Context: an optimization exercise on an open-source flow, tuned for small area. The choices shown serve that exercise and are no tape-out recipe.
RTL that was checked went through simulation tests only; none was proved equivalent to the original.
Some runs may be left out. An edit can pass the tests and still lose a function that they never use.
Function not checked in run 6: the RTL went through the layout flow alone.

**flow/design.v**
```verilog
 `timescale 1ns/1ps
 module async_fifo #(
     parameter  DEPTH   =   128,
     parameter  WIDTH   =   8
 )
 (
     clk,
     reset,
     r_ce,
     r_en,
     r_dout,
     r_depth,
     r_empty,
     w_ce,
     w_en, 
     w_din,
     w_depth,
     w_full
 );
    localparam  PTR_WIDTH   =   $clog2(DEPTH) + 1;   
    input                       clk;         
    input                       reset;
    input                       r_ce;        
    input                       r_en;
    output  [0:WIDTH - 1]       r_dout;
    output  [0:PTR_WIDTH - 1]   r_depth;
    output  r_empty;
    input                       w_ce;        
    input                       w_en;
    input   [0:WIDTH - 1]       w_din;
    output  [0:PTR_WIDTH - 1]   w_depth;
    output                      w_full;
    reg     [0:PTR_WIDTH - 1]   r_ptr;
    wire    [0:PTR_WIDTH - 1]   r_ptr_g;         
    reg     [0:PTR_WIDTH - 1]   r_ptr_g_s;       
    reg     [0:PTR_WIDTH - 1]   r_ptr_g_ss;      
    reg     [0:PTR_WIDTH - 1]   r_ptr_g_ss_b;    
    reg     [0:PTR_WIDTH - 1]   w_ptr;
    wire    [0:PTR_WIDTH - 1]   w_ptr_g;         
    reg     [0:PTR_WIDTH - 1]   w_ptr_g_s;       
    reg     [0:PTR_WIDTH - 1]   w_ptr_g_ss;      
    reg     [0:PTR_WIDTH - 1]   w_ptr_g_ss_b;    
    wire    [0:PTR_WIDTH - 1]   diff_r;
    wire    [0:PTR_WIDTH - 1]   diff_w;
    reg [0:WIDTH - 1]   mem [0:DEPTH - 1];
    assign  r_ptr_g         =   ((r_ptr >> 1) ^ r_ptr);
    assign  w_ptr_g         =   ((w_ptr >> 1) ^ w_ptr);
    always @(*) begin : grey_to_binary
        integer i;
        for(i = 0; i < PTR_WIDTH; i = i + 1) begin
            if(i == 0) begin
                r_ptr_g_ss_b[i] = r_ptr_g_ss[i];
                w_ptr_g_ss_b[i] = w_ptr_g_ss[i];
            end
            else begin
                r_ptr_g_ss_b[i] = r_ptr_g_ss[i] ^ r_ptr_g_ss_b[i - 1];
                w_ptr_g_ss_b[i] = w_ptr_g_ss[i] ^ w_ptr_g_ss_b[i - 1];
            end
        end
    end
    always @(posedge clk, posedge reset) begin
        if(reset) begin
            r_ptr_g_s <= 0;
            r_ptr_g_ss <= 0;
        end
        else if(w_ce) begin
            r_ptr_g_s <= r_ptr_g;
            r_ptr_g_ss <= r_ptr_g_s;
        end
    end
    always @(posedge clk, posedge reset) begin
        if(reset) begin
            w_ptr_g_s <= 0;
            w_ptr_g_ss <= 0;
        end
        else if(r_ce) begin
            w_ptr_g_s <= w_ptr_g;
            w_ptr_g_ss <= w_ptr_g_s;
        end
    end
    assign  diff_r  =   w_ptr_g_ss_b - r_ptr;
    assign  diff_w  =   w_ptr - r_ptr_g_ss_b;
    assign  r_empty =   (diff_r == 0);
    assign  r_depth =   diff_r;
    assign  w_full  =   (diff_w == DEPTH);
    assign  w_depth =   diff_w;
    assign  r_dout  =   mem[r_ptr[1:PTR_WIDTH - 1]];
    always @(posedge clk, posedge reset) begin
        if(reset) r_ptr <= 0;
        else if(r_ce && r_en)
            r_ptr <= r_ptr + 1;
    end
    always @(posedge clk) begin
        if(w_ce && w_en)
            mem[w_ptr[1:PTR_WIDTH - 1]] <= w_din;
    end
    always @(posedge clk, posedge reset) begin
        if(reset) w_ptr <= 0;
        else if(w_ce && w_en)
            w_ptr <= w_ptr + 1;
    end
 endmodule
 `timescale 1ns/1ps
 module uart_tx_clk_gen #(
     parameter  SYS_CLK_FREQ    =   200_000_000,     
     parameter  BAUD_RATE       =   19200            
 )
 (
     sys_clk, 
     reset,
     bit_clk
 );
    input   sys_clk;         
    input   reset;           
    output  bit_clk;
    localparam  COUNT_VALUE =   SYS_CLK_FREQ / BAUD_RATE;    
    reg                             sample_dff;      
    reg [0:$clog2(COUNT_VALUE) - 1] counter;         
    wire                            find_count;      
    assign  bit_clk =   sample_dff;
    assign  find_count  =   (counter == COUNT_VALUE - 1);
    always @(posedge sys_clk, posedge reset) begin
        if(reset) begin
            counter <= 0;
            sample_dff <= 0;
        end
        else begin
            if(find_count) counter <= 0;
            else counter <= counter + 1;
            sample_dff <= find_count;
        end
    end
 endmodule
 `timescale 1ns/1ps
 module uart_tx_send_logic #(
     parameter  FRAME_WIDTH    =   8    
 )
 (
     sys_clk,
     bit_clk,
     reset,
     uart_tx_en,
     uart_tx_din,  
     uart_tx_dout,  
     uart_tx_done
 );
    input                           sys_clk;         
    input                           bit_clk;         
    input                           reset;           
    input                           uart_tx_en;      
    input   [0:FRAME_WIDTH - 1]     uart_tx_din;     
    output                          uart_tx_dout;    
    output                          uart_tx_done;    
    localparam  IDLE    =   2'b00,  
                INIT    =   2'b01,  
                ACTIVE  =   2'b10,  
                STOP    =   2'b11;  
    reg [0:1]                               state;       
    reg [0:$clog2(FRAME_WIDTH + 1) - 1]     counter;     
    reg [0:FRAME_WIDTH]                     shift_reg;   
    reg [0:FRAME_WIDTH - 1]                 din_temp;    
    reg                                     parity_bit;  
    always @(*) begin : parity_generator
        integer i;
        parity_bit = 0;
        for(i = 0; i < FRAME_WIDTH; i = i + 1)
            parity_bit = (parity_bit ^ din_temp[i]);
    end
    always @(posedge sys_clk, posedge reset) begin
        if(reset) begin
            state <= IDLE;
            counter <= 0;
            shift_reg <= 1;  
            din_temp <= 0;
        end
        else if(bit_clk)
            case(state)
                IDLE : begin
                    if(uart_tx_en) begin
                        shift_reg[FRAME_WIDTH] <= 0;  
                        din_temp <= uart_tx_din;
                        state <= INIT;  
                    end
                end
                INIT : begin
                    shift_reg <= {parity_bit, din_temp};  
                    counter <= 0;
                    state <= ACTIVE;  
                end
                ACTIVE : begin
                    if(counter < FRAME_WIDTH) begin : shift_loop
                        integer i;
                        for(i = 1; i <= FRAME_WIDTH; i = i + 1) 
                            shift_reg[i] <= shift_reg[i - 1];  
                        counter <= counter + 1;
                    end
                    else begin
                        shift_reg[FRAME_WIDTH] <= 1;  
                        counter <= 0;
                        state <= STOP;  
                    end
                end
                STOP : begin   
                    if(counter == 1) state <= IDLE;  
                    else counter <= counter + 1;
                end
            endcase
    end
    assign  uart_tx_dout    =   shift_reg[FRAME_WIDTH];      
    assign  uart_tx_done    =   (state == IDLE);             
 endmodule
 `timescale 1ns/1ps
 module uart_tx_top #(
     parameter  SYS_CLK_FREQ    =   200_000_000,
     parameter  BAUD_RATE       =   19200,       
     parameter  FRAME_WIDTH     =   8
 )
 (
     sys_clk,
     reset,
     uart_tx_en,
     uart_tx_din,
     uart_tx_dout,
     uart_tx_done,
     uart_tx_bit_clk
 );
    input                       sys_clk;
    input                       reset;
    input                       uart_tx_en;
    input   [0:FRAME_WIDTH - 1] uart_tx_din;
    output                      uart_tx_dout;
    output                      uart_tx_done;
    output                      uart_tx_bit_clk;     
    wire                        bit_clk_i;
    assign  uart_tx_bit_clk =   bit_clk_i;
    uart_tx_send_logic #(
        .FRAME_WIDTH    (FRAME_WIDTH)
    )
    uart_tx_send_logic_inst
    (
        .sys_clk        (sys_clk),
        .bit_clk        (bit_clk_i),
        .reset          (reset),
        .uart_tx_en     (uart_tx_en),
        .uart_tx_din    (uart_tx_din),
        .uart_tx_dout   (uart_tx_dout),
        .uart_tx_done   (uart_tx_done)
    );
    uart_tx_clk_gen #(
        .SYS_CLK_FREQ   (SYS_CLK_FREQ),
        .BAUD_RATE      (BAUD_RATE)
    )
    uart_tx_clk_gen_inst
    (
        .sys_clk        (sys_clk),
        .reset          (reset),
        .bit_clk        (bit_clk_i)
    );
 endmodule
 `timescale 1ns/1ps
 module uart_rx_clk_gen #(
     parameter  SYS_CLK_FREQ    =   200_000_000,     
     parameter  BAUD_RATE       =   19200            
 )
 (
     sys_clk, 
     reset,
     sample_clk
 );
    input   sys_clk;         
    input   reset;           
    output  sample_clk;
    localparam  COUNT_VALUE =   SYS_CLK_FREQ / (BAUD_RATE * 16);    
    reg                             sample_dff;      
    reg [0:$clog2(COUNT_VALUE) - 1] counter;         
    wire                            find_count;      
    assign  sample_clk =   sample_dff;
    assign  find_count  =   (counter == COUNT_VALUE - 1);
    always @(posedge sys_clk, posedge reset) begin
        if(reset) begin
            counter <= 0;
            sample_dff <= 0;
        end
        else begin
            if(find_count) counter <= 0;
            else counter <= counter + 1;
            sample_dff <= find_count;
        end
    end
 endmodule
 `timescale 1ns/1ps
 module uart_rx_receive_logic #(
     parameter  FRAME_WIDTH =   8
 )
 (
     sys_clk,
     sample_clk,
     reset,
     uart_rx_din,
     uart_rx_dout,
     uart_rx_done,
     uart_rx_data_error,
     uart_rx_frame_error
 );
    input                       sys_clk;                 
    input                       sample_clk;              
    input                       reset;                   
    input                       uart_rx_din;
    output  [0:FRAME_WIDTH - 1] uart_rx_dout;            
    output                      uart_rx_done;
    output                      uart_rx_data_error;      
    output                      uart_rx_frame_error;     
    localparam  IDLE    =   2'b00,
                INIT    =   2'b01,
                SAMPLE  =   2'b10,
                DONE    =   2'b11;
    reg [0:4]               clk_counter;         
    reg [0:FRAME_WIDTH]     bit_counter;         
    reg [0:FRAME_WIDTH - 1] shift_reg;           
    reg                     parity_check_flag;   
    reg                     frame_check_flag;    
    reg [0:1]               state;               
    reg                     din_delay1;          
    reg                     din_delay2;          
    reg                     din_delay3;          
    wire                    negedge_detect;      
    reg                     parity_cur;          
    always @(*) begin : parity_generator_loop
        integer i;
        parity_cur = 0;
        for(i = 0; i < FRAME_WIDTH; i = i + 1)
            parity_cur = parity_cur ^ shift_reg[i];
    end
    always @(posedge sys_clk, posedge reset) begin
        if(reset) begin
            din_delay1 <= 0;
            din_delay2 <= 0;
            din_delay3 <= 0;
        end
        else if(sample_clk) begin
            din_delay1 <= uart_rx_din;
            din_delay2 <= din_delay1;    
            din_delay3 <= din_delay2;
        end
    end
    assign  negedge_detect  =   (~din_delay2) & din_delay3;
    always @(posedge sys_clk, posedge reset) begin
        if(reset) begin
            clk_counter <= 0;
            bit_counter <= 0;
            shift_reg <= 0;
            parity_check_flag <= 0;
            frame_check_flag <= 0;
            state <= IDLE;
        end
        else if(sample_clk)
            case(state)
                IDLE : 
                    if(negedge_detect) begin
                        clk_counter <= 0;
                        state <= INIT;
                    end
                INIT : begin
                    if(clk_counter == 6) begin
                        clk_counter <= 0;
                        bit_counter <= 0;
                        state <= SAMPLE;
                    end
                    else 
                        clk_counter <= clk_counter + 1;
                end
                SAMPLE : begin : shift_loop
                    integer i;
                    if(clk_counter == 15) begin
                        bit_counter <= bit_counter + 1;
                        clk_counter <= 0;
                        if(bit_counter < FRAME_WIDTH) begin  
                            shift_reg[0] <= uart_rx_din;
                            for(i = 1; i < FRAME_WIDTH; i = i + 1)
                                shift_reg[i] <= shift_reg[i - 1];
                        end
                        else if(bit_counter == FRAME_WIDTH) begin  
                            if(uart_rx_din == parity_cur)
                                parity_check_flag <= 0;
                            else 
                                parity_check_flag <= 1;  
                        end
                        else begin  
                            state <= DONE;
                            if(uart_rx_din == 1)
                                frame_check_flag <= 0;
                            else
                                frame_check_flag <= 1;
                        end
                    end
                    else 
                        clk_counter <= clk_counter + 1;
                end
                DONE : state <= IDLE;
            endcase
    end
    assign  uart_rx_done        =   (state == DONE);
    assign  uart_rx_data_error  =   parity_check_flag;
    assign  uart_rx_frame_error =   frame_check_flag;
    assign  uart_rx_dout        =   shift_reg;
 endmodule  
 `timescale 1ns/1ps
 module uart_rx_top #(
     parameter  SYS_CLK_FREQ    =   200_000_000,
     parameter  BAUD_RATE       =   19200,   
     parameter  FRAME_WIDTH     =   8
 )
 (
     sys_clk,
     reset,
     uart_rx_din,
     uart_rx_dout,
     uart_rx_done,
     uart_rx_data_error,
     uart_rx_frame_error,
     uart_rx_sample_clk
 );
    input                       sys_clk;
    input                       reset;
    input                       uart_rx_din;
    output  [0:FRAME_WIDTH - 1] uart_rx_dout;
    output                      uart_rx_done;
    output                      uart_rx_data_error;
    output                      uart_rx_frame_error;
    output                      uart_rx_sample_clk;  
    wire                        sample_clk_i;
    assign  uart_rx_sample_clk  =   sample_clk_i;   
    uart_rx_receive_logic #(
        .FRAME_WIDTH            (FRAME_WIDTH)
    )
    uart_rx_receive_logic_inst
    (
        .sys_clk                (sys_clk),
        .sample_clk             (sample_clk_i),
        .reset                  (reset),
        .uart_rx_din            (uart_rx_din),
        .uart_rx_dout           (uart_rx_dout),
        .uart_rx_done           (uart_rx_done),
        .uart_rx_data_error     (uart_rx_data_error),
        .uart_rx_frame_error    (uart_rx_frame_error)
    );
    uart_rx_clk_gen #(
        .SYS_CLK_FREQ           (SYS_CLK_FREQ),
        .BAUD_RATE              (BAUD_RATE)
    )
    uart_rx_clk_gen_inst
    (
        .sys_clk                (sys_clk),
        .reset                  (reset),
        .sample_clk             (sample_clk_i)
    );
 endmodule
 `timescale 1ns/1ps
 module uart_ip_top #(
     parameter  FRAME_WIDTH     =   8,
     parameter  FIFO_DEPTH      =   16,
     parameter  BAUD_RATE       =   115_200,
     parameter  SYS_CLK_FREQ    =   50_000_000
 )
 (
     sys_clk,
     reset,
     din,
     ri,
     si,
     tx,
     dout,
     ro, 
     so,
     rx
 );
    input                       sys_clk;     
    input                       reset;       
    input   [0:FRAME_WIDTH - 1] din;
    input                       si;          
    output                      ri;          
    output                      tx;          
    output  [0:FRAME_WIDTH - 1] dout;
    input                       ro;          
    output                      so;          
    input                       rx;          
    wire                        in_buf_full;
    wire                        in_buf_w_en;
    wire    [0:FRAME_WIDTH - 1] in_buf_w_din;
    wire                        in_buf_empty;
    wire                        in_buf_r_en;
    wire    [0:FRAME_WIDTH - 1] in_buf_r_dout;
    wire                        out_buf_full;
    wire                        out_buf_w_en;
    wire    [0:FRAME_WIDTH - 1] out_buf_w_din;
    wire                        out_buf_empty;
    wire                        out_buf_r_en;
    wire    [0:FRAME_WIDTH - 1] out_buf_r_dout;
    wire                        bit_clk;
    wire                        uart_tx_en;
    wire    [0:FRAME_WIDTH - 1] uart_tx_din;
    wire                        uart_tx_dout;
    wire                        uart_tx_done;
    wire                        sample_clk;
    wire                        uart_rx_din;
    wire    [0:FRAME_WIDTH - 1] uart_rx_dout;
    wire                        uart_rx_done;
    wire                        uart_rx_data_error;
    wire                        uart_rx_frame_error;
    async_fifo #(
        .DEPTH              (FIFO_DEPTH),
        .WIDTH              (FRAME_WIDTH)
    )
    in_buf
    (
        .clk                (sys_clk),
        .reset              (reset),
        .r_ce               (bit_clk),
        .r_en               (in_buf_r_en),
        .r_dout             (in_buf_r_dout),
        .r_depth            (),
        .r_empty            (in_buf_empty),
        .w_ce               (1'b1),
        .w_en               (in_buf_w_en),
        .w_din              (in_buf_w_din),
        .w_depth            (),
        .w_full             (in_buf_full)
    );
    uart_tx_top #(
        .SYS_CLK_FREQ       (SYS_CLK_FREQ),
        .BAUD_RATE          (BAUD_RATE),
        .FRAME_WIDTH        (FRAME_WIDTH)
    )
    tx_inst
    (
        .sys_clk            (sys_clk),
        .reset              (reset),
        .uart_tx_en         (uart_tx_en),
        .uart_tx_din        (uart_tx_din),
        .uart_tx_dout       (uart_tx_dout),
        .uart_tx_done       (uart_tx_done),
        .uart_tx_bit_clk    (bit_clk)
    );
    async_fifo #(
        .DEPTH              (FIFO_DEPTH),
        .WIDTH              (FRAME_WIDTH)
    )
    out_buf
    (
        .clk                (sys_clk),
        .reset              (reset),
        .r_ce               (1'b1),
        .r_en               (out_buf_r_en),
        .r_dout             (out_buf_r_dout),
        .r_depth            (),
        .r_empty            (out_buf_empty),
        .w_ce               (sample_clk),
        .w_en               (out_buf_w_en),
        .w_din              (out_buf_w_din),
        .w_depth            (),
        .w_full             (out_buf_full)
    );
    uart_rx_top #(
        .SYS_CLK_FREQ           (SYS_CLK_FREQ),
        .BAUD_RATE              (BAUD_RATE),
        .FRAME_WIDTH            (FRAME_WIDTH)
    )
    rx_inst
    (
        .sys_clk                (sys_clk),
        .reset                  (reset),
        .uart_rx_din            (uart_rx_din),
        .uart_rx_dout           (uart_rx_dout),
        .uart_rx_done           (uart_rx_done),
        .uart_rx_data_error     (uart_rx_data_error),
        .uart_rx_frame_error    (uart_rx_frame_error),
        .uart_rx_sample_clk     (sample_clk)
    );
    assign  ri              =   si & (!in_buf_full);
    assign  in_buf_w_en     =   ri;
    assign  in_buf_w_din    =   (in_buf_w_en) ? din : 0;
    assign  in_buf_r_en     =   uart_tx_done & (!in_buf_empty);
    assign  uart_tx_en      =   uart_tx_done & (!in_buf_empty);
    assign  uart_tx_din     =   in_buf_r_dout;
    assign  tx              =   uart_tx_dout;
    assign  so              =   (!out_buf_empty);
    assign  out_buf_r_en    =   so & ro;
    assign  dout            =   (out_buf_r_en) ? out_buf_r_dout : 0;
    assign  out_buf_w_en    =  uart_rx_done & (!out_buf_full);
    assign  out_buf_w_din   =  (out_buf_w_en) ? uart_rx_dout : 0;
    assign  uart_rx_din     =   rx;
 endmodule      
```
**flow/run.sh**
```bash
#!/bin/bash
# synth_recipe.tcl (not shown) runs the flow's synth.tcl, then flattens the netlist and writes it again
# the make line also repeats each setting of config.mk as NAME=value (left out here)
make -C /OpenROAD-flow-scripts/flow DESIGN_CONFIG=/design/flow/config.mk WORK_HOME=/design/flow/orfs CLKGATE_MAP_FILE= SYNTH_SCRIPT=/design/flow/synth_recipe.tcl finish
```
**flow/config.mk**
```make
export PLATFORM = sky130hd
export DESIGN_NAME = uart_ip_top
export DESIGN_NICKNAME = uart_ip_top
export VERILOG_FILES = /design/flow/design.v
export SDC_FILE = /design/flow/constraint.sdc
export NUM_CORES = 4
export LEC_CHECK = 0
export CAP_MARGIN = 20
export CORE_MARGIN = 2
export CORE_UTILIZATION = 40
export SLEW_MARGIN = 20
```
**flow/constraint.sdc**
```tcl
create_clock -name core_clock -period 20.0 [get_ports {sys_clk}]
set_input_delay 4.0000 -clock core_clock [delete_from_list [all_inputs] [get_ports {sys_clk}]]
set_output_delay 4.0000 -clock core_clock [all_outputs]
set_load 0.01 [all_outputs]
```
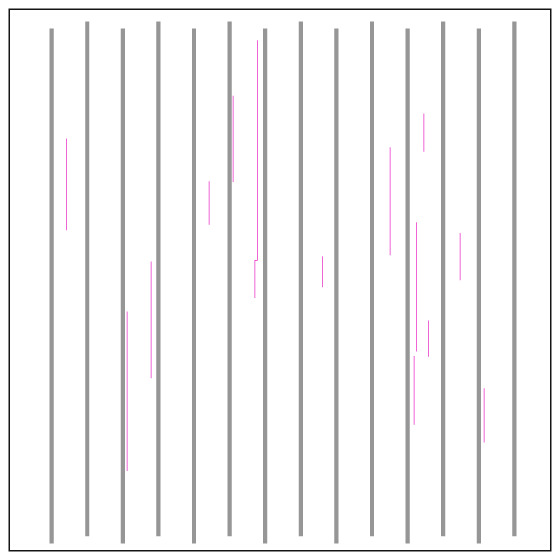
Run 1: signal wires on met4
Supply wires on this layer in gray.
longest straight run: 83.7 um
share of all routed wire: 1.7%
nets with wire on the layer: 6
main direction: vertical
wire length on this layer: 480 um
Detailed Route WL: 27.96 mm
vias: 7,901

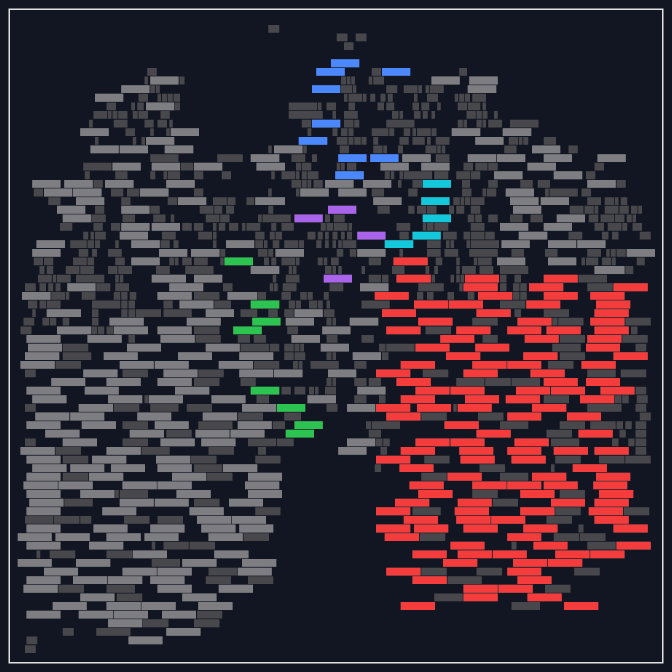
Run 1: register map, names as in the netlist
legend:
  tx_inst.uart_tx_send_logic_inst.din_temp:
    color: green
    sequential_cells: 8
    where: middle
  out_buf.mem:
    color: red
    sequential_cells: 128
  rx_inst.uart_rx_receive_logic_inst.bit_counter:
    color: blue
    sequential_cells: 9
    where: top middle
  out_buf.w_ptr:
    color: cyan
    sequential_cells: 5
  tx_inst.uart_tx_send_logic_inst.counter:
    color: purple
    sequential_cells: 4
not colored: 228

==> qor.yml, run 1 <==
yosys:
  synth_area_leaders: "edfxtp_1 47%, dfrtp_1 19%, mux4_2 11%, ha_1 4.7%, mux2_2 2.5%"
  synth_fa_ha_area_share_pct: 4.683
  synth_fp_nets: 1043
  synth_seq_cells: 382
  yosys.area_share.xor_xnor_pct: 3.792
  ys.flop_type: "edfxtp_1"
  synthMuxAreaShare_pct: 14.52
  synth_top_area_share_pct: 47.16
cells_and_area:
  drive_above_1_share_pct: 19.38
  register_area_um2: 10840
  comb.multi_input.count: 507
  clock_area_share_pct: 7.426
  multi_input_area_share_pct: 27.82
  multi_input_area_um2: 5136
  antenna_cells: 0
critical_path:
  startpoint: "si"
  crit_cells: 3
  critPathSlowestCell: "clkdlybuf4s50_1"
  crit_end: "ri"
outcome:
  status: "timing/DRC/antenna clean"
global_route:
  global_route.peak_usage_layer: "met2"
  grt_pass1_vias: 8487
drt:
  vias_per_cell: 5.058
  drc_errors: 0
  wl_met2_mm: 13.86
sta:
  hold_viol: 0
  drv_slew: 0
  setup_tns_ps: 0
  tightest_slew_ps: 964.9
  rsz0062_at_grt: "no"
clock_tree:
  cts.reportedPaths.clkPinSlew_ps: 60
  clockRootBuffer: "clkbuf_16"
  cts_max_level: 2
placed_design:
  portBuffers: 23
  gp_congestion: 0.7559
  pre_cts_slack_ps: 10390
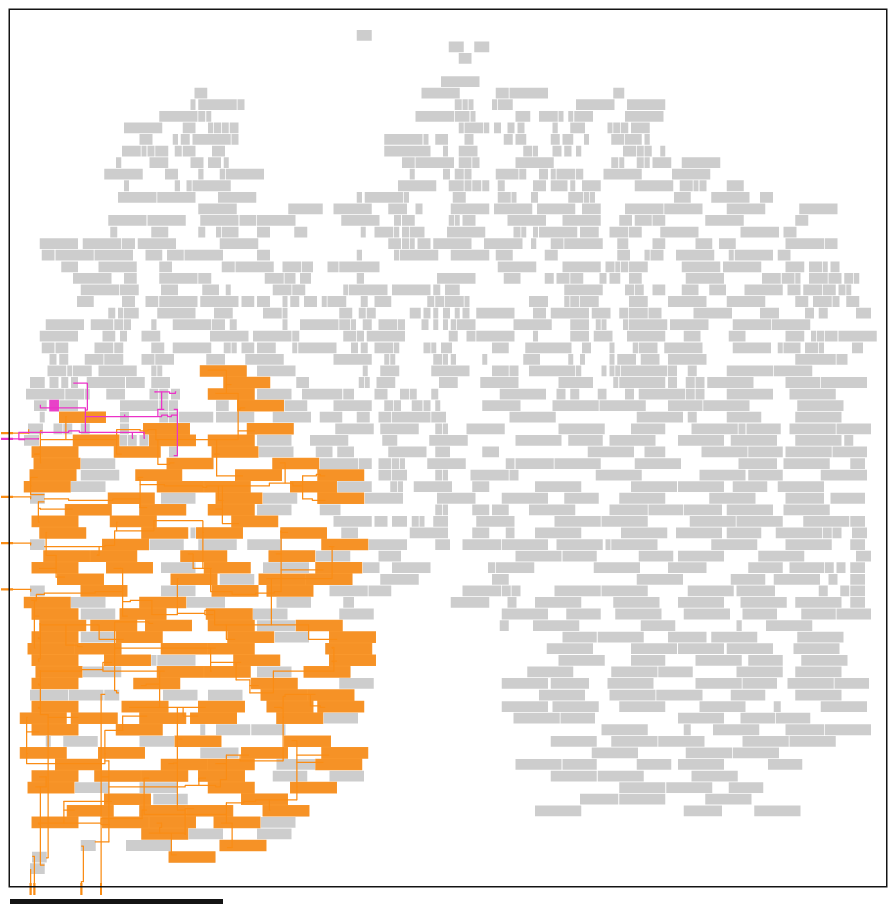
Run 1: nets reached from selected ports
Scale bar: 50 um.
legend:
  ri:
    color: magenta
    bits: 1
    direction: output
    edge: left
    end_cells: 1
    buffers: 1
    wire: 118 um
  din:
    color: orange
    bits: 8
    direction: input
    edge: 4 left, 4 bottom
    end_cells: 128
    buffers: 8
    wire: 1,330 um

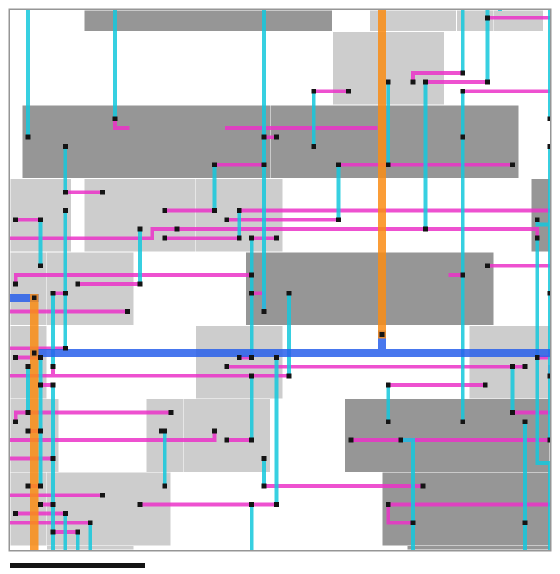
Run 1: close-up of the layout
Scale bar: 5 um. Region (144, 144) to (164, 164) um. Cells in gray, sequential cells in the stronger gray; small squares are vias.
legend:
  metal 2:
    color: cyan
  metal 1:
    color: magenta
  metal 3:
    color: blue
  metal 4:
    color: orange
cells with their middle in the window: 17
most frequent: dfrtp_1 (5), xor2_1 (4), mux2_2 (3)
netlist names of flops here include: out_buf.r_ptr_g_ss (3), out_buf.w_ptr_g_s (2)
sequential cells in the window: 5

==> run 2, diff against run 1 <==
--- a/flow/config.mk
+++ b/flow/config.mk
@@ -8,4 +8,5 @@
 export CAP_MARGIN = 20
 export CORE_MARGIN = 2
 export CORE_UTILIZATION = 40
+export CTS_BUF_LIST = sky130_fd_sc_hd__clkbuf_4
 export SLEW_MARGIN = 20
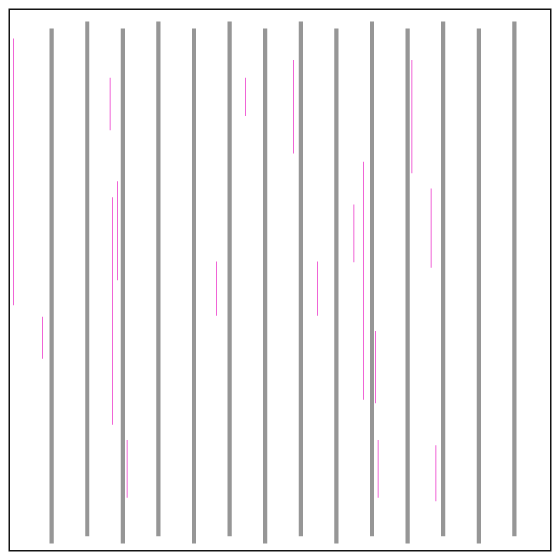
Run 2: signal wires on met4
Supply wires on this layer in gray.
nets with wire on the layer: 10
wire length on this layer: 628 um
longest straight run: 101 um

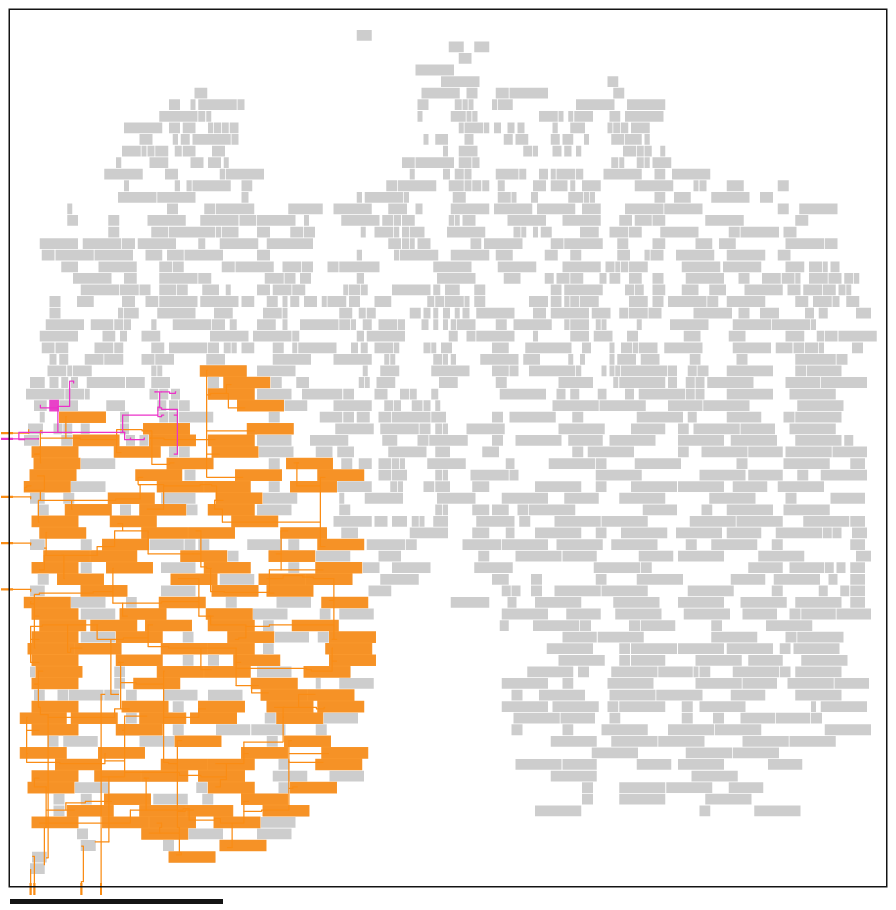
Run 2: nets reached from selected ports
Scale bar: 50 um.
legend:
  ri:
    color: magenta
    bits: 1
    direction: output
    edge: left
    end_cells: 1
    buffers: 1
    wire: 106 um
  din:
    color: orange
    bits: 8
    direction: input
    edge: 4 left, 4 bottom
    end_cells: 128
    buffers: 8
    wire: 1,330 um

==> qor.yml, run 2 <==
cells_and_area:
  drive_above_1_share_pct: 26.54  # +7.2 points
  antenna_cells: 1  # +1
  register_area_um2: 10840  # unchanged
  multi_input_area_share_pct: 27.94  # +0.13 points
  multi_input_area_um2: 5135  # about the same
  comb.multi_input.count: 507  # unchanged
yosys:
  synth_fp_nets: 1043  # unchanged
  yosys.area_share.xor_xnor_pct: 3.792  # unchanged
  synth_top_area_share_pct: 47.16  # unchanged
  synth_area_leaders: "edfxtp_1 47%, dfrtp_1 19%, mux4_2 11%, ha_1 4.7%, mux2_2 2.5%"
  ys.flop_type: "edfxtp_1"
  synth_fa_ha_area_share_pct: 4.683  # unchanged
clock_tree:
  clockRootBuffer: "clkbuf_4"
  cts_max_level: 3  # +1
  cts.reportedPaths.clkPinSlew_ps: 60  # about the same
critical_path:
  crit_end: "ri"
  critPathSlowestCell: "clkdlybuf4s50_1"
  startpoint: "si"
  crit_cells: 3  # unchanged
sta:
  drv_slew: 0  # unchanged
  hold_viol: 0  # unchanged
  rsz0062_at_grt: "no"
drt:
  route.vias.total: 8203  # +3.8%
  drc_errors: 0  # unchanged
  wl_mm: 28.43  # +1.7%
  vias_per_cell: 4.942  # -2.3%
  wl_met2_mm: 14.00  # +1.0%
placed_design:
  pre_cts_slack_ps: 10390  # unchanged
outcome:
  status: "timing/DRC/antenna clean"
Run 2, close-up of the layout:
Scale bar: 5 um. Region (144, 144) to (164, 164) um. Cells in gray, sequential cells in the stronger gray; small squares are vias.
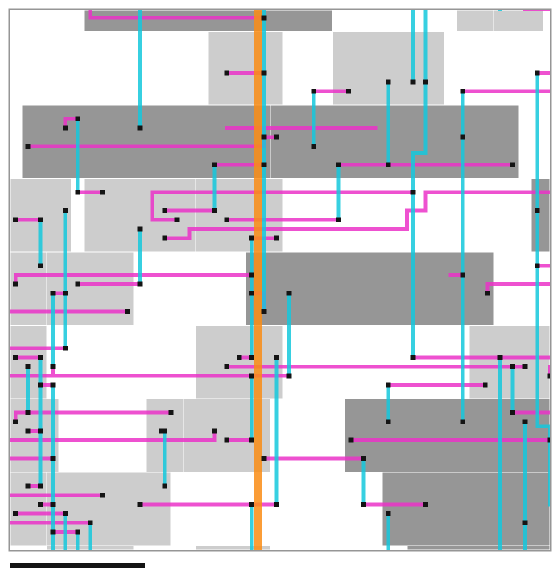

--- run 3 (changed files replaced; the others as in run 2) ---
==> flow/design.v <==
`timescale 1ns/1ps
module uart_ip_top (
    sys_clk,
    reset,
    din,
    ri,
    si,
    tx,
    dout,
    ro,
    so,
    rx
);
    input           sys_clk;
    input           reset;
    input   [0:7]   din;
    input           si;
    output          ri;
    output          tx;
    output  [0:7]   dout;
    input           ro;
    output          so;
    input           rx;
    reg     [8:0]   tc;
    wire            bit_tick = (tc == 9'd434);
    wire            tc_two   = (tc == 9'd2);
    always @(posedge sys_clk, posedge reset)
        if (reset)          tc <= 9'd0;
        else if (bit_tick)  tc <= 9'd1;
        else                tc <= tc + 9'd1;
    reg     [0:7]   tmem [0:15];
    reg     [4:0]   twp;             
    reg     [4:0]   trp;             
    wire    [4:0]   tdx    = twp ^ trp;
    wire            t_full = (tdx == 5'b10000);
    wire            t_ne   = |tdx;
    assign ri = si & ~t_full;
    always @(posedge sys_clk)
        if (ri) tmem[twp[3:0]] <= din;
    always @(posedge sys_clk, posedge reset)
        if (reset)      twp <= 5'd0;
        else if (ri)    twp <= twp + 5'd1;
    reg     [3:0]   tp;
    reg             e_s, e_ss;       
    wire            t_idle = (tp == 4'd3);
    always @(posedge sys_clk, posedge reset)
        if (reset) begin
            tp   <= 4'd3;
            e_s  <= 1'b0;
            e_ss <= 1'b0;
        end
        else if (bit_tick) begin
            e_s  <= t_ne;
            e_ss <= e_s;
            if (t_idle) begin
                if (e_ss) tp <= 4'd7;
            end
            else tp <= tp + 4'd1;
        end
    always @(posedge sys_clk, posedge reset)
        if (reset)                      trp <= 5'd0;
        else if (tc_two && tp == 4'd7)  trp <= trp + 5'd1;
    reg     [0:7]   dt;
    always @(posedge sys_clk)
        if (bit_tick && t_idle && e_ss) dt <= tmem[trp[3:0]];
    wire            dbit = dt[~tp[2:0]];
    reg             par;
    always @(posedge sys_clk)
        if (bit_tick) par <= tp[3] & (par ^ dbit);
    assign tx = tp[3] ? dbit : (tp[2] ? 1'b0 : ((tp[1] | tp[0]) ? 1'b1 : par));
    reg     [4:0]   rc;
    wire            s_tick = (rc == 5'd27);
    wire            rc_two = (rc == 5'd2);
    always @(posedge sys_clk, posedge reset)
        if (reset)          rc <= 5'd0;
        else if (s_tick)    rc <= 5'd1;
        else                rc <= rc + 5'd1;
    reg             d1, d2, d3;
    always @(posedge sys_clk, posedge reset)
        if (reset) begin
            d1 <= 1'b0;
            d2 <= 1'b0;
            d3 <= 1'b0;
        end
        else if (s_tick) begin
            d1 <= rx;
            d2 <= d1;
            d3 <= d2;
        end
    reg             ridle;
    reg     [7:0]   k;
    wire            r_done = ~ridle & (k == 8'd167);
    always @(posedge sys_clk, posedge reset)
        if (reset) ridle <= 1'b1;
        else if (s_tick) begin
            if (ridle) begin
                if (~d2 & d3) ridle <= 1'b0;
            end
            else if (k == 8'd167) ridle <= 1'b1;
        end
    always @(posedge sys_clk)
        if (s_tick) begin
            if (ridle) k <= 8'd0;
            else       k <= k + 8'd1;
        end
    reg     [0:7]   sr;
    wire            shift = ~ridle && k[3:0] == 4'd6 && k[7:4] >= 4'd1 && k[7:4] <= 4'd8;
    always @(posedge sys_clk)
        if (s_tick && shift) sr <= {rx, sr[0:6]};
    reg     [0:7]   rmem [0:15];
    reg     [4:0]   rwp;             
    reg     [4:0]   rrp;
    reg             f_s, f_ss;       
    reg             wp;              
    wire    [4:0]   rdx    = rwp ^ rrp;
    wire            r_full = (rdx == 5'b10000);
    wire            wgo    = wp & rc_two;
    always @(posedge sys_clk, posedge reset)
        if (reset) begin
            f_s  <= 1'b0;
            f_ss <= 1'b0;
            wp   <= 1'b0;
        end
        else begin
            if (s_tick) begin
                f_s  <= r_full;
                f_ss <= f_s;
            end
            if (s_tick && r_done) wp <= ~f_ss;
            else if (rc_two)      wp <= 1'b0;
        end
    always @(posedge sys_clk)
        if (wgo) rmem[rwp[3:0]] <= sr;
    always @(posedge sys_clk, posedge reset)
        if (reset)      rwp <= 5'd0;
        else if (wgo)   rwp <= rwp + 5'd1;
    assign so = |rdx;
    wire rd = so & ro;
    assign dout = rd ? rmem[rrp[3:0]] : 8'd0;
    always @(posedge sys_clk, posedge reset)
        if (reset)      rrp <= 5'd0;
        else if (rd)    rrp <= rrp + 5'd1;
endmodule
==> flow/config.mk <==
export PLATFORM = sky130hd
export DESIGN_NAME = uart_ip_top
export DESIGN_NICKNAME = uart_ip_top
export VERILOG_FILES = /design/flow/design.v
export SDC_FILE = /design/flow/constraint.sdc
export NUM_CORES = 4
export LEC_CHECK = 0
export CAP_MARGIN = 20
export CORE_MARGIN = 2
export CORE_UTILIZATION = 40
export SLEW_MARGIN = 20
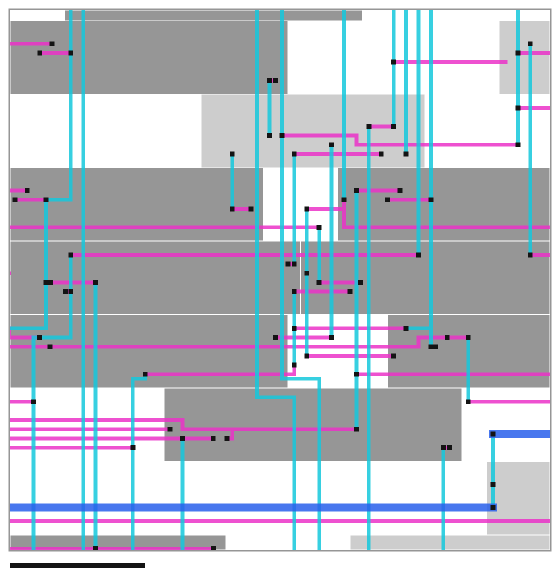
Run 3: close-up of the layout
Scale bar: 5 um. Region (130, 130) to (150, 150) um. Cells in gray, sequential cells in the stronger gray; small squares are vias.
legend:
  metal 2:
    color: cyan
  metal 1:
    color: magenta
  metal 3:
    color: blue
most frequent: edfxtp_1 (8), mux4_2 (1)
netlist names of flops here include: rmem (8)
cells with their middle in the window: 9
sequential cells in the window: 8

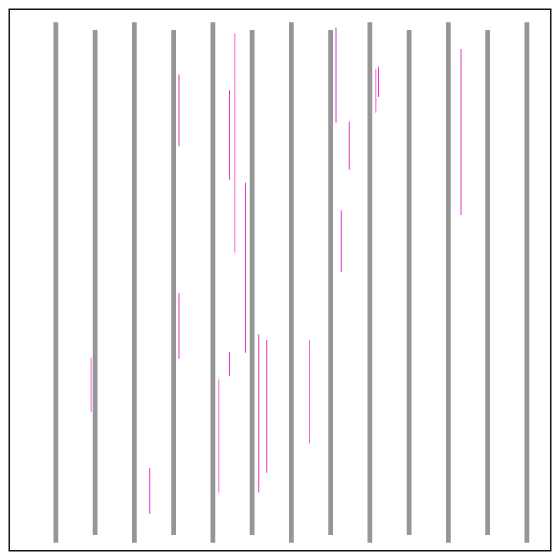
Run 3: signal wires on met4
Supply wires on this layer in gray.
main direction: vertical
wire length on this layer: 580 um
Detailed Route WL: 25.30 mm
vias: 6,554

==> qor.yml, run 3 <==
cells_and_area:
  register_area_um2: 9622  # -11%
  n_all_inverters: 18
  multi_input_area_share_pct: 22.82  # -5.1 points
  antenna_cells: 0  # -1
  drive_above_1_share_pct: 16.79  # -9.8 points
  comb.multi_input.count: 350  # -31%
  multi_input_area_um2: 3453  # -33%
  signal_buffers: 32
critical_path:
  crit_required_ps: 16000
  crit_end: "ri"
  startpoint: "si"
  crit_cells: 3  # unchanged
  critPathSlowestCell: "clkdlybuf4s50_1"
yosys:
  synth_fa_ha_area_share_pct: 1.687  # -3.0 points
  synth_edf_count: 281
  synth_largest_area_cell: "edfxtp_1"
  ys.flop_type: "edfxtp_1"
  yosysUniqueCellTypes: 51
  synth_fp_nets: 763  # -27%
  synth_area_leaders: "edfxtp_1 63%, mux4_2 9.6%, dfrtp_1 8.2%, xnor2_1 2.0%, mux4_1 1.8%"
  synth_top_area_share_pct: 63.20  # +16 points
drt:
  wl_met3_mm: 1.136
  drt_iter0_markers: 451
  drc_errors: 0  # unchanged
  wl_met2_mm: 12.60  # -10%
  vias_per_cell: 5.311  # +7.5%
sta:
  hold_viol: 0  # unchanged
  drv_slew: 0  # unchanged
  rsz0062_at_grt: "no"
clock_tree:
  clk_latency_ps: 530
  clockRootBuffer: "clkbuf_16"
  cts_max_level: 2  # -1
  cts.reportedPaths.clkPinSlew_ps: 60  # about the same
  cts_tree: "done"
  cts_made_buffers: 36
min_path:
  hold_path_depth: 1
global_route:
  use_met2_pct: 24.65
  grt_pass1_vias: 6862
outcome:
  status: "timing/DRC/antenna clean"
placed_design:
  pre_cts_slack_ps: 10460  # +67.70 ps
Run 3, nets reached from selected ports:
Scale bar: 50 um.
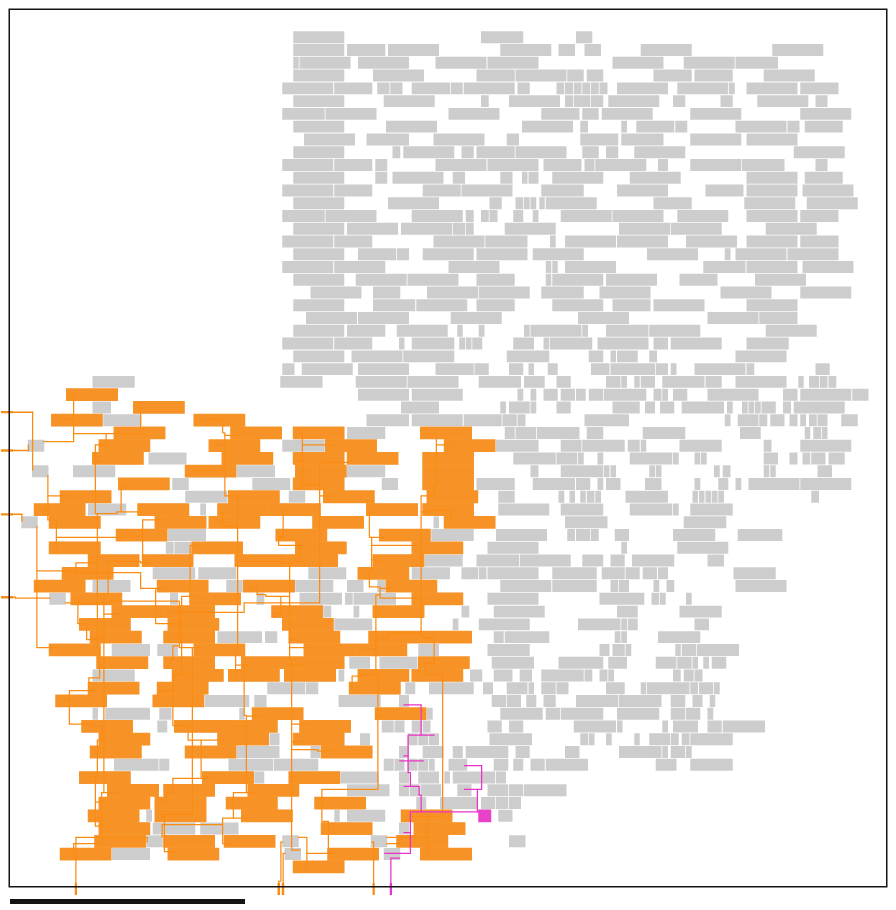

==> run 4, diff against run 3 <==
--- a/flow/config.mk
+++ b/flow/config.mk
@@ -8,4 +8,7 @@
 export CAP_MARGIN = 20
 export CORE_MARGIN = 2
 export CORE_UTILIZATION = 40
+export CTS_BUF_LIST = sky130_fd_sc_hd__clkbuf_8
+export CTS_CLUSTER_DIAMETER = 60
+export CTS_CLUSTER_SIZE = 16
 export SLEW_MARGIN = 20
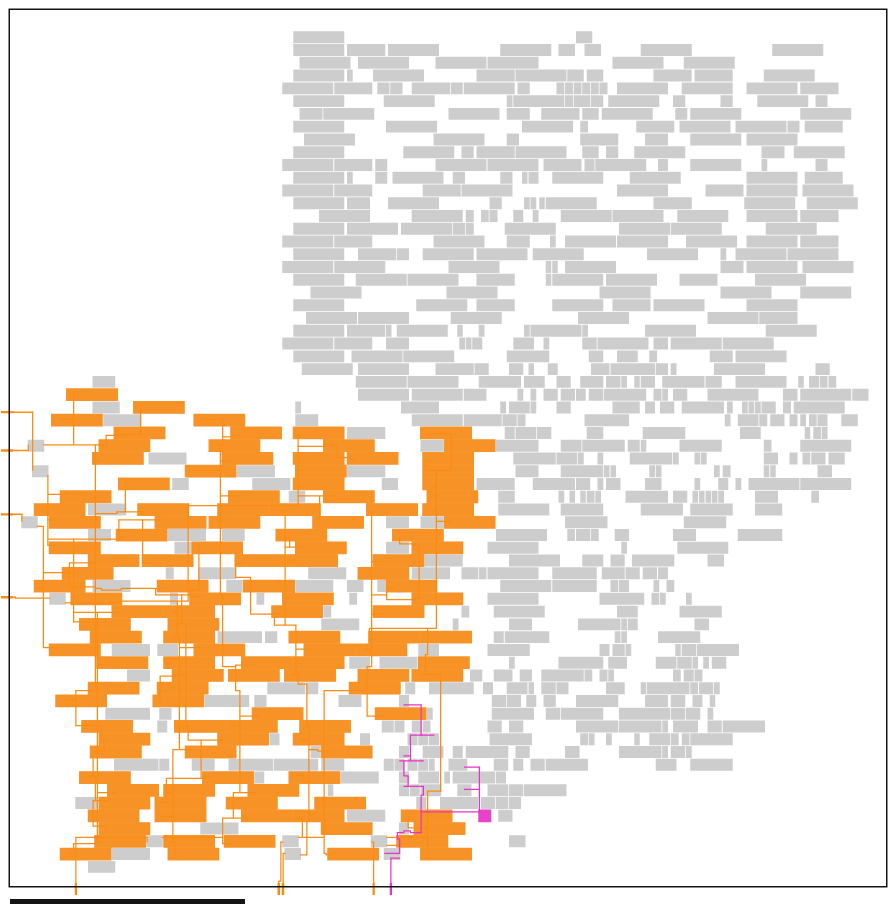
Run 4: nets reached from selected ports
Scale bar: 50 um.
legend:
  ri:
    color: magenta
    bits: 1
    direction: output
    edge: bottom
    end_cells: 1
    buffers: 1
    wire: 97.6 um
  din:
    color: orange
    bits: 8
    direction: input
    edge: 4 left, 4 bottom
    end_cells: 128
    buffers: 8
    wire: 1,380 um
num ports: 24
PortBufs: 23

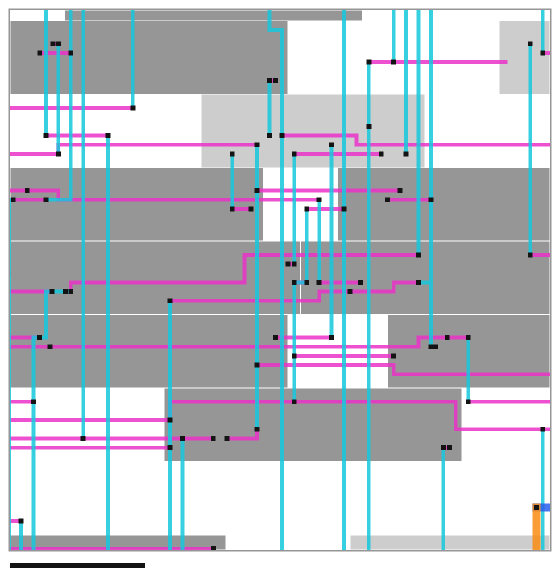
Run 4: close-up of the layout
Scale bar: 5 um. Region (130, 130) to (150, 150) um. Cells in gray, sequential cells in the stronger gray; small squares are vias.
legend:
  metal 3:
    color: blue
  metal 1:
    color: magenta
  metal 4:
    color: orange
  metal 2:
    color: cyan
cells with their middle in the window: 9
sequential cells in the window: 8
netlist names of flops here include: rmem (8)
most frequent: edfxtp_1 (8), mux4_2 (1)

==> qor.yml, run 4 <==
cells_and_area:
  antenna_cells: 1  # +1
  multi_input_area_share_pct: 23.66  # +0.84 points
  n_all_inverters: 18  # unchanged
  signal_buffers: 32  # unchanged
  drive_above_1_share_pct: 15.87  # -0.92 points
  register_area_um2: 9622  # unchanged
  nets: 789
  multi_input_area_um2: 3453  # unchanged
  final_area_um2: 14600
  comb.multi_input.count: 350  # unchanged
global_route:
  grt_pass1_vias: 6740  # -1.8%
  use_met2_pct: 24.29  # -0.36 points
clock_tree:
  cts_max_level: 1  # -1
  cts_made_buffers: 28  # -22%
  cts.reportedPaths.clkPinSlew_ps: 90  # +30 ps
  clockRootBuffer: "clkbuf_8"
  cts_tree: "done"
min_path:
  hold_path_depth: 1  # unchanged
floorplan:
  taps: 442
drt:
  wl_met3_mm: 1.098  # -3.3%
  wl_met2_mm: 12.52  # -0.63%
  vias_per_cell: 5.329  # +0.34%
  antenna_left: 0
  drt_iter0_markers: 508  # +13%
  route.vias.total: 6491  # -0.96%
  drc_errors: 0  # unchanged
  wl_per_cell_um: 20.51
sta:
  setup_tns_ps: 0
  setup_ws_ps: 10440
  rsz0062_at_grt: "no"
critical_path:
  crit_cells: 3  # unchanged
  crit_required_ps: 16000  # about the same
  critPathSlowestCell: "clkdlybuf4s50_1"
  startpoint: "si"
  crit_end: "ri"
  crit_type: "primary input to output port"
yosys:
  yosysUniqueCellTypes: 51  # unchanged
  synth_fa_ha_area_share_pct: 1.687  # unchanged
  synth_top_area_share_pct: 63.20  # unchanged
  synth_largest_area_cell: "edfxtp_1"
  synth_fp_nets: 763  # unchanged
  synth_area_leaders: "edfxtp_1 63%, mux4_2 9.6%, dfrtp_1 8.2%, xnor2_1 2.0%, mux4_1 1.8%"
  ys.flop_type: "edfxtp_1"
  synth_edf_count: 281  # unchanged
outcome:
  status: "timing/DRC/antenna clean"
placed_design:
  pre_cts_slack_ps: 10460  # unchanged
Run 4, signal wires on met4:
Supply wires on this layer in gray.
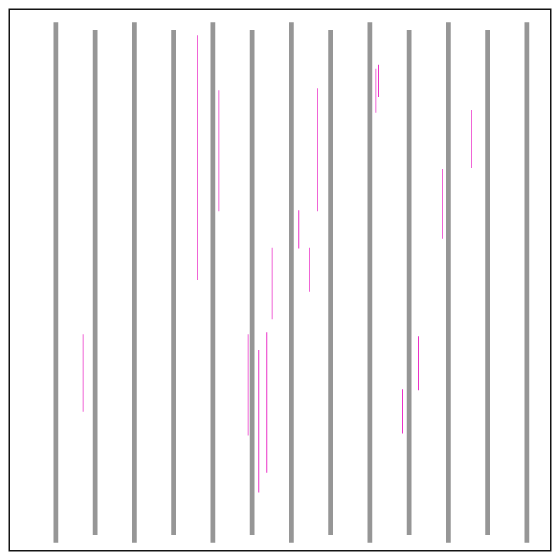

==> run 5, diff against run 4 <==
==> flow/config.mk (replaced) <==
export PLATFORM = sky130hd
export DESIGN_NAME = uart_ip_top
export DESIGN_NICKNAME = uart_ip_top
export VERILOG_FILES = /design/flow/design.v
export SDC_FILE = /design/flow/constraint.sdc
export NUM_CORES = 4
export LEC_CHECK = 0
export CAP_MARGIN = 20
export CORE_MARGIN = 2
export CORE_UTILIZATION = 60
export CTS_BUF_LIST = sky130_fd_sc_hd__clkbuf_16
export CTS_CLUSTER_DIAMETER = 80
export CTS_CLUSTER_SIZE = 30
export SLEW_MARGIN = 20
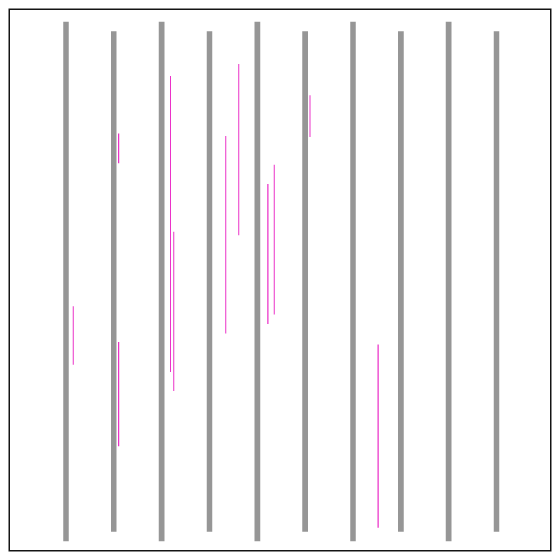
Run 5: signal wires on met4
Supply wires on this layer in gray.
longest straight run: 83.6 um
share of all routed wire: 1.8%
nets with wire on the layer: 8
vias: 6,354
Detailed Route WL: 23.90 mm

==> qor.yml, run 5 <==
clock_tree:
  cts_made_buffers: 15  # -46%
  clockRootBuffer: "clkbuf_16"
  cts_tree: "done"
  cts_max_level: 1  # unchanged
  cts.reportedPaths.clkPinSlew_ps: 120  # +30 ps
critical_path:
  crit_required_ps: 16000  # about the same
  critPathSlowestCell: "clkdlybuf4s50_1"
  crit_type: "primary input to output port"
cells_and_area:
  signal_buffers: 33  # +3.1%
  antenna_cells: 0  # -1
  final_area_um2: 14230  # -2.5%
  comb.multi_input.count: 350  # unchanged
  multi_input_area_um2: 3453  # unchanged
  n_all_inverters: 18  # unchanged
  drive_above_1_share_pct: 13.96  # -1.9 points
placed_design:
  pre_cts_slack_ps: 10480  # +13.10 ps
drt:
  wl_met2_mm: 12.24  # -2.2%
  antenna_left: 0  # unchanged
  drc_errors: 0  # unchanged
  wl_met3_mm: 1.053  # -4.1%
  drt_iter0_markers: 432  # -15%
  wl_per_cell_um: 23.16  # +13%
  vias_per_cell: 6.157  # +16%
yosys:
  synth_top_area_share_pct: 63.20  # unchanged
  synth_area_leaders: "edfxtp_1 63%, mux4_2 9.6%, dfrtp_1 8.2%, xnor2_1 2.0%, mux4_1 1.8%"
  synth_fp_nets: 763  # unchanged
  synth_edf_count: 281  # unchanged
  yosysUniqueCellTypes: 51  # unchanged
global_route:
  use_met2_pct: 35.99  # +12 points
outcome:
  status: "timing/DRC/antenna clean"
sta:
  rsz0062_at_grt: "no"
  setup_tns_ps: 0  # unchanged
  setup_ws_ps: 10430  # -6.400 ps
floorplan:
  taps: 280  # -37%
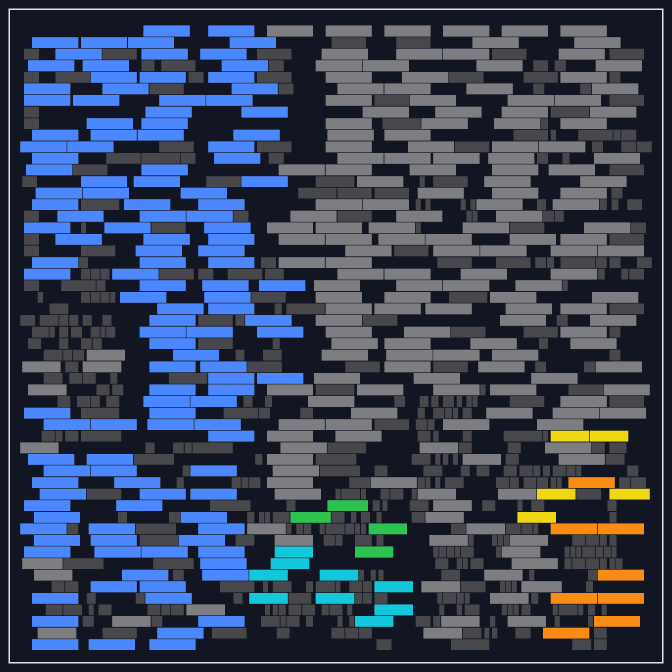
Run 5: register map, names as in the netlist
legend:
  rrp:
    color: yellow
    sequential_cells: 5
    where: bottom right
  tc:
    color: cyan
    sequential_cells: 9
    where: bottom middle
  tp:
    color: green
    sequential_cells: 4
    where: bottom middle
  k:
    color: orange
    sequential_cells: 8
    where: bottom right
  tmem:
    color: blue
    sequential_cells: 128
not colored: 174

Run 5, nets reached from selected ports:
Scale bar: 50 um.
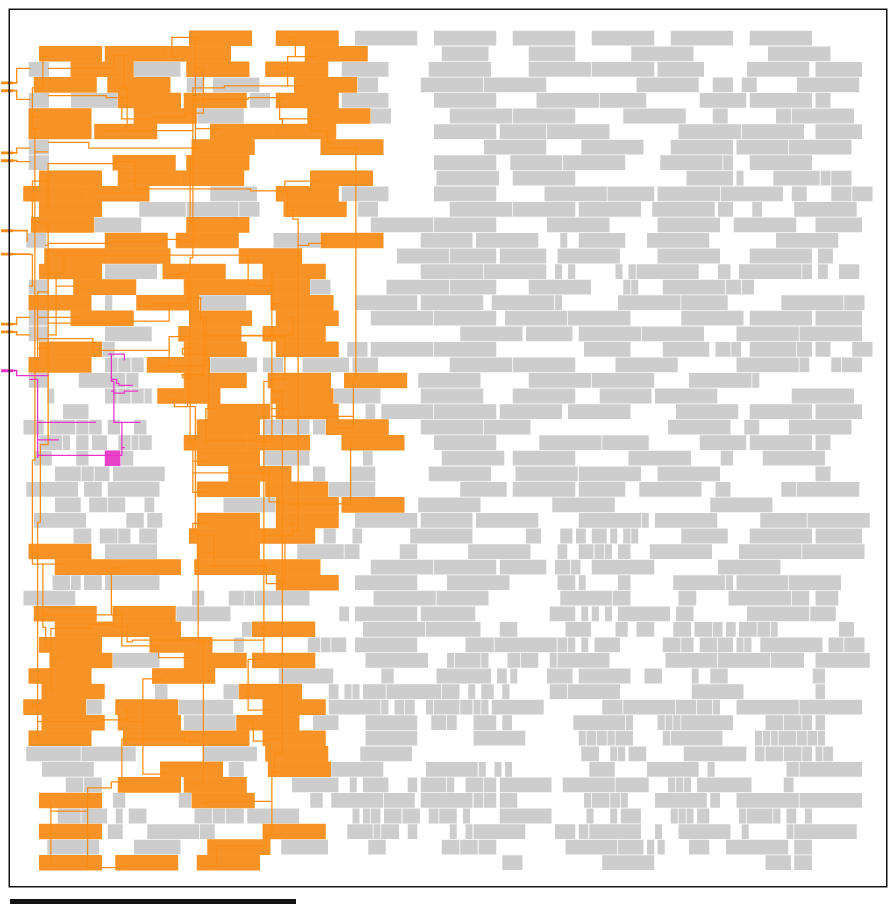

==> run 6, diff against run 5 <==
==> flow/design.v (replaced) <==
`timescale 1ns/1ps
module uart_ip_top (
    sys_clk,
    reset,
    din,
    ri,
    si,
    tx,
    dout,
    ro,
    so,
    rx
);
    input           sys_clk;
    input           reset;
    input   [0:7]   din;
    input           si;
    output          ri;
    output          tx;
    output  [0:7]   dout;
    input           ro;
    output          so;
    input           rx;
    reg     [8:0]   tc;
    wire            bit_tick = tc[8] & ~tc[7] & tc[6] & ~tc[5] & tc[4] & ~tc[3] & tc[2] & ~tc[0];
    wire            tc_two   = tc[8] & ~tc[7] & ~tc[5] & tc[4] & ~tc[3] & ~tc[2] & ~tc[1] & tc[0];
    always @(posedge sys_clk, posedge reset)
        if (reset)  tc <= 9'b001010100;
        else        tc <= {tc[7:0], tc[8] ^ tc[3] ^ bit_tick};
    reg     [0:7]   tmem [0:15];
    reg     [4:0]   tcnt;
    wire            t_full = tcnt[4];
    wire            t_ne   = |tcnt;
    integer         ti;
    assign ri = si & ~t_full;
    always @(posedge sys_clk)
        if (ri) begin
            tmem[0] <= din;
            for (ti = 1; ti < 16; ti = ti + 1)
                tmem[ti] <= tmem[ti - 1];
        end
    reg     [3:0]   tp;
    reg             e_s, e_ss;       
    wire            t_idle = (tp == 4'd3);
    always @(posedge sys_clk, posedge reset)
        if (reset) begin
            tp   <= 4'd3;
            e_s  <= 1'b0;
            e_ss <= 1'b0;
        end
        else if (bit_tick) begin
            e_s  <= t_ne;
            e_ss <= e_s;
            if (t_idle) begin
                if (e_ss) tp <= 4'd7;
            end
            else tp <= tp + 4'd1;
        end
    wire            t_rd = tc_two && tp == 4'd7;
    always @(posedge sys_clk, posedge reset)
        if (reset)  tcnt <= 5'd0;
        else        tcnt <= tcnt + {4'd0, ri} - {4'd0, t_rd};
    wire    [3:0]   toldest = tcnt[3:0] - 4'd1;
    reg     [0:7]   dt;
    always @(posedge sys_clk)
        if (bit_tick && t_idle && e_ss) dt <= tmem[toldest];
    wire            dbit = dt[~tp[2:0]];
    reg             par;
    always @(posedge sys_clk)
        if (bit_tick) par <= tp[3] & (par ^ dbit);
    assign tx = tp[3] ? dbit : (tp[2] ? 1'b0 : ((tp[1] | tp[0]) ? 1'b1 : par));
    reg     [4:0]   rc;
    wire            s_tick = (rc == 5'b01011);
    wire            rc_two = ~rc[4] & rc[3] & rc[2] & ~rc[0];
    always @(posedge sys_clk, posedge reset)
        if (reset)  rc <= 5'b11011;
        else        rc <= {rc[3:0], rc[4] ^ rc[1] ^ s_tick};
    reg             d1, d2, d3;
    always @(posedge sys_clk, posedge reset)
        if (reset) begin
            d1 <= 1'b0;
            d2 <= 1'b0;
            d3 <= 1'b0;
        end
        else if (s_tick) begin
            d1 <= rx;
            d2 <= d1;
            d3 <= d2;
        end
    reg             ridle;
    reg     [7:0]   k;
    wire            r_done = ~ridle & (k == 8'd167);
    always @(posedge sys_clk, posedge reset)
        if (reset) ridle <= 1'b1;
        else if (s_tick) begin
            if (ridle) begin
                if (~d2 & d3) ridle <= 1'b0;
            end
            else if (k == 8'd167) ridle <= 1'b1;
        end
    always @(posedge sys_clk)
        if (s_tick) begin
            if (ridle) k <= 8'd0;
            else       k <= k + 8'd1;
        end
    reg     [0:7]   sr;
    wire            shift = ~ridle && k[3:0] == 4'd6 && k[7:4] >= 4'd1 && k[7:4] <= 4'd8;
    always @(posedge sys_clk)
        if (s_tick && shift) sr <= {rx, sr[0:6]};
    reg     [0:7]   ring [0:15];
    reg     [3:0]   rpos;
    reg     [4:0]   cnt;
    reg             f_s, f_ss;       
    reg             wp;              
    wire            r_full = cnt[4];
    wire            wgo    = wp & rc_two;
    wire            rd     = so & ro;
    wire    [3:0]   wpos   = rpos + cnt[3:0];
    wire            wr_now = ~ridle & k[7] & k[5] & ~r_full & (wpos == 4'd15);
    always @(posedge sys_clk, posedge reset)
        if (reset) begin
            f_s  <= 1'b0;
            f_ss <= 1'b0;
            wp   <= 1'b0;
        end
        else begin
            if (s_tick) begin
                f_s  <= r_full;
                f_ss <= f_s;
            end
            if (s_tick && r_done) wp <= ~f_ss;
            else if (rc_two)      wp <= 1'b0;
        end
    integer         ri_;
    always @(posedge sys_clk) begin
        for (ri_ = 1; ri_ < 16; ri_ = ri_ + 1)
            ring[ri_] <= ring[ri_ - 1];
        ring[0] <= wr_now ? sr : ring[15];
    end
    always @(posedge sys_clk, posedge reset)
        if (reset) begin
            rpos <= 4'd0;
            cnt  <= 5'd0;
        end
        else begin
            rpos <= rpos + {3'd0, rd} + 4'd1;
            cnt  <= cnt + {4'd0, wgo} - {4'd0, rd};
        end
    assign so   = |cnt;
    assign dout = rd ? ring[rpos] : 8'd0;
endmodule
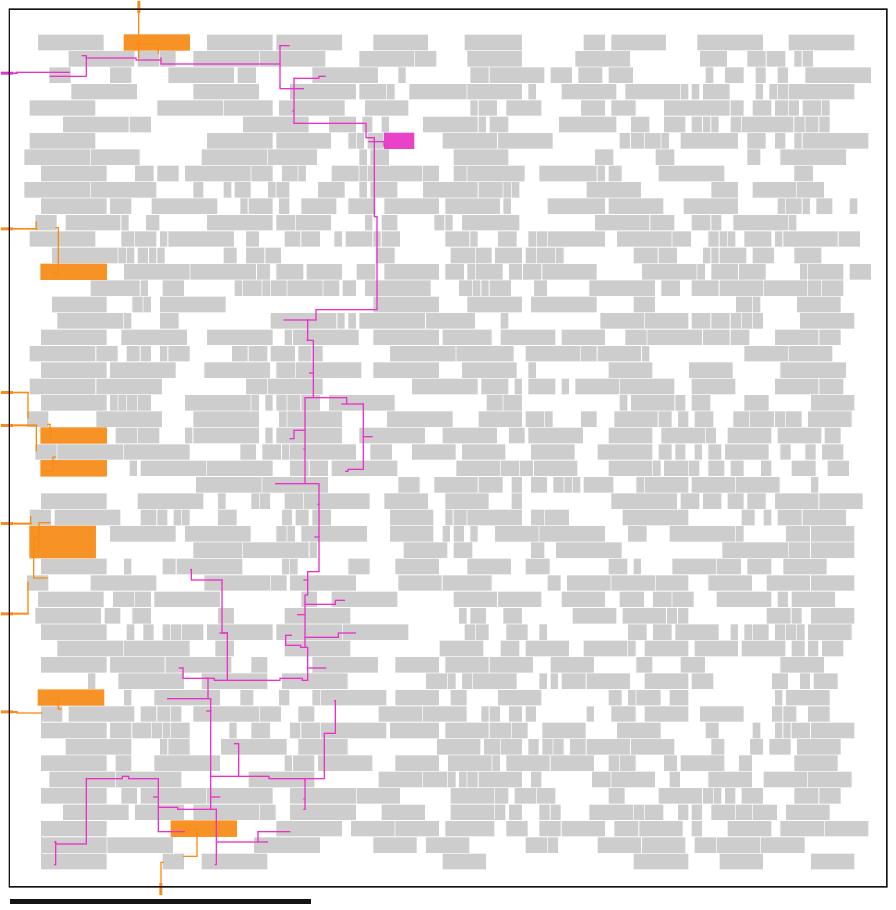
Run 6: nets reached from selected ports
Scale bar: 50 um.
legend:
  ri:
    color: magenta
    bits: 1
    direction: output
    edge: left
    end_cells: 1
    buffers: 2
    wire: 485 um
  din:
    color: orange
    bits: 8
    direction: input
    edge: 6 left, 1 top, 1 bottom
    end_cells: 8
    buffers: 8
    wire: 101 um

==> qor.yml, run 6 <==
outcome:
  status: "timing/DRC/antenna clean"
critical_path:
  crit_type: "primary input to output port"
  critPathSlowestCell: "clkdlybuf4s50_1"
  cpMostUsedCell: "clkdlybuf4s50_1"
  arrival_ps: 5880
  crit_end: "dout[1]"
  crit_required_ps: 16000  # about the same
  startpoint: "ro"
cells_and_area:
  n_all_inverters: 32  # +14
  multi_input_area_um2: 3480  # +0.76%
  antenna_cells: 0  # unchanged
  final_area_um2: 12920  # -9.2%
  drive_above_1_share_pct: 12.02  # -1.9 points
  signal_buffers: 35  # +6.1%
drt:
  drc_errors: 0  # unchanged
  wl_per_cell_um: 21.01  # -9.3%
  route.vias.total: 6846  # +7.7%
  wl_mm: 23.74  # -0.66%
  wl_met3_mm: 1.041  # -1.1%
  wl_met2_mm: 11.79  # -3.6%
  antenna_left: 0  # unchanged
  vias_per_cell: 6.058  # -1.6%
  drt_iter0_markers: 653  # +51%
yosys:
  synth_top_area_share_pct: 38.26  # -25 points
  yosysUniqueCellTypes: 69  # +35%
  synth_area_leaders: "edfxtp_1 38%, dfxtp_1 21%, dfrtp_1 6.5%, mux2_2 2.9%, ha_1 2.4%"
  synth_edf_count: 153  # -46%
  synth_compound_area_share_pct: 9.450
placed_design:
  pre_cts_slack_ps: 10140  # -336.3 ps
clock_tree:
  clockRootBuffer: "clkbuf_16"
  cts_max_level: 1  # unchanged
  cts_tree: "done"
  cts_made_buffers: 15  # unchanged
  cts.reportedPaths.clkPinSlew_ps: 110  # about the same
sta:
  setup_tns_ps: 0  # unchanged
  hold_viol: 0
  rsz0062_at_grt: "no"
  setup_ws_ps: 10120  # -307.5 ps
floorplan:
  die_height_um: 145.5
min_path:
  hold_end: "ring[3][7]"
global_route:
  use_met2_pct: 38.58  # +2.6 points
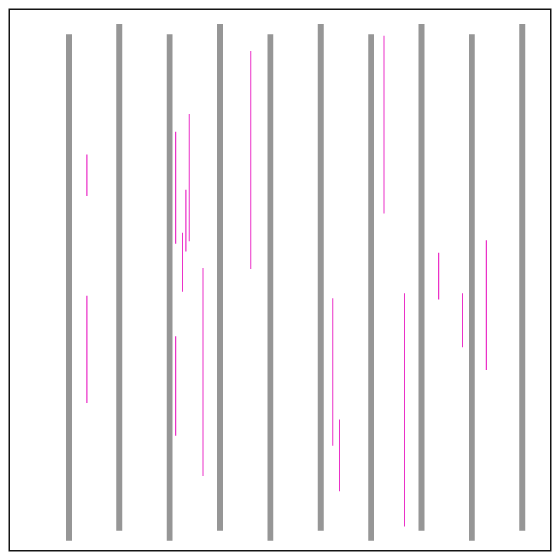
Run 6: signal wires on met4
Supply wires on this layer in gray.
wire length on this layer: 506 um
nets with wire on the layer: 12

Run 6, close-up of the layout:
Scale bar: 5 um. Region (99, 99) to (119, 119) um. Cells in gray, sequential cells in the stronger gray; small squares are vias.
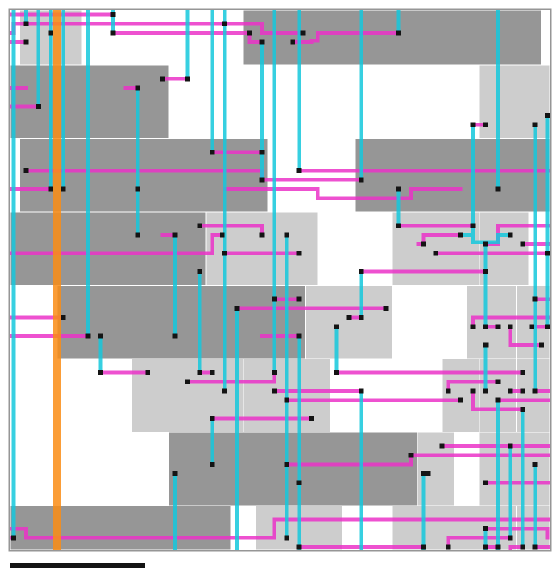

==> run 7, diff against run 6 <==
--- a/flow/design.v
+++ b/flow/design.v
@@ -60,10 +60,17 @@
     always @(posedge sys_clk, posedge reset)
         if (reset)  tcnt <= 5'd0;
         else        tcnt <= tcnt + {4'd0, ri} - {4'd0, t_rd};
-    wire    [3:0]   toldest = tcnt[3:0] - 4'd1;
+    wire    [0:7]   tperm [0:15];
+    genvar          tg;
+    generate
+        for (tg = 0; tg < 16; tg = tg + 1) begin : g_tperm
+            assign tperm[tg] = tmem[(tg + 15) % 16];
+        end
+    endgenerate
+    wire    [0:7]   told = tperm[tcnt[3:0]];
     reg     [0:7]   dt;
     always @(posedge sys_clk)
-        if (bit_tick && t_idle && e_ss) dt <= tmem[toldest];
+        if (bit_tick && t_idle && e_ss) dt <= told;
     wire            dbit = dt[~tp[2:0]];
     reg             par;
     always @(posedge sys_clk)
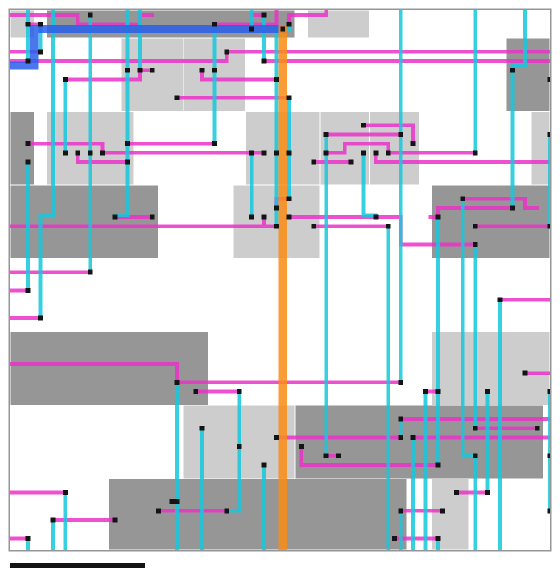
Run 7: close-up of the layout
Scale bar: 5 um. Region (98, 98) to (118, 118) um. Cells in gray, sequential cells in the stronger gray; small squares are vias.
legend:
  metal 2:
    color: cyan
  metal 3:
    color: blue
  metal 1:
    color: magenta
  metal 4:
    color: orange
cells with their middle in the window: 14
netlist names of flops here include: sr (2)
sequential cells in the window: 4
most frequent: nand4b_1 (2), edfxtp_1 (2)

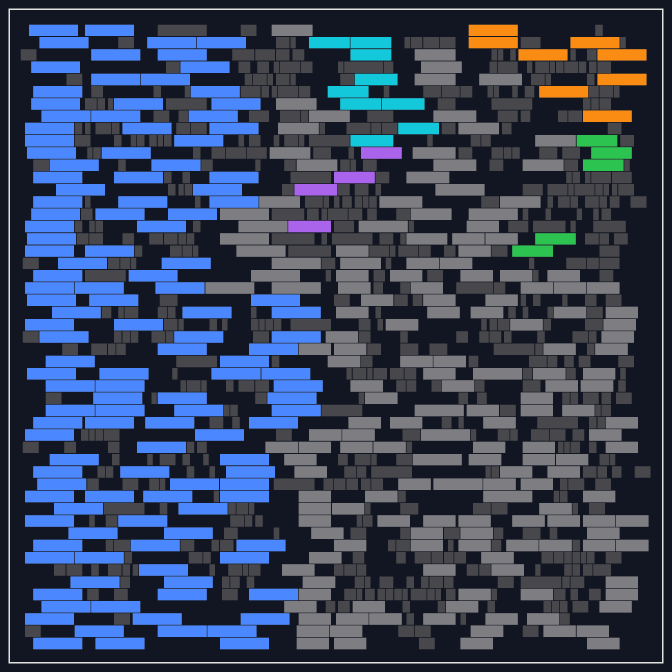
Run 7: register map, names as in the netlist
legend:
  tc:
    color: cyan
    sequential_cells: 9
    where: top middle
  tp:
    color: purple
    sequential_cells: 4
    where: top middle
  tmem:
    color: blue
    sequential_cells: 128
  cnt:
    color: green
    sequential_cells: 5
    where: top right
  k:
    color: orange
    sequential_cells: 8
    where: top right
not colored: 168
Seq/total area: 64.44%
final core utilization: 65.57%
FF/Latch Area: 8197 um^2

==> qor.yml, run 7 <==
yosys:
  synth_edf_count: 153  # unchanged
  yosysUniqueCellTypes: 71  # +2.9%
  synth_top_area_share_pct: 38.74  # +0.48 points
  synth_fp_nets: 906
  synth_compound_area_share_pct: 10.61  # +1.2 points
  postSynthAreaPerCell_um2: 13.68
critical_path:
  critPathSlowestCell: "clkdlybuf4s50_1"
  cpMostUsedCell: "clkdlybuf4s50_1"
  crit_end: "dout[0]"
  crit_path_max_incr_delay_ps: 560
  crit_type: "primary input to output port"
  arrival_ps: 5810  # -70 ps
  crit_required_ps: 16000  # about the same
  startpoint: "ro"
cells_and_area:
  antenna_cells: 0  # unchanged
  drive_above_1_share_pct: 8.409  # -3.6 points
  n_all_inverters: 32  # unchanged
  final-nonclk-buf-share_pct: 2.518
  multi_input_area_um2: 3314  # -4.7%
  largestClassByArea: "flip-flops and latches"
  final_area_um2: 12720  # -1.5%
  signal_buffers: 35  # unchanged
outcome:
  status: "timing/DRC/antenna clean"
sta:
  max_freq_mhz: 101.9
  hold_viol: 0  # unchanged
  setup_tns_ps: 0  # unchanged
  rsz0062_at_grt: "no"
drt:
  vias_per_cell: 6.044  # -0.24%
  wl_met2_mm: 10.77  # -8.7%
  drt_iter0_markers: 629  # -3.7%
  wl_per_cell_um: 19.80  # -5.8%
  drc_errors: 0  # unchanged
  antenna_left: 0  # unchanged
  route.vias.total: 6920  # +1.1%
  wl_mm: 22.67  # -4.5%
clock_tree:
  cts.reportedPaths.clkPinSlew_ps: 110  # about the same
  clockRootBuffer: "clkbuf_16"
  cts_max_level: 1  # unchanged
  cts_tree: "done"
global_route:
  grt_first_pass_wirelength_mm: 36.70
  use_met2_pct: 37.39  # -1.2 points
min_path:
  hold_end: "ring[2][5]"
placed_design:
  pre_cts_slack_ps: 10180  # +39.00 ps
Run 7, nets reached from selected ports:
Scale bar: 50 um.
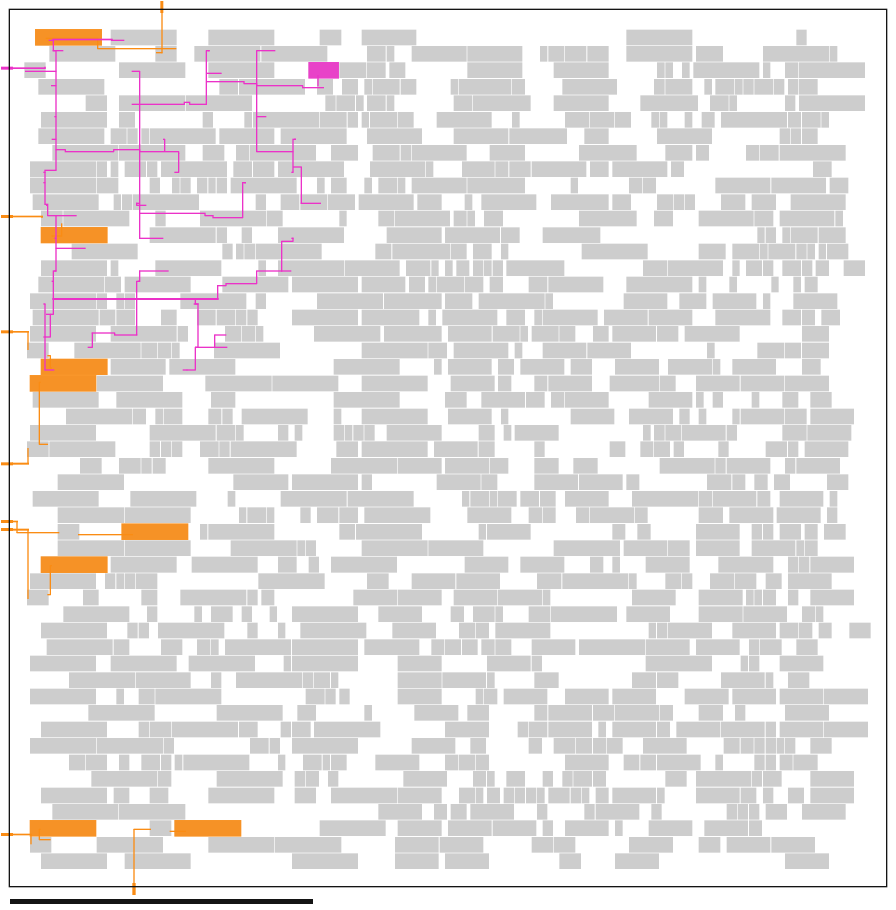

==> run 8, diff against run 7 <==
==> flow/flow/run.sh (new file) <==
#!/bin/bash
# Own layout flow: the standard layout, with two changes.
#  1. Synthesis is ORFS's (synth_recipe.tcl, unchanged), but ABC maps the
#     logic with an area-oriented script (flow/abc_map.script) in place of
#     ORFS's delay-oriented abc_speed.script. Flip-flops are mapped by
#     dfflibmap before ABC runs, so the registers are the standard ones.
#  2. Port buffers use the smallest buffer cell.
# Each tool's output goes to a log file in this folder.
set -euo pipefail
here=$(pwd)
rm -rf "$here/scripts_abc"
cp -r "$FLOW_HOME/scripts" "$here/scripts_abc"
cp "$here/flow/abc_map.script" "$here/scripts_abc/abc_speed.script"
bash standard.sh SCRIPTS_DIR="$here/scripts_abc" synth > "$here/synth.log" 2>&1
bash standard.sh BUFFER_PORTS_ARGS="-buffer_cell sky130_fd_sc_hd__buf_1" > "$here/layout.log" 2>&1
test -s out/final.def
==> flow/flow/abc_map.script (new file) <==
strash
ifraig
scorr
dc2
strash
&get -n
&st
&dch
&nf -R 1000 -p
&put
topo
stime -c
==> flow/standard.sh (new file) <==
#!/bin/bash
# synth_recipe.tcl (not shown) runs the flow's synth.tcl, then flattens the netlist and writes it again
# the make line also repeats each setting of config.mk as NAME=value (left out here)
make -C /OpenROAD-flow-scripts/flow DESIGN_CONFIG=/design/flow/config.mk WORK_HOME=/design/flow/orfs CLKGATE_MAP_FILE= SYNTH_SCRIPT=/design/flow/synth_recipe.tcl "${@:-finish}"
removed: flow/run.sh
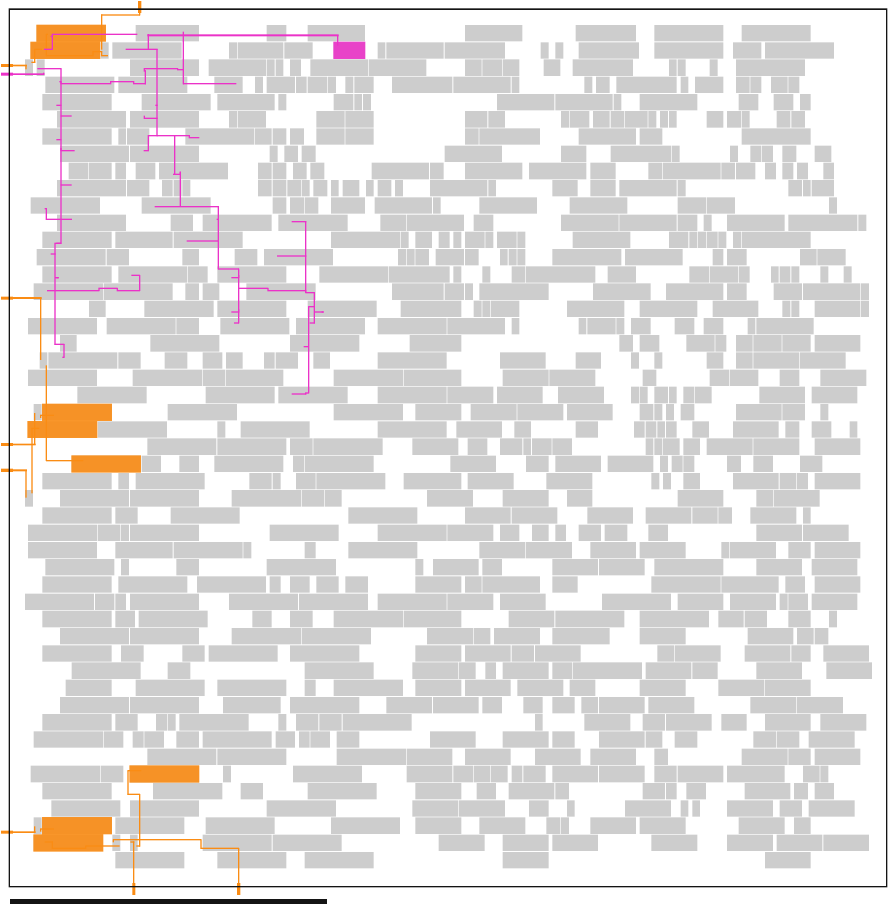
Run 8: nets reached from selected ports
Scale bar: 50 um.
legend:
  din:
    color: orange
    bits: 8
    direction: input
    edge: 5 left, 2 bottom, 1 top
    end_cells: 8
    buffers: 8
    wire: 166 um
  ri:
    color: magenta
    bits: 1
    direction: output
    edge: left
    end_cells: 1
    buffers: 2
    wire: 322 um

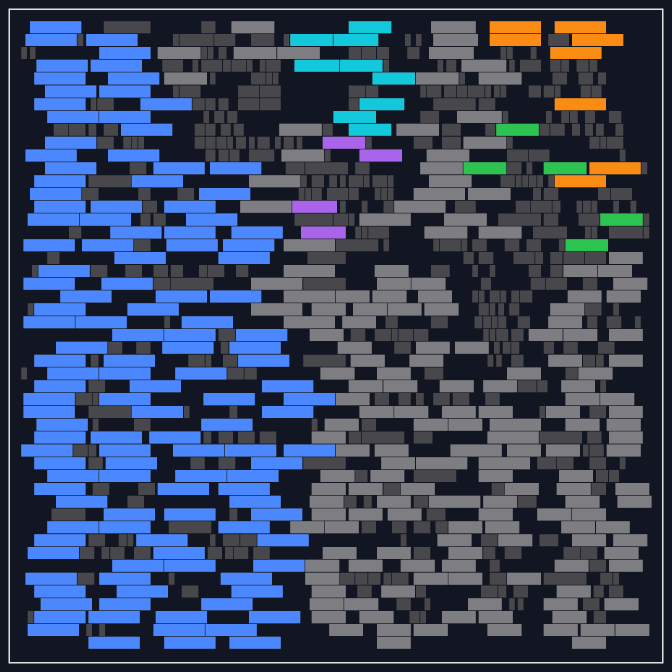
Run 8: register map, names as in the netlist
legend:
  tc:
    color: cyan
    sequential_cells: 9
    where: top middle
  k:
    color: orange
    sequential_cells: 8
    where: top right
  tmem:
    color: blue
    sequential_cells: 128
  cnt:
    color: green
    sequential_cells: 5
    where: top right
  tp:
    color: purple
    sequential_cells: 4
    where: top middle
not colored: 168

==> qor.yml, run 8 <==
outcome:
  status: "timing/DRC/antenna clean"
drt:
  antenna_left: 0  # unchanged
  drc_errors: 0  # unchanged
  wl_mm: 22.11  # -2.5%
  vias_per_cell: 6.436  # +6.5%
  wl_met3_mm: 1.576
  route.vias.total: 6230  # -10%
  wl_per_cell_um: 22.84  # +15%
  drt_iter0_markers: 843  # +34%
critical_path:
  crit_end: "ri"
  cpMostUsedCell: "buf_1"
  crit_type: "primary input to output port"
  startpoint: "si"
  critPathSlowestCell: "nor2b_4"
  crit_path_max_incr_delay_ps: 580  # +20 ps
  crit_required_ps: 16000  # about the same
  arrival_ps: 5050  # -760 ps
cells_and_area:
  signal_buffers: 38  # +8.6%
  largestClassByArea: "flip-flops and latches"
  drive_above_1_share_pct: 6.225  # -2.2 points
  antenna_cells: 0  # unchanged
  final_area_um2: 11770  # -7.4%
  seq_share_pct: 69.61  # +5.2 points
  multi_input_area_um2: 2549  # -23%
  n_all_inverters: 26  # -19%
  register_area_um2: 8195  # about the same
  final-nonclk-buf-share_pct: 1.966  # -0.55 points
  final_util_pct: 65.99  # +0.42 points
sta:
  rsz0062_at_grt: "no"
  setup_tns_ps: 0  # unchanged
  hold_viol: 0  # unchanged
  fin_crit_sh_pct: 45.23
  max_freq_mhz: 110.6  # +8.5%
yosys:
  synth_top_area_share_pct: 42.45  # +3.7 points
  synth_edf_count: 153  # unchanged
  yosysUniqueCellTypes: 40  # -44%
  synth_fp_nets: 716  # -21%
  postSynthAreaPerCell_um2: 15.99  # +17%
global_route:
  grt_first_pass_wirelength_mm: 34.43  # -6.2%
  use_met2_pct: 37.73  # +0.34 points
  grt_max_degree: 91
floorplan:
  taps: 229
clock_tree:
  clockRootBuffer: "clkbuf_16"
  cts_tree: "done"
placed_design:
  pre_cts_slack_ps: 10800  # +617.5 ps
min_path:
  hold_end: "ring[8][0]"
Run 8, close-up of the layout:
Scale bar: 5 um. Region (94, 94) to (114, 114) um. Cells in gray, sequential cells in the stronger gray; small squares are vias.
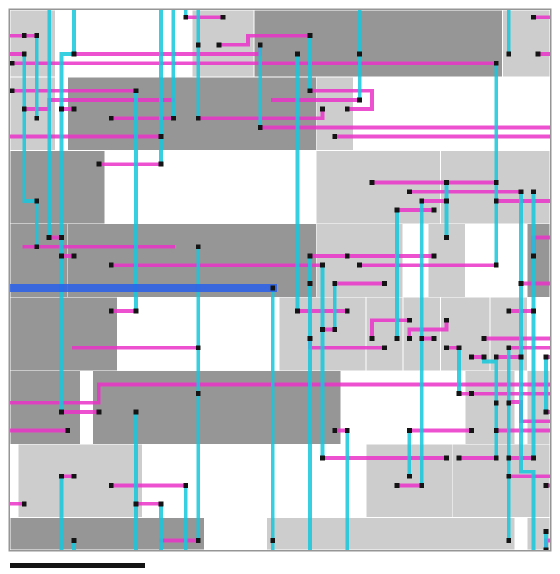

==> run 9, diff against run 8 <==
--- a/flow/design.v
+++ b/flow/design.v
@@ -96,22 +96,23 @@
         end
     reg             ridle;
     reg     [7:0]   k;
-    wire            r_done = ~ridle & (k == 8'd167);
+    wire            k_done = ~k[7] & ~k[6] & k[5];
+    wire            r_done = ~ridle & k_done;
     always @(posedge sys_clk, posedge reset)
         if (reset) ridle <= 1'b1;
         else if (s_tick) begin
             if (ridle) begin
                 if (~d2 & d3) ridle <= 1'b0;
             end
-            else if (k == 8'd167) ridle <= 1'b1;
+            else if (k_done) ridle <= 1'b1;
         end
     always @(posedge sys_clk)
         if (s_tick) begin
-            if (ridle) k <= 8'd0;
+            if (ridle) k <= 8'h79;
             else       k <= k + 8'd1;
         end
     reg     [0:7]   sr;
-    wire            shift = ~ridle && k[3:0] == 4'd6 && k[7:4] >= 4'd1 && k[7:4] <= 4'd8;
+    wire            shift = k[7] & (k[3:0] == 4'hf);
     always @(posedge sys_clk)
         if (s_tick && shift) sr <= {rx, sr[0:6]};
     reg     [0:7]   ring [0:15];
@@ -123,7 +124,7 @@
     wire            wgo    = wp & rc_two;
     wire            rd     = so & ro;
     wire    [3:0]   wpos   = rpos + cnt[3:0];
-    wire            wr_now = ~ridle & k[7] & k[5] & ~r_full & (wpos == 4'd15);
+    wire            wr_now = ~ridle & ~k[7] & ~k[6] & ~r_full & (wpos == 4'd15);
     always @(posedge sys_clk, posedge reset)
         if (reset) begin
             f_s  <= 1'b0;
--- a/flow/config.mk
+++ b/flow/config.mk
@@ -8,7 +8,7 @@
 export CAP_MARGIN = 20
 export CORE_MARGIN = 2
 export CORE_UTILIZATION = 60
-export CTS_BUF_LIST = sky130_fd_sc_hd__clkbuf_16
-export CTS_CLUSTER_DIAMETER = 80
-export CTS_CLUSTER_SIZE = 30
+export CTS_BUF_LIST = sky130_fd_sc_hd__clkbuf_8
+export CTS_CLUSTER_DIAMETER = 50
+export CTS_CLUSTER_SIZE = 16
 export SLEW_MARGIN = 20
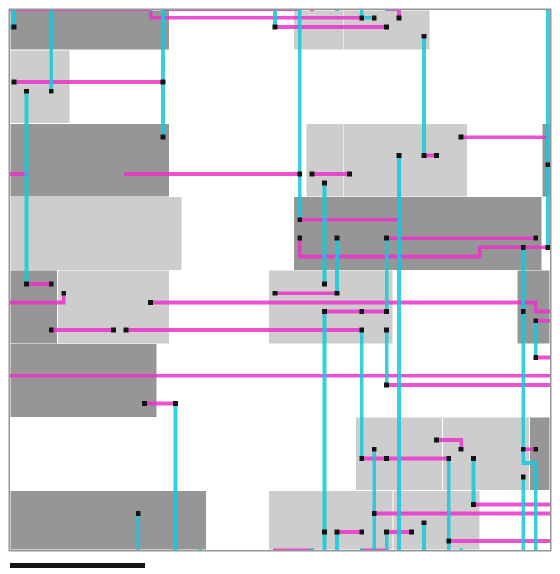
Run 9: close-up of the layout
Scale bar: 5 um. Region (93, 93) to (113, 113) um. Cells in gray, sequential cells in the stronger gray; small squares are vias.
legend:
  metal 2:
    color: cyan
  metal 1:
    color: magenta
sequential cells in the window: 4
most frequent: xnor2_1 (3), ha_1 (3), dfrtp_1 (3)
cells with their middle in the window: 16

==> qor.yml, run 9 <==
drt:
  wl_per_cell_um: 23.14  # +1.3%
  route.vias.total: 6258  # +0.45%
  wl_met3_mm: 1.699  # +7.8%
  antenna_left: 0  # unchanged
  vias_per_cell: 6.425  # -0.17%
  drc_errors: 0  # unchanged
  wl_mm: 22.54  # +1.9%
cells_and_area:
  signal_buffers: 35  # -7.9%
  antenna_cells: 0  # unchanged
  n_all_inverters: 25  # -3.8%
  drive_above_1_share_pct: 9.613  # +3.4 points
  final-nonclk-buf-share_pct: 1.514  # -0.45 points
  largestClassByArea: "flip-flops and latches"
  multi_input_area_um2: 2496  # -2.1%
  final_area_um2: 11900  # +1.1%
yosys:
  synth_edf_count: 153  # unchanged
  netlist_top_cells_count: "153 x edfxtp_1, 128 x dfxtp_1, 56 x a222oi_1, 31 x a22oi_1, 31 x dfrtp_1"
  async_flop_share_pct: 12.73
  synth_fp_nets: 700  # -2.2%
  synth_top_area_share_pct: 42.67  # +0.22 points
  postSynthAreaPerCell_um2: 16.26  # +1.7%
  yosysUniqueCellTypes: 43  # +7.5%
sta:
  setup_tns_ps: 0  # unchanged
  rsz0062_at_grt: "no"
  fin_crit_sh_pct: 44.42  # -0.81 points
  max_freq_mhz: 112.6  # +1.8%
  slew_headroom_pct: 29.47
  hold_viol: 0  # unchanged
global_route:
  grt_overflow: 0
  grt_max_degree: 94  # +3.3%
  grt_first_pass_wirelength_mm: 34.10  # -0.96%
  use_met2_pct: 40.57  # +2.8 points
critical_path:
  crit_end: "dout[0]"
  critPathSlowestCell: "nand2_1"
  arrival_ps: 4880  # -170 ps
  crit_path_max_incr_delay_ps: 310  # -270 ps
  cpMostUsedCell: "buf_1"
  startpoint: "ro"
  crit_required_ps: 16000  # about the same
  crit_type: "primary input to output port"
placed_design:
  pre_cts_slack_ps: 11110  # +315.1 ps
floorplan:
  taps: 225  # -1.7%
min_path:
  hold_end: "ring[12][2]"
outcome:
  status: "timing/DRC/antenna clean"
clock_tree:
  clockRootBuffer: "clkbuf_8"
  cts_tree: "done"
  post-cts-setup-buffers: 0
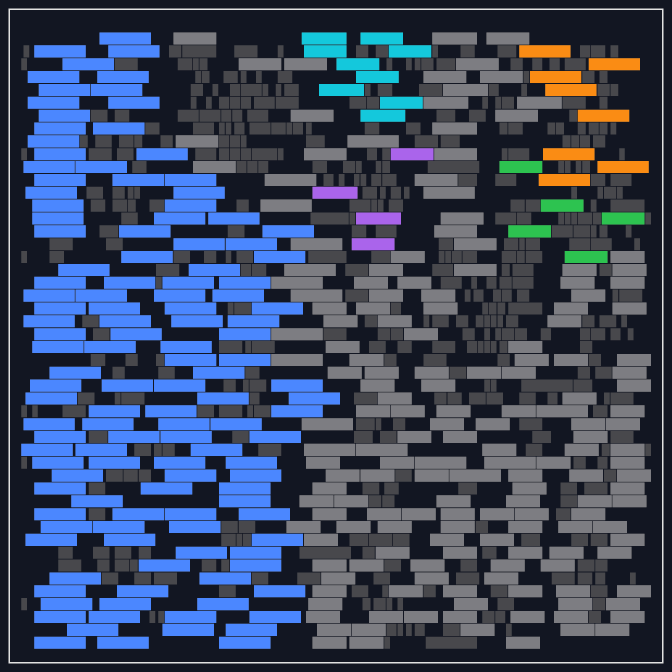
Run 9: register map, names as in the netlist
legend:
  tc:
    color: cyan
    sequential_cells: 9
    where: top middle
  k:
    color: orange
    sequential_cells: 8
    where: top right
  cnt:
    color: green
    sequential_cells: 5
  tmem:
    color: blue
    sequential_cells: 128
  tp:
    color: purple
    sequential_cells: 4
FF/Latch Area: 8195 um^2
Seq/total area: 68.87%
final core utilization: 68.33%

Run 9, signal wires on met4:
Supply wires on this layer in gray.
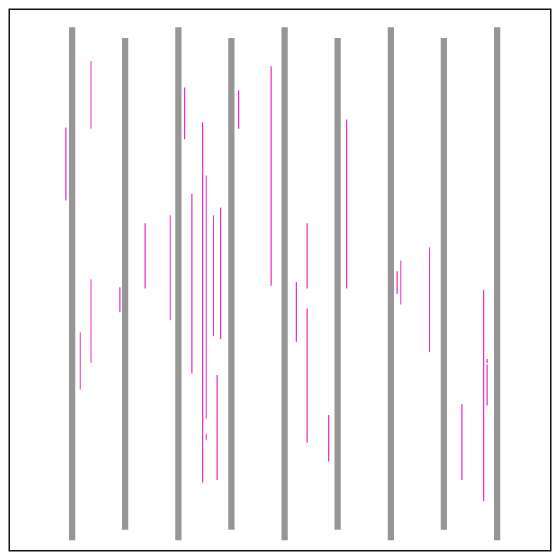

==> run 10, diff against run 9 <==
--- a/flow/config.mk
+++ b/flow/config.mk
@@ -7,8 +7,8 @@
 export LEC_CHECK = 0
 export CAP_MARGIN = 20
 export CORE_MARGIN = 2
-export CORE_UTILIZATION = 60
+export CORE_UTILIZATION = 70
 export CTS_BUF_LIST = sky130_fd_sc_hd__clkbuf_8
 export CTS_CLUSTER_DIAMETER = 50
-export CTS_CLUSTER_SIZE = 16
+export CTS_CLUSTER_SIZE = 20
 export SLEW_MARGIN = 20
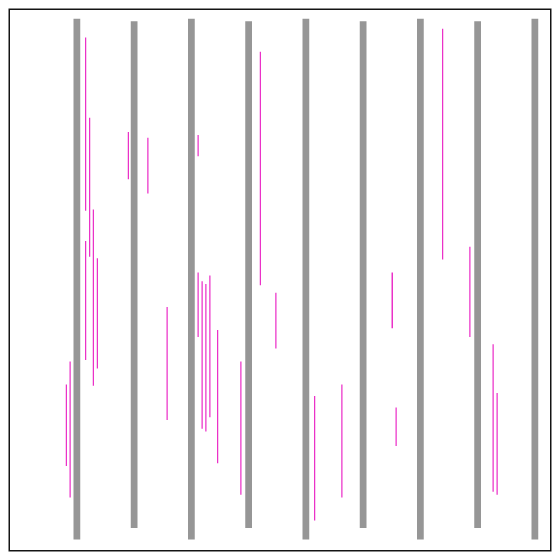
Run 10: signal wires on met4
Supply wires on this layer in gray.
nets with wire on the layer: 19
main direction: vertical
share of all routed wire: 3.4%
longest straight run: 55.1 um
wire length on this layer: 734 um

==> qor.yml, run 10 <==
yosys:
  synth_edf_count: 153  # unchanged
  synth_fp_nets: 700  # unchanged
  ys.flop_type: "edfxtp_1"
  netlist_top_cells_count: "153 x edfxtp_1, 128 x dfxtp_1, 56 x a222oi_1, 31 x a22oi_1, 31 x dfrtp_1"
  postSynthAreaPerCell_um2: 16.26  # unchanged
  yosysUniqueCellTypes: 43  # unchanged
  async_flop_share_pct: 12.73  # unchanged
  synth_top_area_share_pct: 42.67  # unchanged
sta:
  setup_tns_ps: 0  # unchanged
  max_freq_mhz: 113.3  # +0.65%
  rsz0062_at_grt: "no"
  slew_headroom_pct: 33.29  # +3.8 points
  fin_crit_sh_pct: 44.13  # -0.29 points
  hold_viol: 0  # unchanged
global_route:
  grt_overflow: 0  # unchanged
  grt_first_pass_wirelength_mm: 33.71  # -1.2%
  grt_max_degree: 94  # unchanged
  use_met2_pct: 43.57  # +3.0 points
critical_path:
  crit_path_max_incr_delay_ps: 300  # about the same
  startpoint: "ro"
  crit_type: "primary input to output port"
  crit_end: "dout[6]"
  arrival_ps: 4830  # -50 ps
  crit_required_ps: 16000  # about the same
  cpMostUsedCell: "buf_1"
  critPathSlowestCell: "nand2_1"
  crit_buf_inv: 2
cells_and_area:
  signal_buffers: 35  # unchanged
  final_area_um2: 11750  # -1.3%
  n_all_inverters: 25  # unchanged
  drive_above_1_share_pct: 9.177  # -0.44 points
  final-nonclk-buf-share_pct: 1.534  # +0.020 points
  largestClassByArea: "flip-flops and latches"
  final_util_pct: 77.84  # +9.5 points
  area_delta_synth_final_pct: 9.088
  multi_input_area_um2: 2496  # unchanged
  seq_share_pct: 69.78  # +0.91 points
  multi_input_area_share_pct: 21.25
drt:
  wl_per_cell_um: 23.07  # -0.27%
  antenna_left: 0  # unchanged
  wl_mm: 21.44  # -4.9%
  vias_per_cell: 6.745  # +5.0%
  top_layer_used: "met4"
  route.vias.total: 6266  # +0.13%
  wl_met3_mm: 1.895  # +12%
min_path:
  hold_end: "ring[12][0]"
placed_design:
  pre_cts_slack_ps: 11190  # +82.20 ps
  portBuffers: 23
floorplan:
  taps: 188  # -16%
outcome:
  status: "timing/DRC/antenna clean"
clock_tree:
  clockRootBuffer: "clkbuf_8"
  post-cts-setup-buffers: 0  # unchanged
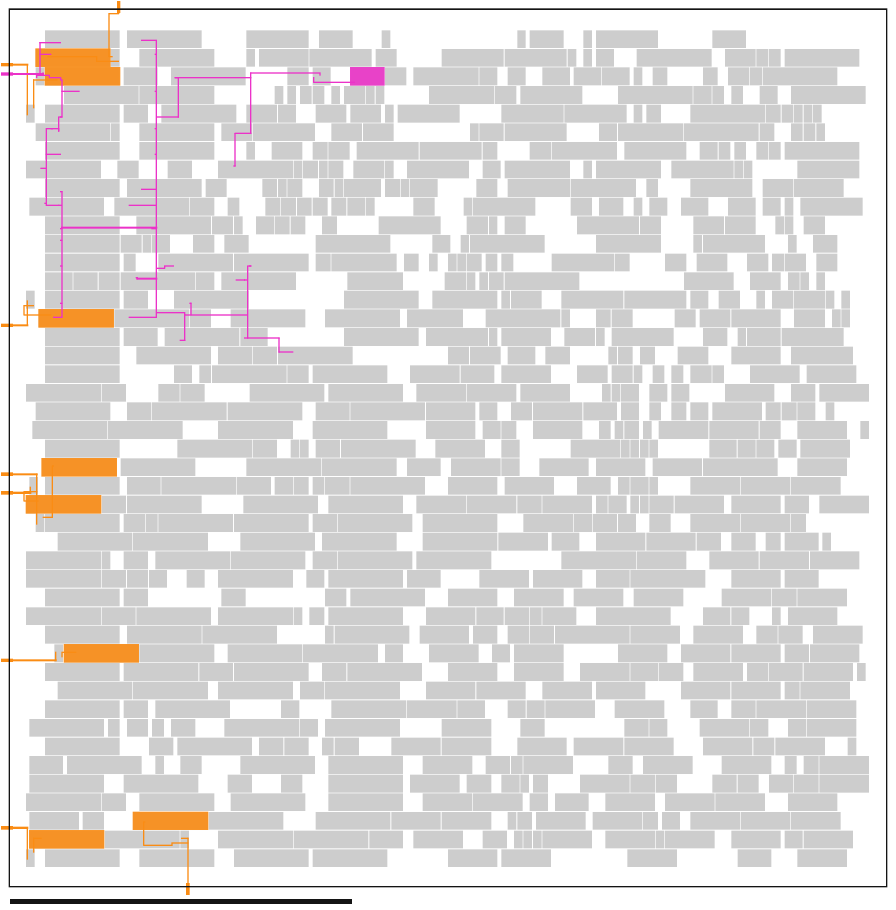
Run 10: nets reached from selected ports
Scale bar: 50 um.
legend:
  din:
    color: orange
    bits: 8
    direction: input
    edge: 6 left, 1 top, 1 bottom
    end_cells: 8
    buffers: 8
    wire: 115 um
  ri:
    color: magenta
    bits: 1
    direction: output
    edge: left
    end_cells: 1
    buffers: 2
    wire: 238 um

Run 10, close-up of the layout:
Scale bar: 5 um. Region (86, 86) to (106, 106) um. Cells in gray, sequential cells in the stronger gray; small squares are vias.
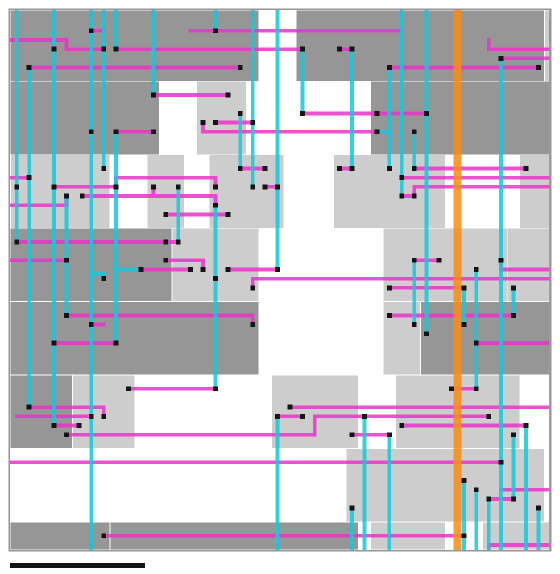

==> run 11, diff against run 10 <==
--- a/flow/config.mk
+++ b/flow/config.mk
@@ -8,7 +8,7 @@
 export CAP_MARGIN = 20
 export CORE_MARGIN = 2
 export CORE_UTILIZATION = 70
-export CTS_BUF_LIST = sky130_fd_sc_hd__clkbuf_8
-export CTS_CLUSTER_DIAMETER = 50
-export CTS_CLUSTER_SIZE = 20
+export CTS_BUF_LIST = sky130_fd_sc_hd__clkbuf_16
+export CTS_CLUSTER_DIAMETER = 80
+export CTS_CLUSTER_SIZE = 35
 export SLEW_MARGIN = 20
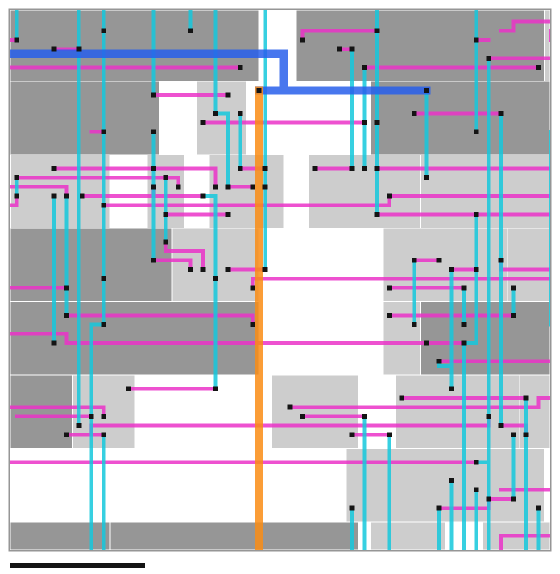
Run 11: close-up of the layout
Scale bar: 5 um. Region (86, 86) to (106, 106) um. Cells in gray, sequential cells in the stronger gray; small squares are vias.
legend:
  metal 1:
    color: magenta
  metal 2:
    color: cyan
  metal 3:
    color: blue
  metal 4:
    color: orange
cells with their middle in the window: 20
sequential cells in the window: 7
netlist names of flops here include: rc (4)
most frequent: dfrtp_1 (4), dfstp_2 (3), ha_1 (2)

==> qor.yml, run 11 <==
cells_and_area:
  drive_above_1_share_pct: 5.997  # -3.2 points
  clock_buffer_count: 13
  area_delta_synth_final_pct: 7.531
  n_all_inverters: 25  # unchanged
  final_util_pct: 76.72  # -1.1 points
  seq_share_pct: 70.79  # +1.0 points
  nets: 750
  signal_buffers: 35  # unchanged
  largestClassByArea: "flip-flops and latches"
  multi_input_area_share_pct: 21.56  # +0.31 points
  multi_input_area_um2: 2496  # unchanged
  final-nonclk-buf-share_pct: 1.556  # +0.022 points
global_route:
  grt_overflow: 0  # unchanged
  grt_first_pass_wirelength_mm: 33.17  # -1.6%
  grt_max_degree: 94  # unchanged
sta:
  max_freq_mhz: 113.3  # about the same
  fin_crit_sh_pct: 44.13  # about the same
  setup_tns_ps: 0  # unchanged
  hold_viol: 0  # unchanged
  slew_headroom_pct: 34.70  # +1.4 points
  rsz0062_at_grt: "no"
yosys:
  netlist_top_cells_count: "153 x edfxtp_1, 128 x dfxtp_1, 56 x a222oi_1, 31 x a22oi_1, 31 x dfrtp_1"
  async_flop_share_pct: 12.73  # unchanged
  yosysWarnings: 3
  synth_edf_count: 153  # unchanged
  synth_seq_cells: 322
  postSynthAreaPerCell_um2: 16.26  # unchanged
  yosysUniqueCellTypes: 43  # unchanged
  ys.flop_type: "edfxtp_1"
  synth_top_area_share_pct: 42.67  # unchanged
  synth_fp_nets: 700  # unchanged
drt:
  route.vias.total: 6145  # -1.9%
  wl_per_cell_um: 23.55  # +2.1%
  antenna_left: 0  # unchanged
  wl_mm: 21.32  # -0.56%
  top_layer_used: "met4"
  vias_per_cell: 6.790  # +0.67%
  wl_met2_mm: 10.27
  wl_met3_mm: 1.786  # -5.8%
critical_path:
  crit_path_max_incr_delay_ps: 300  # about the same
  crit_buf_inv: 2  # unchanged
  cpMostUsedCell: "buf_1"
  ff2ff_setup_slack_ps: 16790
  crit_type: "primary input to output port"
  critPathSlowestCell: "nand2_1"
  arrival_ps: 4830  # about the same
  startpoint: "ro"
  crit_required_ps: 16000  # about the same
placed_design:
  pre_cts_slack_ps: 11190  # unchanged
  portBuffers: 23  # unchanged
clock_tree:
  clockRootBuffer: "clkbuf_16"
floorplan:
  io_pins: 24
  taps: 188  # unchanged
min_path:
  hold_end: "ring[12][0]"
outcome:
  status: "timing/DRC/antenna clean"
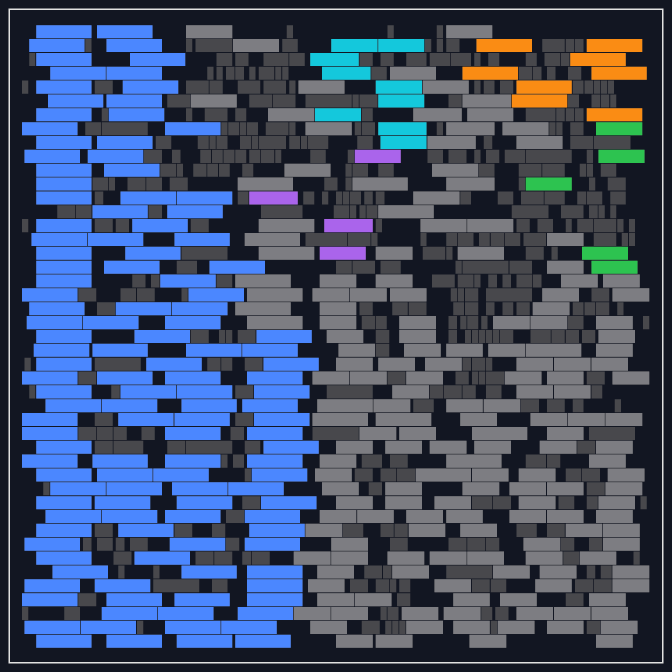
Run 11: register map, names as in the netlist
legend:
  tc:
    color: cyan
    sequential_cells: 9
    where: top middle
  tp:
    color: purple
    sequential_cells: 4
  cnt:
    color: green
    sequential_cells: 5
    where: top right
  k:
    color: orange
    sequential_cells: 8
    where: top right
  tmem:
    color: blue
    sequential_cells: 128
not colored: 168

Run 11, signal wires on met4:
Supply wires on this layer in gray.
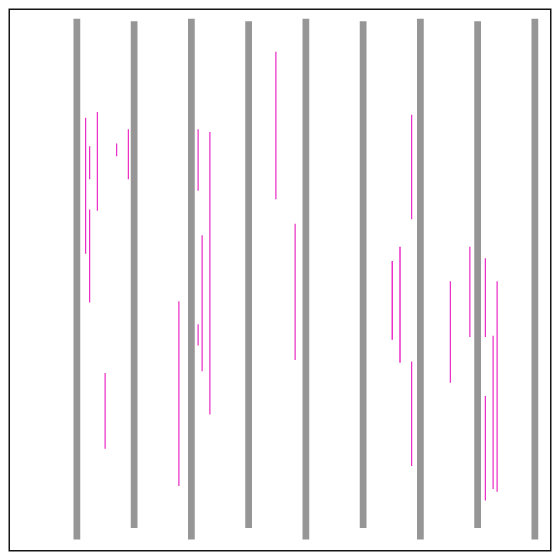

==> run 12, diff against run 11 <==
--- a/flow/config.mk
+++ b/flow/config.mk
@@ -7,8 +7,8 @@
 export LEC_CHECK = 0
 export CAP_MARGIN = 20
 export CORE_MARGIN = 2
-export CORE_UTILIZATION = 70
+export CORE_UTILIZATION = 60
 export CTS_BUF_LIST = sky130_fd_sc_hd__clkbuf_16
 export CTS_CLUSTER_DIAMETER = 80
-export CTS_CLUSTER_SIZE = 35
+export CTS_CLUSTER_SIZE = 30
 export SLEW_MARGIN = 20
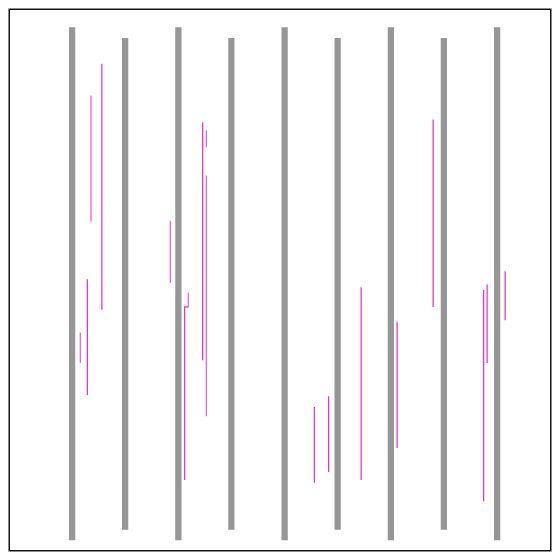
Run 12: signal wires on met4
Supply wires on this layer in gray.
share of all routed wire: 2.6%
nets with wire on the layer: 11
wire length on this layer: 574 um
longest straight run: 62.6 um
main direction: vertical

==> qor.yml, run 12 <==
drt:
  vias_per_cell: 6.488  # -4.5%
  top_layer_used: "met4"
  antenna_left: 0  # unchanged
  wl_per_cell_um: 23.62  # +0.27%
  wl_met2_mm: 11.03  # +7.4%
  route.vias.total: 6144  # -0.016%
  wl_mm: 22.37  # +4.9%
  wl_met3_mm: 1.413  # -21%
cells_and_area:
  clock_buffer_count: 16  # +3
  area_delta_synth_final_pct: 8.797
  nets: 752  # +0.27%
  multi_input_area_um2: 2496  # unchanged
  final_util_pct: 67.26  # -9.5 points
  final-nonclk-buf-share_pct: 1.538  # -0.018 points
  drive_above_1_share_pct: 6.648  # +0.65 points
  largestClassByArea: "flip-flops and latches"
  seq_share_pct: 69.96  # -0.82 points
  seq_cell_count: 322
  n_all_inverters: 25  # unchanged
sta:
  slew_headroom_pct: 31.60  # -3.1 points
  fin_crit_sh_pct: 44.43  # +0.30 points
  setup_tns_ps: 0  # unchanged
  max_freq_mhz: 112.5  # -0.68%
critical_path:
  cpMostUsedCell: "buf_1"
  crit_required_ps: 16000  # about the same
  crit_type: "primary input to output port"
  startpoint: "ro"
  critPathSlowestCell: "nand2_1"
  crit_path_max_incr_delay_ps: 310  # about the same
  arrival_ps: 4890  # +60 ps
  crit_buf_inv: 2  # unchanged
yosys:
  yosysUniqueCellTypes: 43  # unchanged
  synth_top_area_share_pct: 42.67  # unchanged
  ys.flop_type: "edfxtp_1"
  synth_seq_cells: 322  # unchanged
  async_flop_share_pct: 12.73  # unchanged
  synth_edf_count: 153  # unchanged
  netlist_top_cells_count: "153 x edfxtp_1, 128 x dfxtp_1, 56 x a222oi_1, 31 x a22oi_1, 31 x dfrtp_1"
  synth_fp_nets: 700  # unchanged
  postSynthAreaPerCell_um2: 16.26  # unchanged
  yosysWarnings: 3  # unchanged
outcome:
  status: "timing/DRC/antenna clean"
clock_tree:
  cts_sinks: 322
  clk_latency_ps: 500
  clockRootBuffer: "clkbuf_16"
global_route:
  grt_max_degree: 94  # unchanged
  grt_overflow: 0  # unchanged
floorplan:
  taps: 225  # +20%
placed_design:
  pre_cts_slack_ps: 11110  # -82.20 ps
  portBuffers: 23  # unchanged
min_path:
  hold_end: "ring[8][0]"
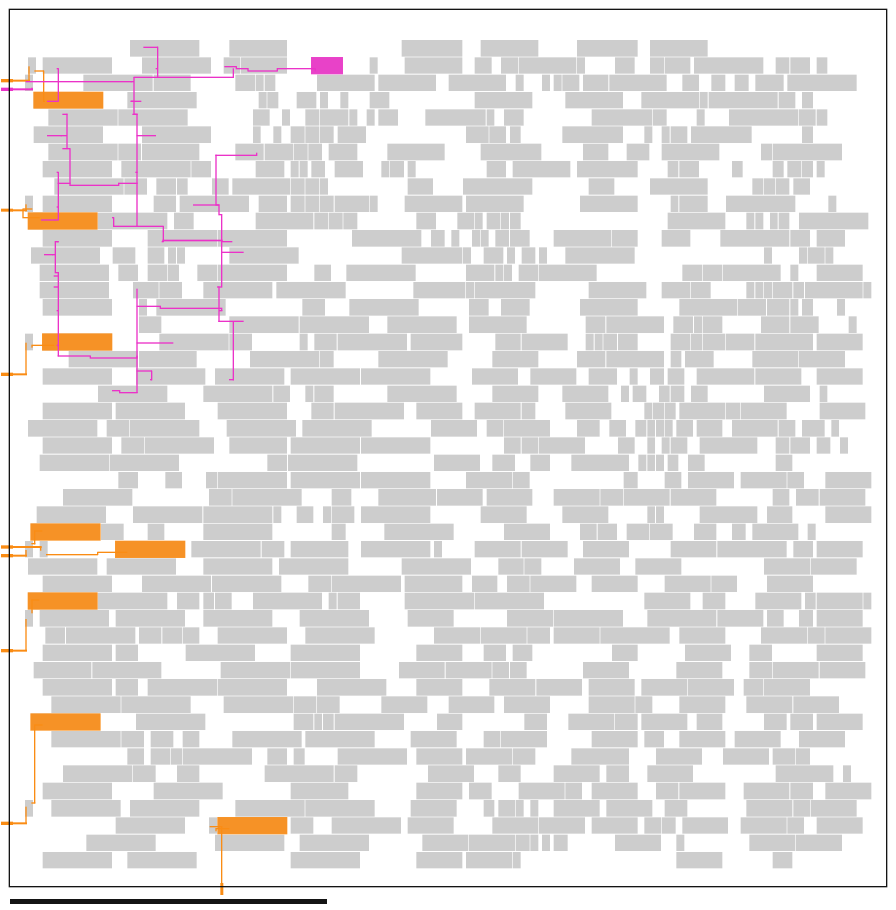
Run 12: nets reached from selected ports
Scale bar: 50 um.
legend:
  din:
    color: orange
    bits: 8
    direction: input
    edge: 7 left, 1 bottom
    end_cells: 8
    buffers: 8
    wire: 96.2 um
  ri:
    color: magenta
    bits: 1
    direction: output
    edge: left
    end_cells: 1
    buffers: 2
    wire: 294 um

Run 12, register map, names as in the netlist:
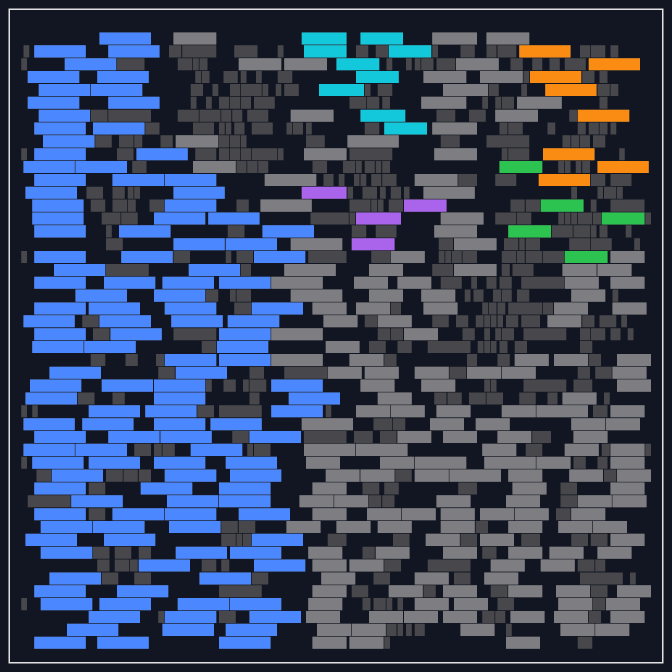

==> run 13, diff against run 12 <==
==> flow/flow/run.sh (replaced) <==
#!/bin/bash
# Own layout flow: the standard layout (standard.sh), with these changes.
#  1. Synthesis is ORFS's (synth_recipe.tcl, unchanged), but ABC maps the
#     logic with an area-oriented script (flow/abc_map.script) in place of
#     ORFS's delay-oriented abc_speed.script. Flip-flops are mapped by
#     dfflibmap before ABC runs, so the registers are the standard ones.
#  2. Port buffers use the smallest buffer cell.
#  3. Clock tree synthesis without dummy loads.
# Each tool's output goes to a log file in this folder.
set -euo pipefail
here=$(pwd)
rm -rf "$here/scripts_abc"
cp -r "$FLOW_HOME/scripts" "$here/scripts_abc"
cp "$here/flow/abc_map.script" "$here/scripts_abc/abc_speed.script"
bash standard.sh SCRIPTS_DIR="$here/scripts_abc" synth > "$here/synth.log" 2>&1
cts="-sink_clustering_enable -repair_clock_nets -dont_use_dummy_load"
cts="$cts -sink_clustering_size $(cat flow/cts_size) -sink_clustering_max_diameter $(cat flow/cts_diam)"
cts="$cts -buf_list $(cat flow/cts_buf)"
bash standard.sh BUFFER_PORTS_ARGS="-buffer_cell sky130_fd_sc_hd__buf_1" CTS_ARGS="$cts" > "$here/layout.log" 2>&1
test -s out/final.def
==> flow/flow/cts_buf (new file) <==
sky130_fd_sc_hd__clkbuf_16
==> flow/flow/cts_diam (new file) <==
80
==> flow/flow/cts_size (new file) <==
30
==> flow/config.mk (replaced) <==
export PLATFORM = sky130hd
export DESIGN_NAME = uart_ip_top
export DESIGN_NICKNAME = uart_ip_top
export VERILOG_FILES = /design/flow/design.v
export SDC_FILE = /design/flow/constraint.sdc
export NUM_CORES = 4
export LEC_CHECK = 0
export CAP_MARGIN = 0
export CORE_MARGIN = 2
export CORE_UTILIZATION = 60
export SLEW_MARGIN = 0
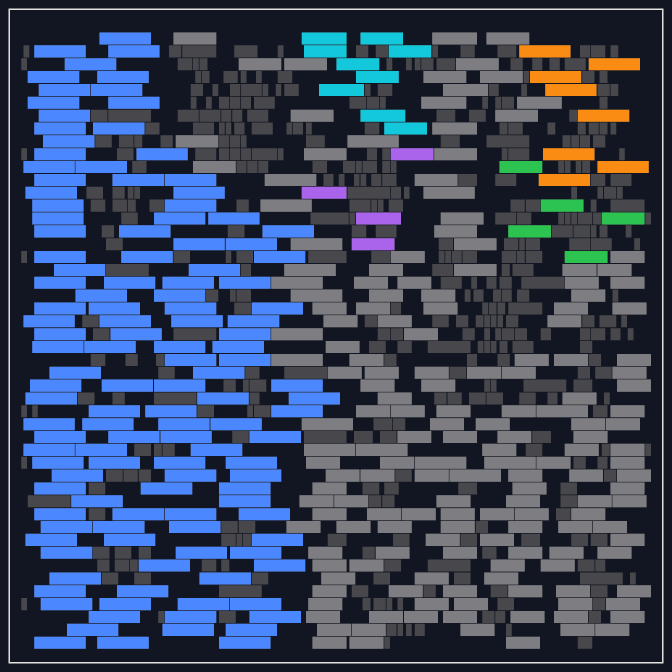
Run 13: register map, names as in the netlist
legend:
  tc:
    color: cyan
    sequential_cells: 9
    where: top middle
  cnt:
    color: green
    sequential_cells: 5
  k:
    color: orange
    sequential_cells: 8
    where: top right
  tp:
    color: purple
    sequential_cells: 4
  tmem:
    color: blue
    sequential_cells: 128
not colored: 168
Seq/total area: 70.54%
final core utilization: 66.71%

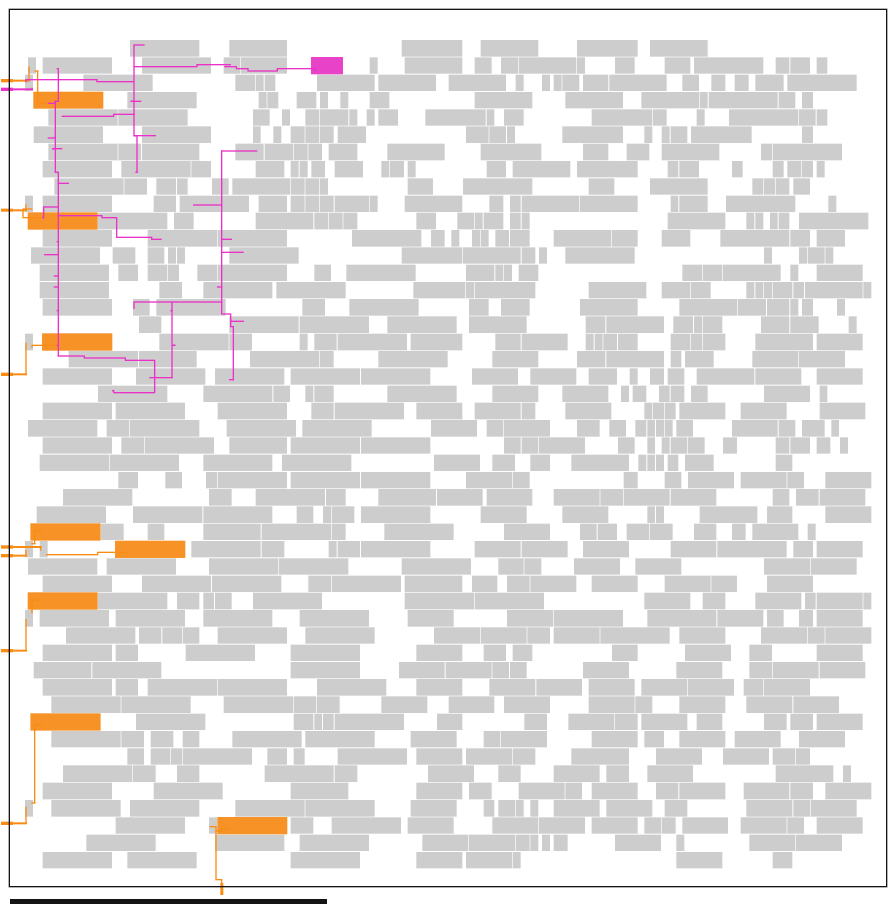
Run 13: nets reached from selected ports
Scale bar: 50 um.
legend:
  din:
    color: orange
    bits: 8
    direction: input
    edge: 7 left, 1 bottom
    end_cells: 8
    buffers: 8
    wire: 96.6 um
  ri:
    color: magenta
    bits: 1
    direction: output
    edge: left
    end_cells: 1
    buffers: 2
    wire: 288 um

==> qor.yml, run 13 <==
outcome:
  status: "timing/DRC/antenna clean"
cells_and_area:
  area_delta_synth_final_pct: 7.914
  nets: 752  # unchanged
  drive_above_1_share_pct: 5.899  # -0.75 points
  multi_input_area_um2: 2496  # unchanged
  seq_cell_count: 322  # unchanged
  largestClassByArea: "flip-flops and latches"
  n_all_inverters: 25  # unchanged
  final-nonclk-buf-share_pct: 1.518  # -0.020 points
global_route:
  grt_overflow: 0  # unchanged
  grt_max_degree: 94  # unchanged
drt:
  wl_met3_mm: 1.377  # -2.5%
  route.vias.total: 6081  # -1.0%
  wl_per_cell_um: 23.72  # +0.41%
  wl_met2_mm: 11.00  # -0.26%
  wl_mm: 22.22  # -0.65%
yosys:
  yosysWarnings: 3  # unchanged
  synth_edf_count: 153  # unchanged
  ys.flop_type: "edfxtp_1"
  async_flop_share_pct: 12.73  # unchanged
  synth_fp_nets: 700  # unchanged
  synth_top_area_share_pct: 42.67  # unchanged
  yosysUniqueCellTypes: 43  # unchanged
  synth_seq_cells: 322  # unchanged
critical_path:
  cpMostUsedCell: "buf_1"
  crit_type: "primary input to output port"
  crit_required_ps: 16000  # about the same
  arrival_ps: 4900  # about the same
  crit_path_max_incr_delay_ps: 330  # +20 ps
placed_design:
  portBuffers: 23  # unchanged
  pre_cts_slack_ps: 11110  # unchanged
sta:
  fin_crit_sh_pct: 44.51  # +0.081 points
  max_freq_mhz: 112.3  # -0.18%
  slew_headroom_pct: 24.08  # -7.5 points
clock_tree:
  cts_sinks: 322  # unchanged
  clockRootBuffer: "clkbuf_16"
min_path:
  hold_end: "ring[12][2]"
floorplan:
  taps: 225  # unchanged

==> screenshots <==
Register map, names as in the netlist.
shot_01.png
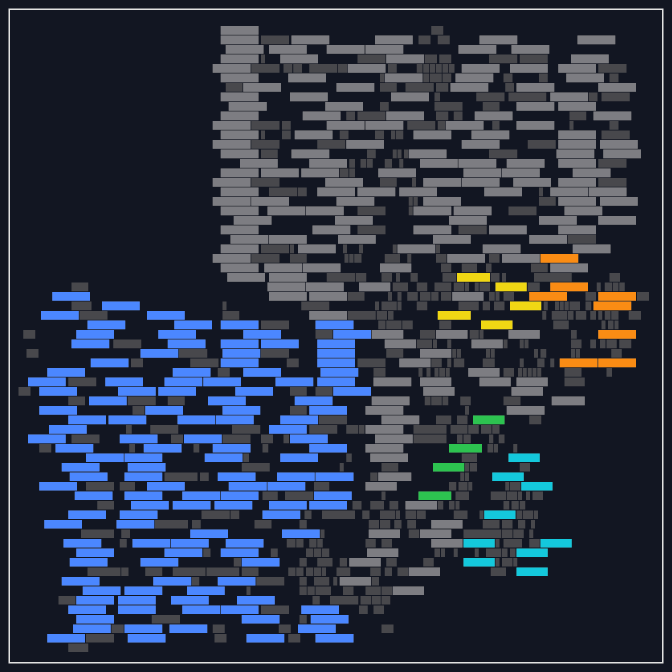
shot_02.png
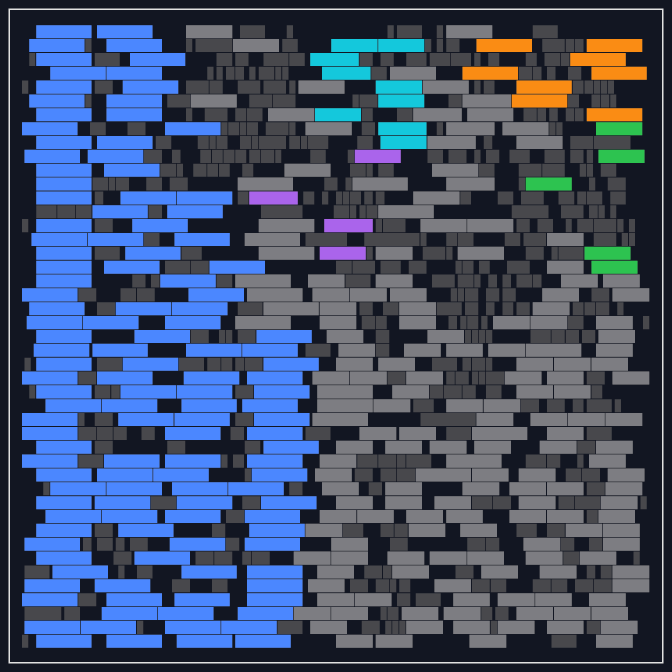
shot_03.png
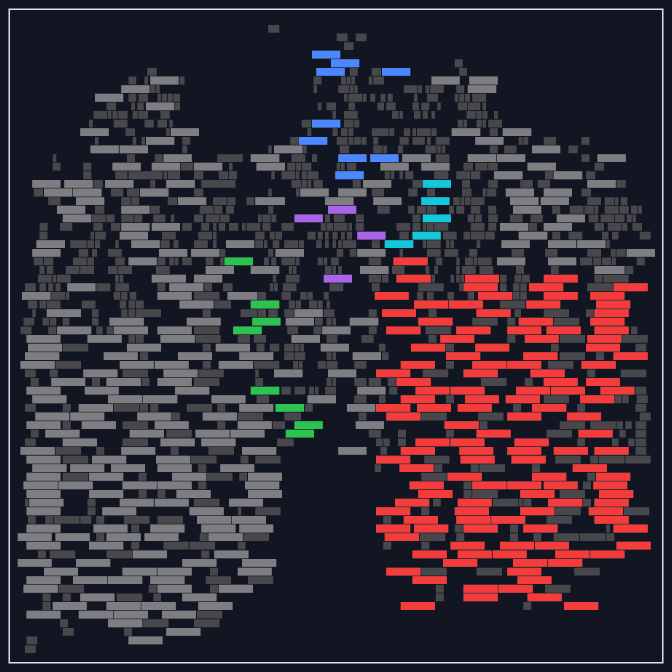
shot_04.png
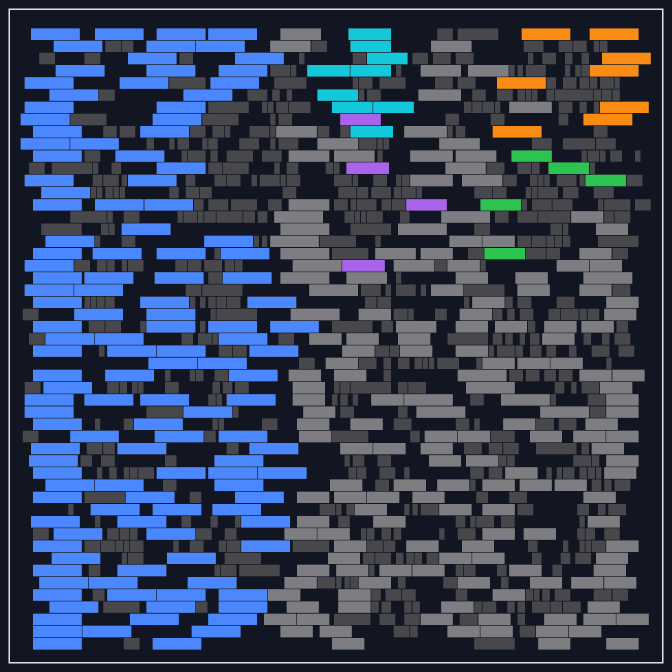
Run 4 is shot_01.png.
Run 6 is shot_04.png.
Run 2 is shot_03.png.
Run 10 is shot_02.png.
- most cells: shot_03.png
- most sequential cells: shot_03.png

Key to shot_01.png:
legend:
  tc:
    color: cyan
    sequential_cells: 9
    where: bottom right
  k:
    color: orange
    sequential_cells: 8
    where: right middle
  tmem:
    color: blue
    sequential_cells: 128
  tp:
    color: green
    sequential_cells: 4
  rrp:
    color: yellow
    sequential_cells: 5
    where: right middle

-- static timing again, ports no longer ideal --
The results above use ideal ports. As a check the final layouts listed here were re-extracted and re-timed, cells and wires unchanged. Step 1 assumes that a clkbuf_16 drives the clock port and a buf_2 every other input. Step 2 also shifts input and output timing later by t, the mid clock arrival at the registers, as if the neighbouring blocks saw the same clock. Slacks: no drivers / after step 1 / after step 2; pairs: no drivers / after step 1.
run	t (ns)	slack for setup (ns)	worst setup path at the end	slew at the worst register clock pin (ns)
run 1	0.581	10.364 / 10.341 / 10.341	input to output	0.06 / 0.06
run 2	0.794	10.374 / 10.351 / 10.351	input to output	0.07 / 0.07
run 3	0.562	10.435 / 10.405 / 10.405	input to output	0.06 / 0.06
run 4	0.615	10.438 / 10.409 / 10.409	input to output	0.11 / 0.11
run 5	0.540	10.432 / 10.411 / 10.411	input to output	0.12 / 0.12
run 6	0.548	10.124 / 10.097 / 10.097	input to output	0.12 / 0.12
run 7	0.534	10.187 / 10.163 / 10.163	input to output	0.11 / 0.11
run 8	0.524	10.955 / 10.931 / 10.931	input to output	0.11 / 0.11
run 9	0.613	11.116 / 11.089 / 11.089	input to output	0.11 / 0.11
run 10	0.602	11.174 / 11.147 / 11.147	input to output	0.12 / 0.12
run 11	0.531	11.174 / 11.148 / 11.148	input to output	0.12 / 0.12
run 12	0.536	11.114 / 11.087 / 11.087	input to output	0.11 / 0.11
run 13	0.524	11.098 / 11.071 / 11.071	input to output	0.11 / 0.11
After both steps setup and hold are still met in every run listed. The setup slack of run 3, which loses most, moves by -0.030 ns with the drivers and by -0.030 ns with both steps.
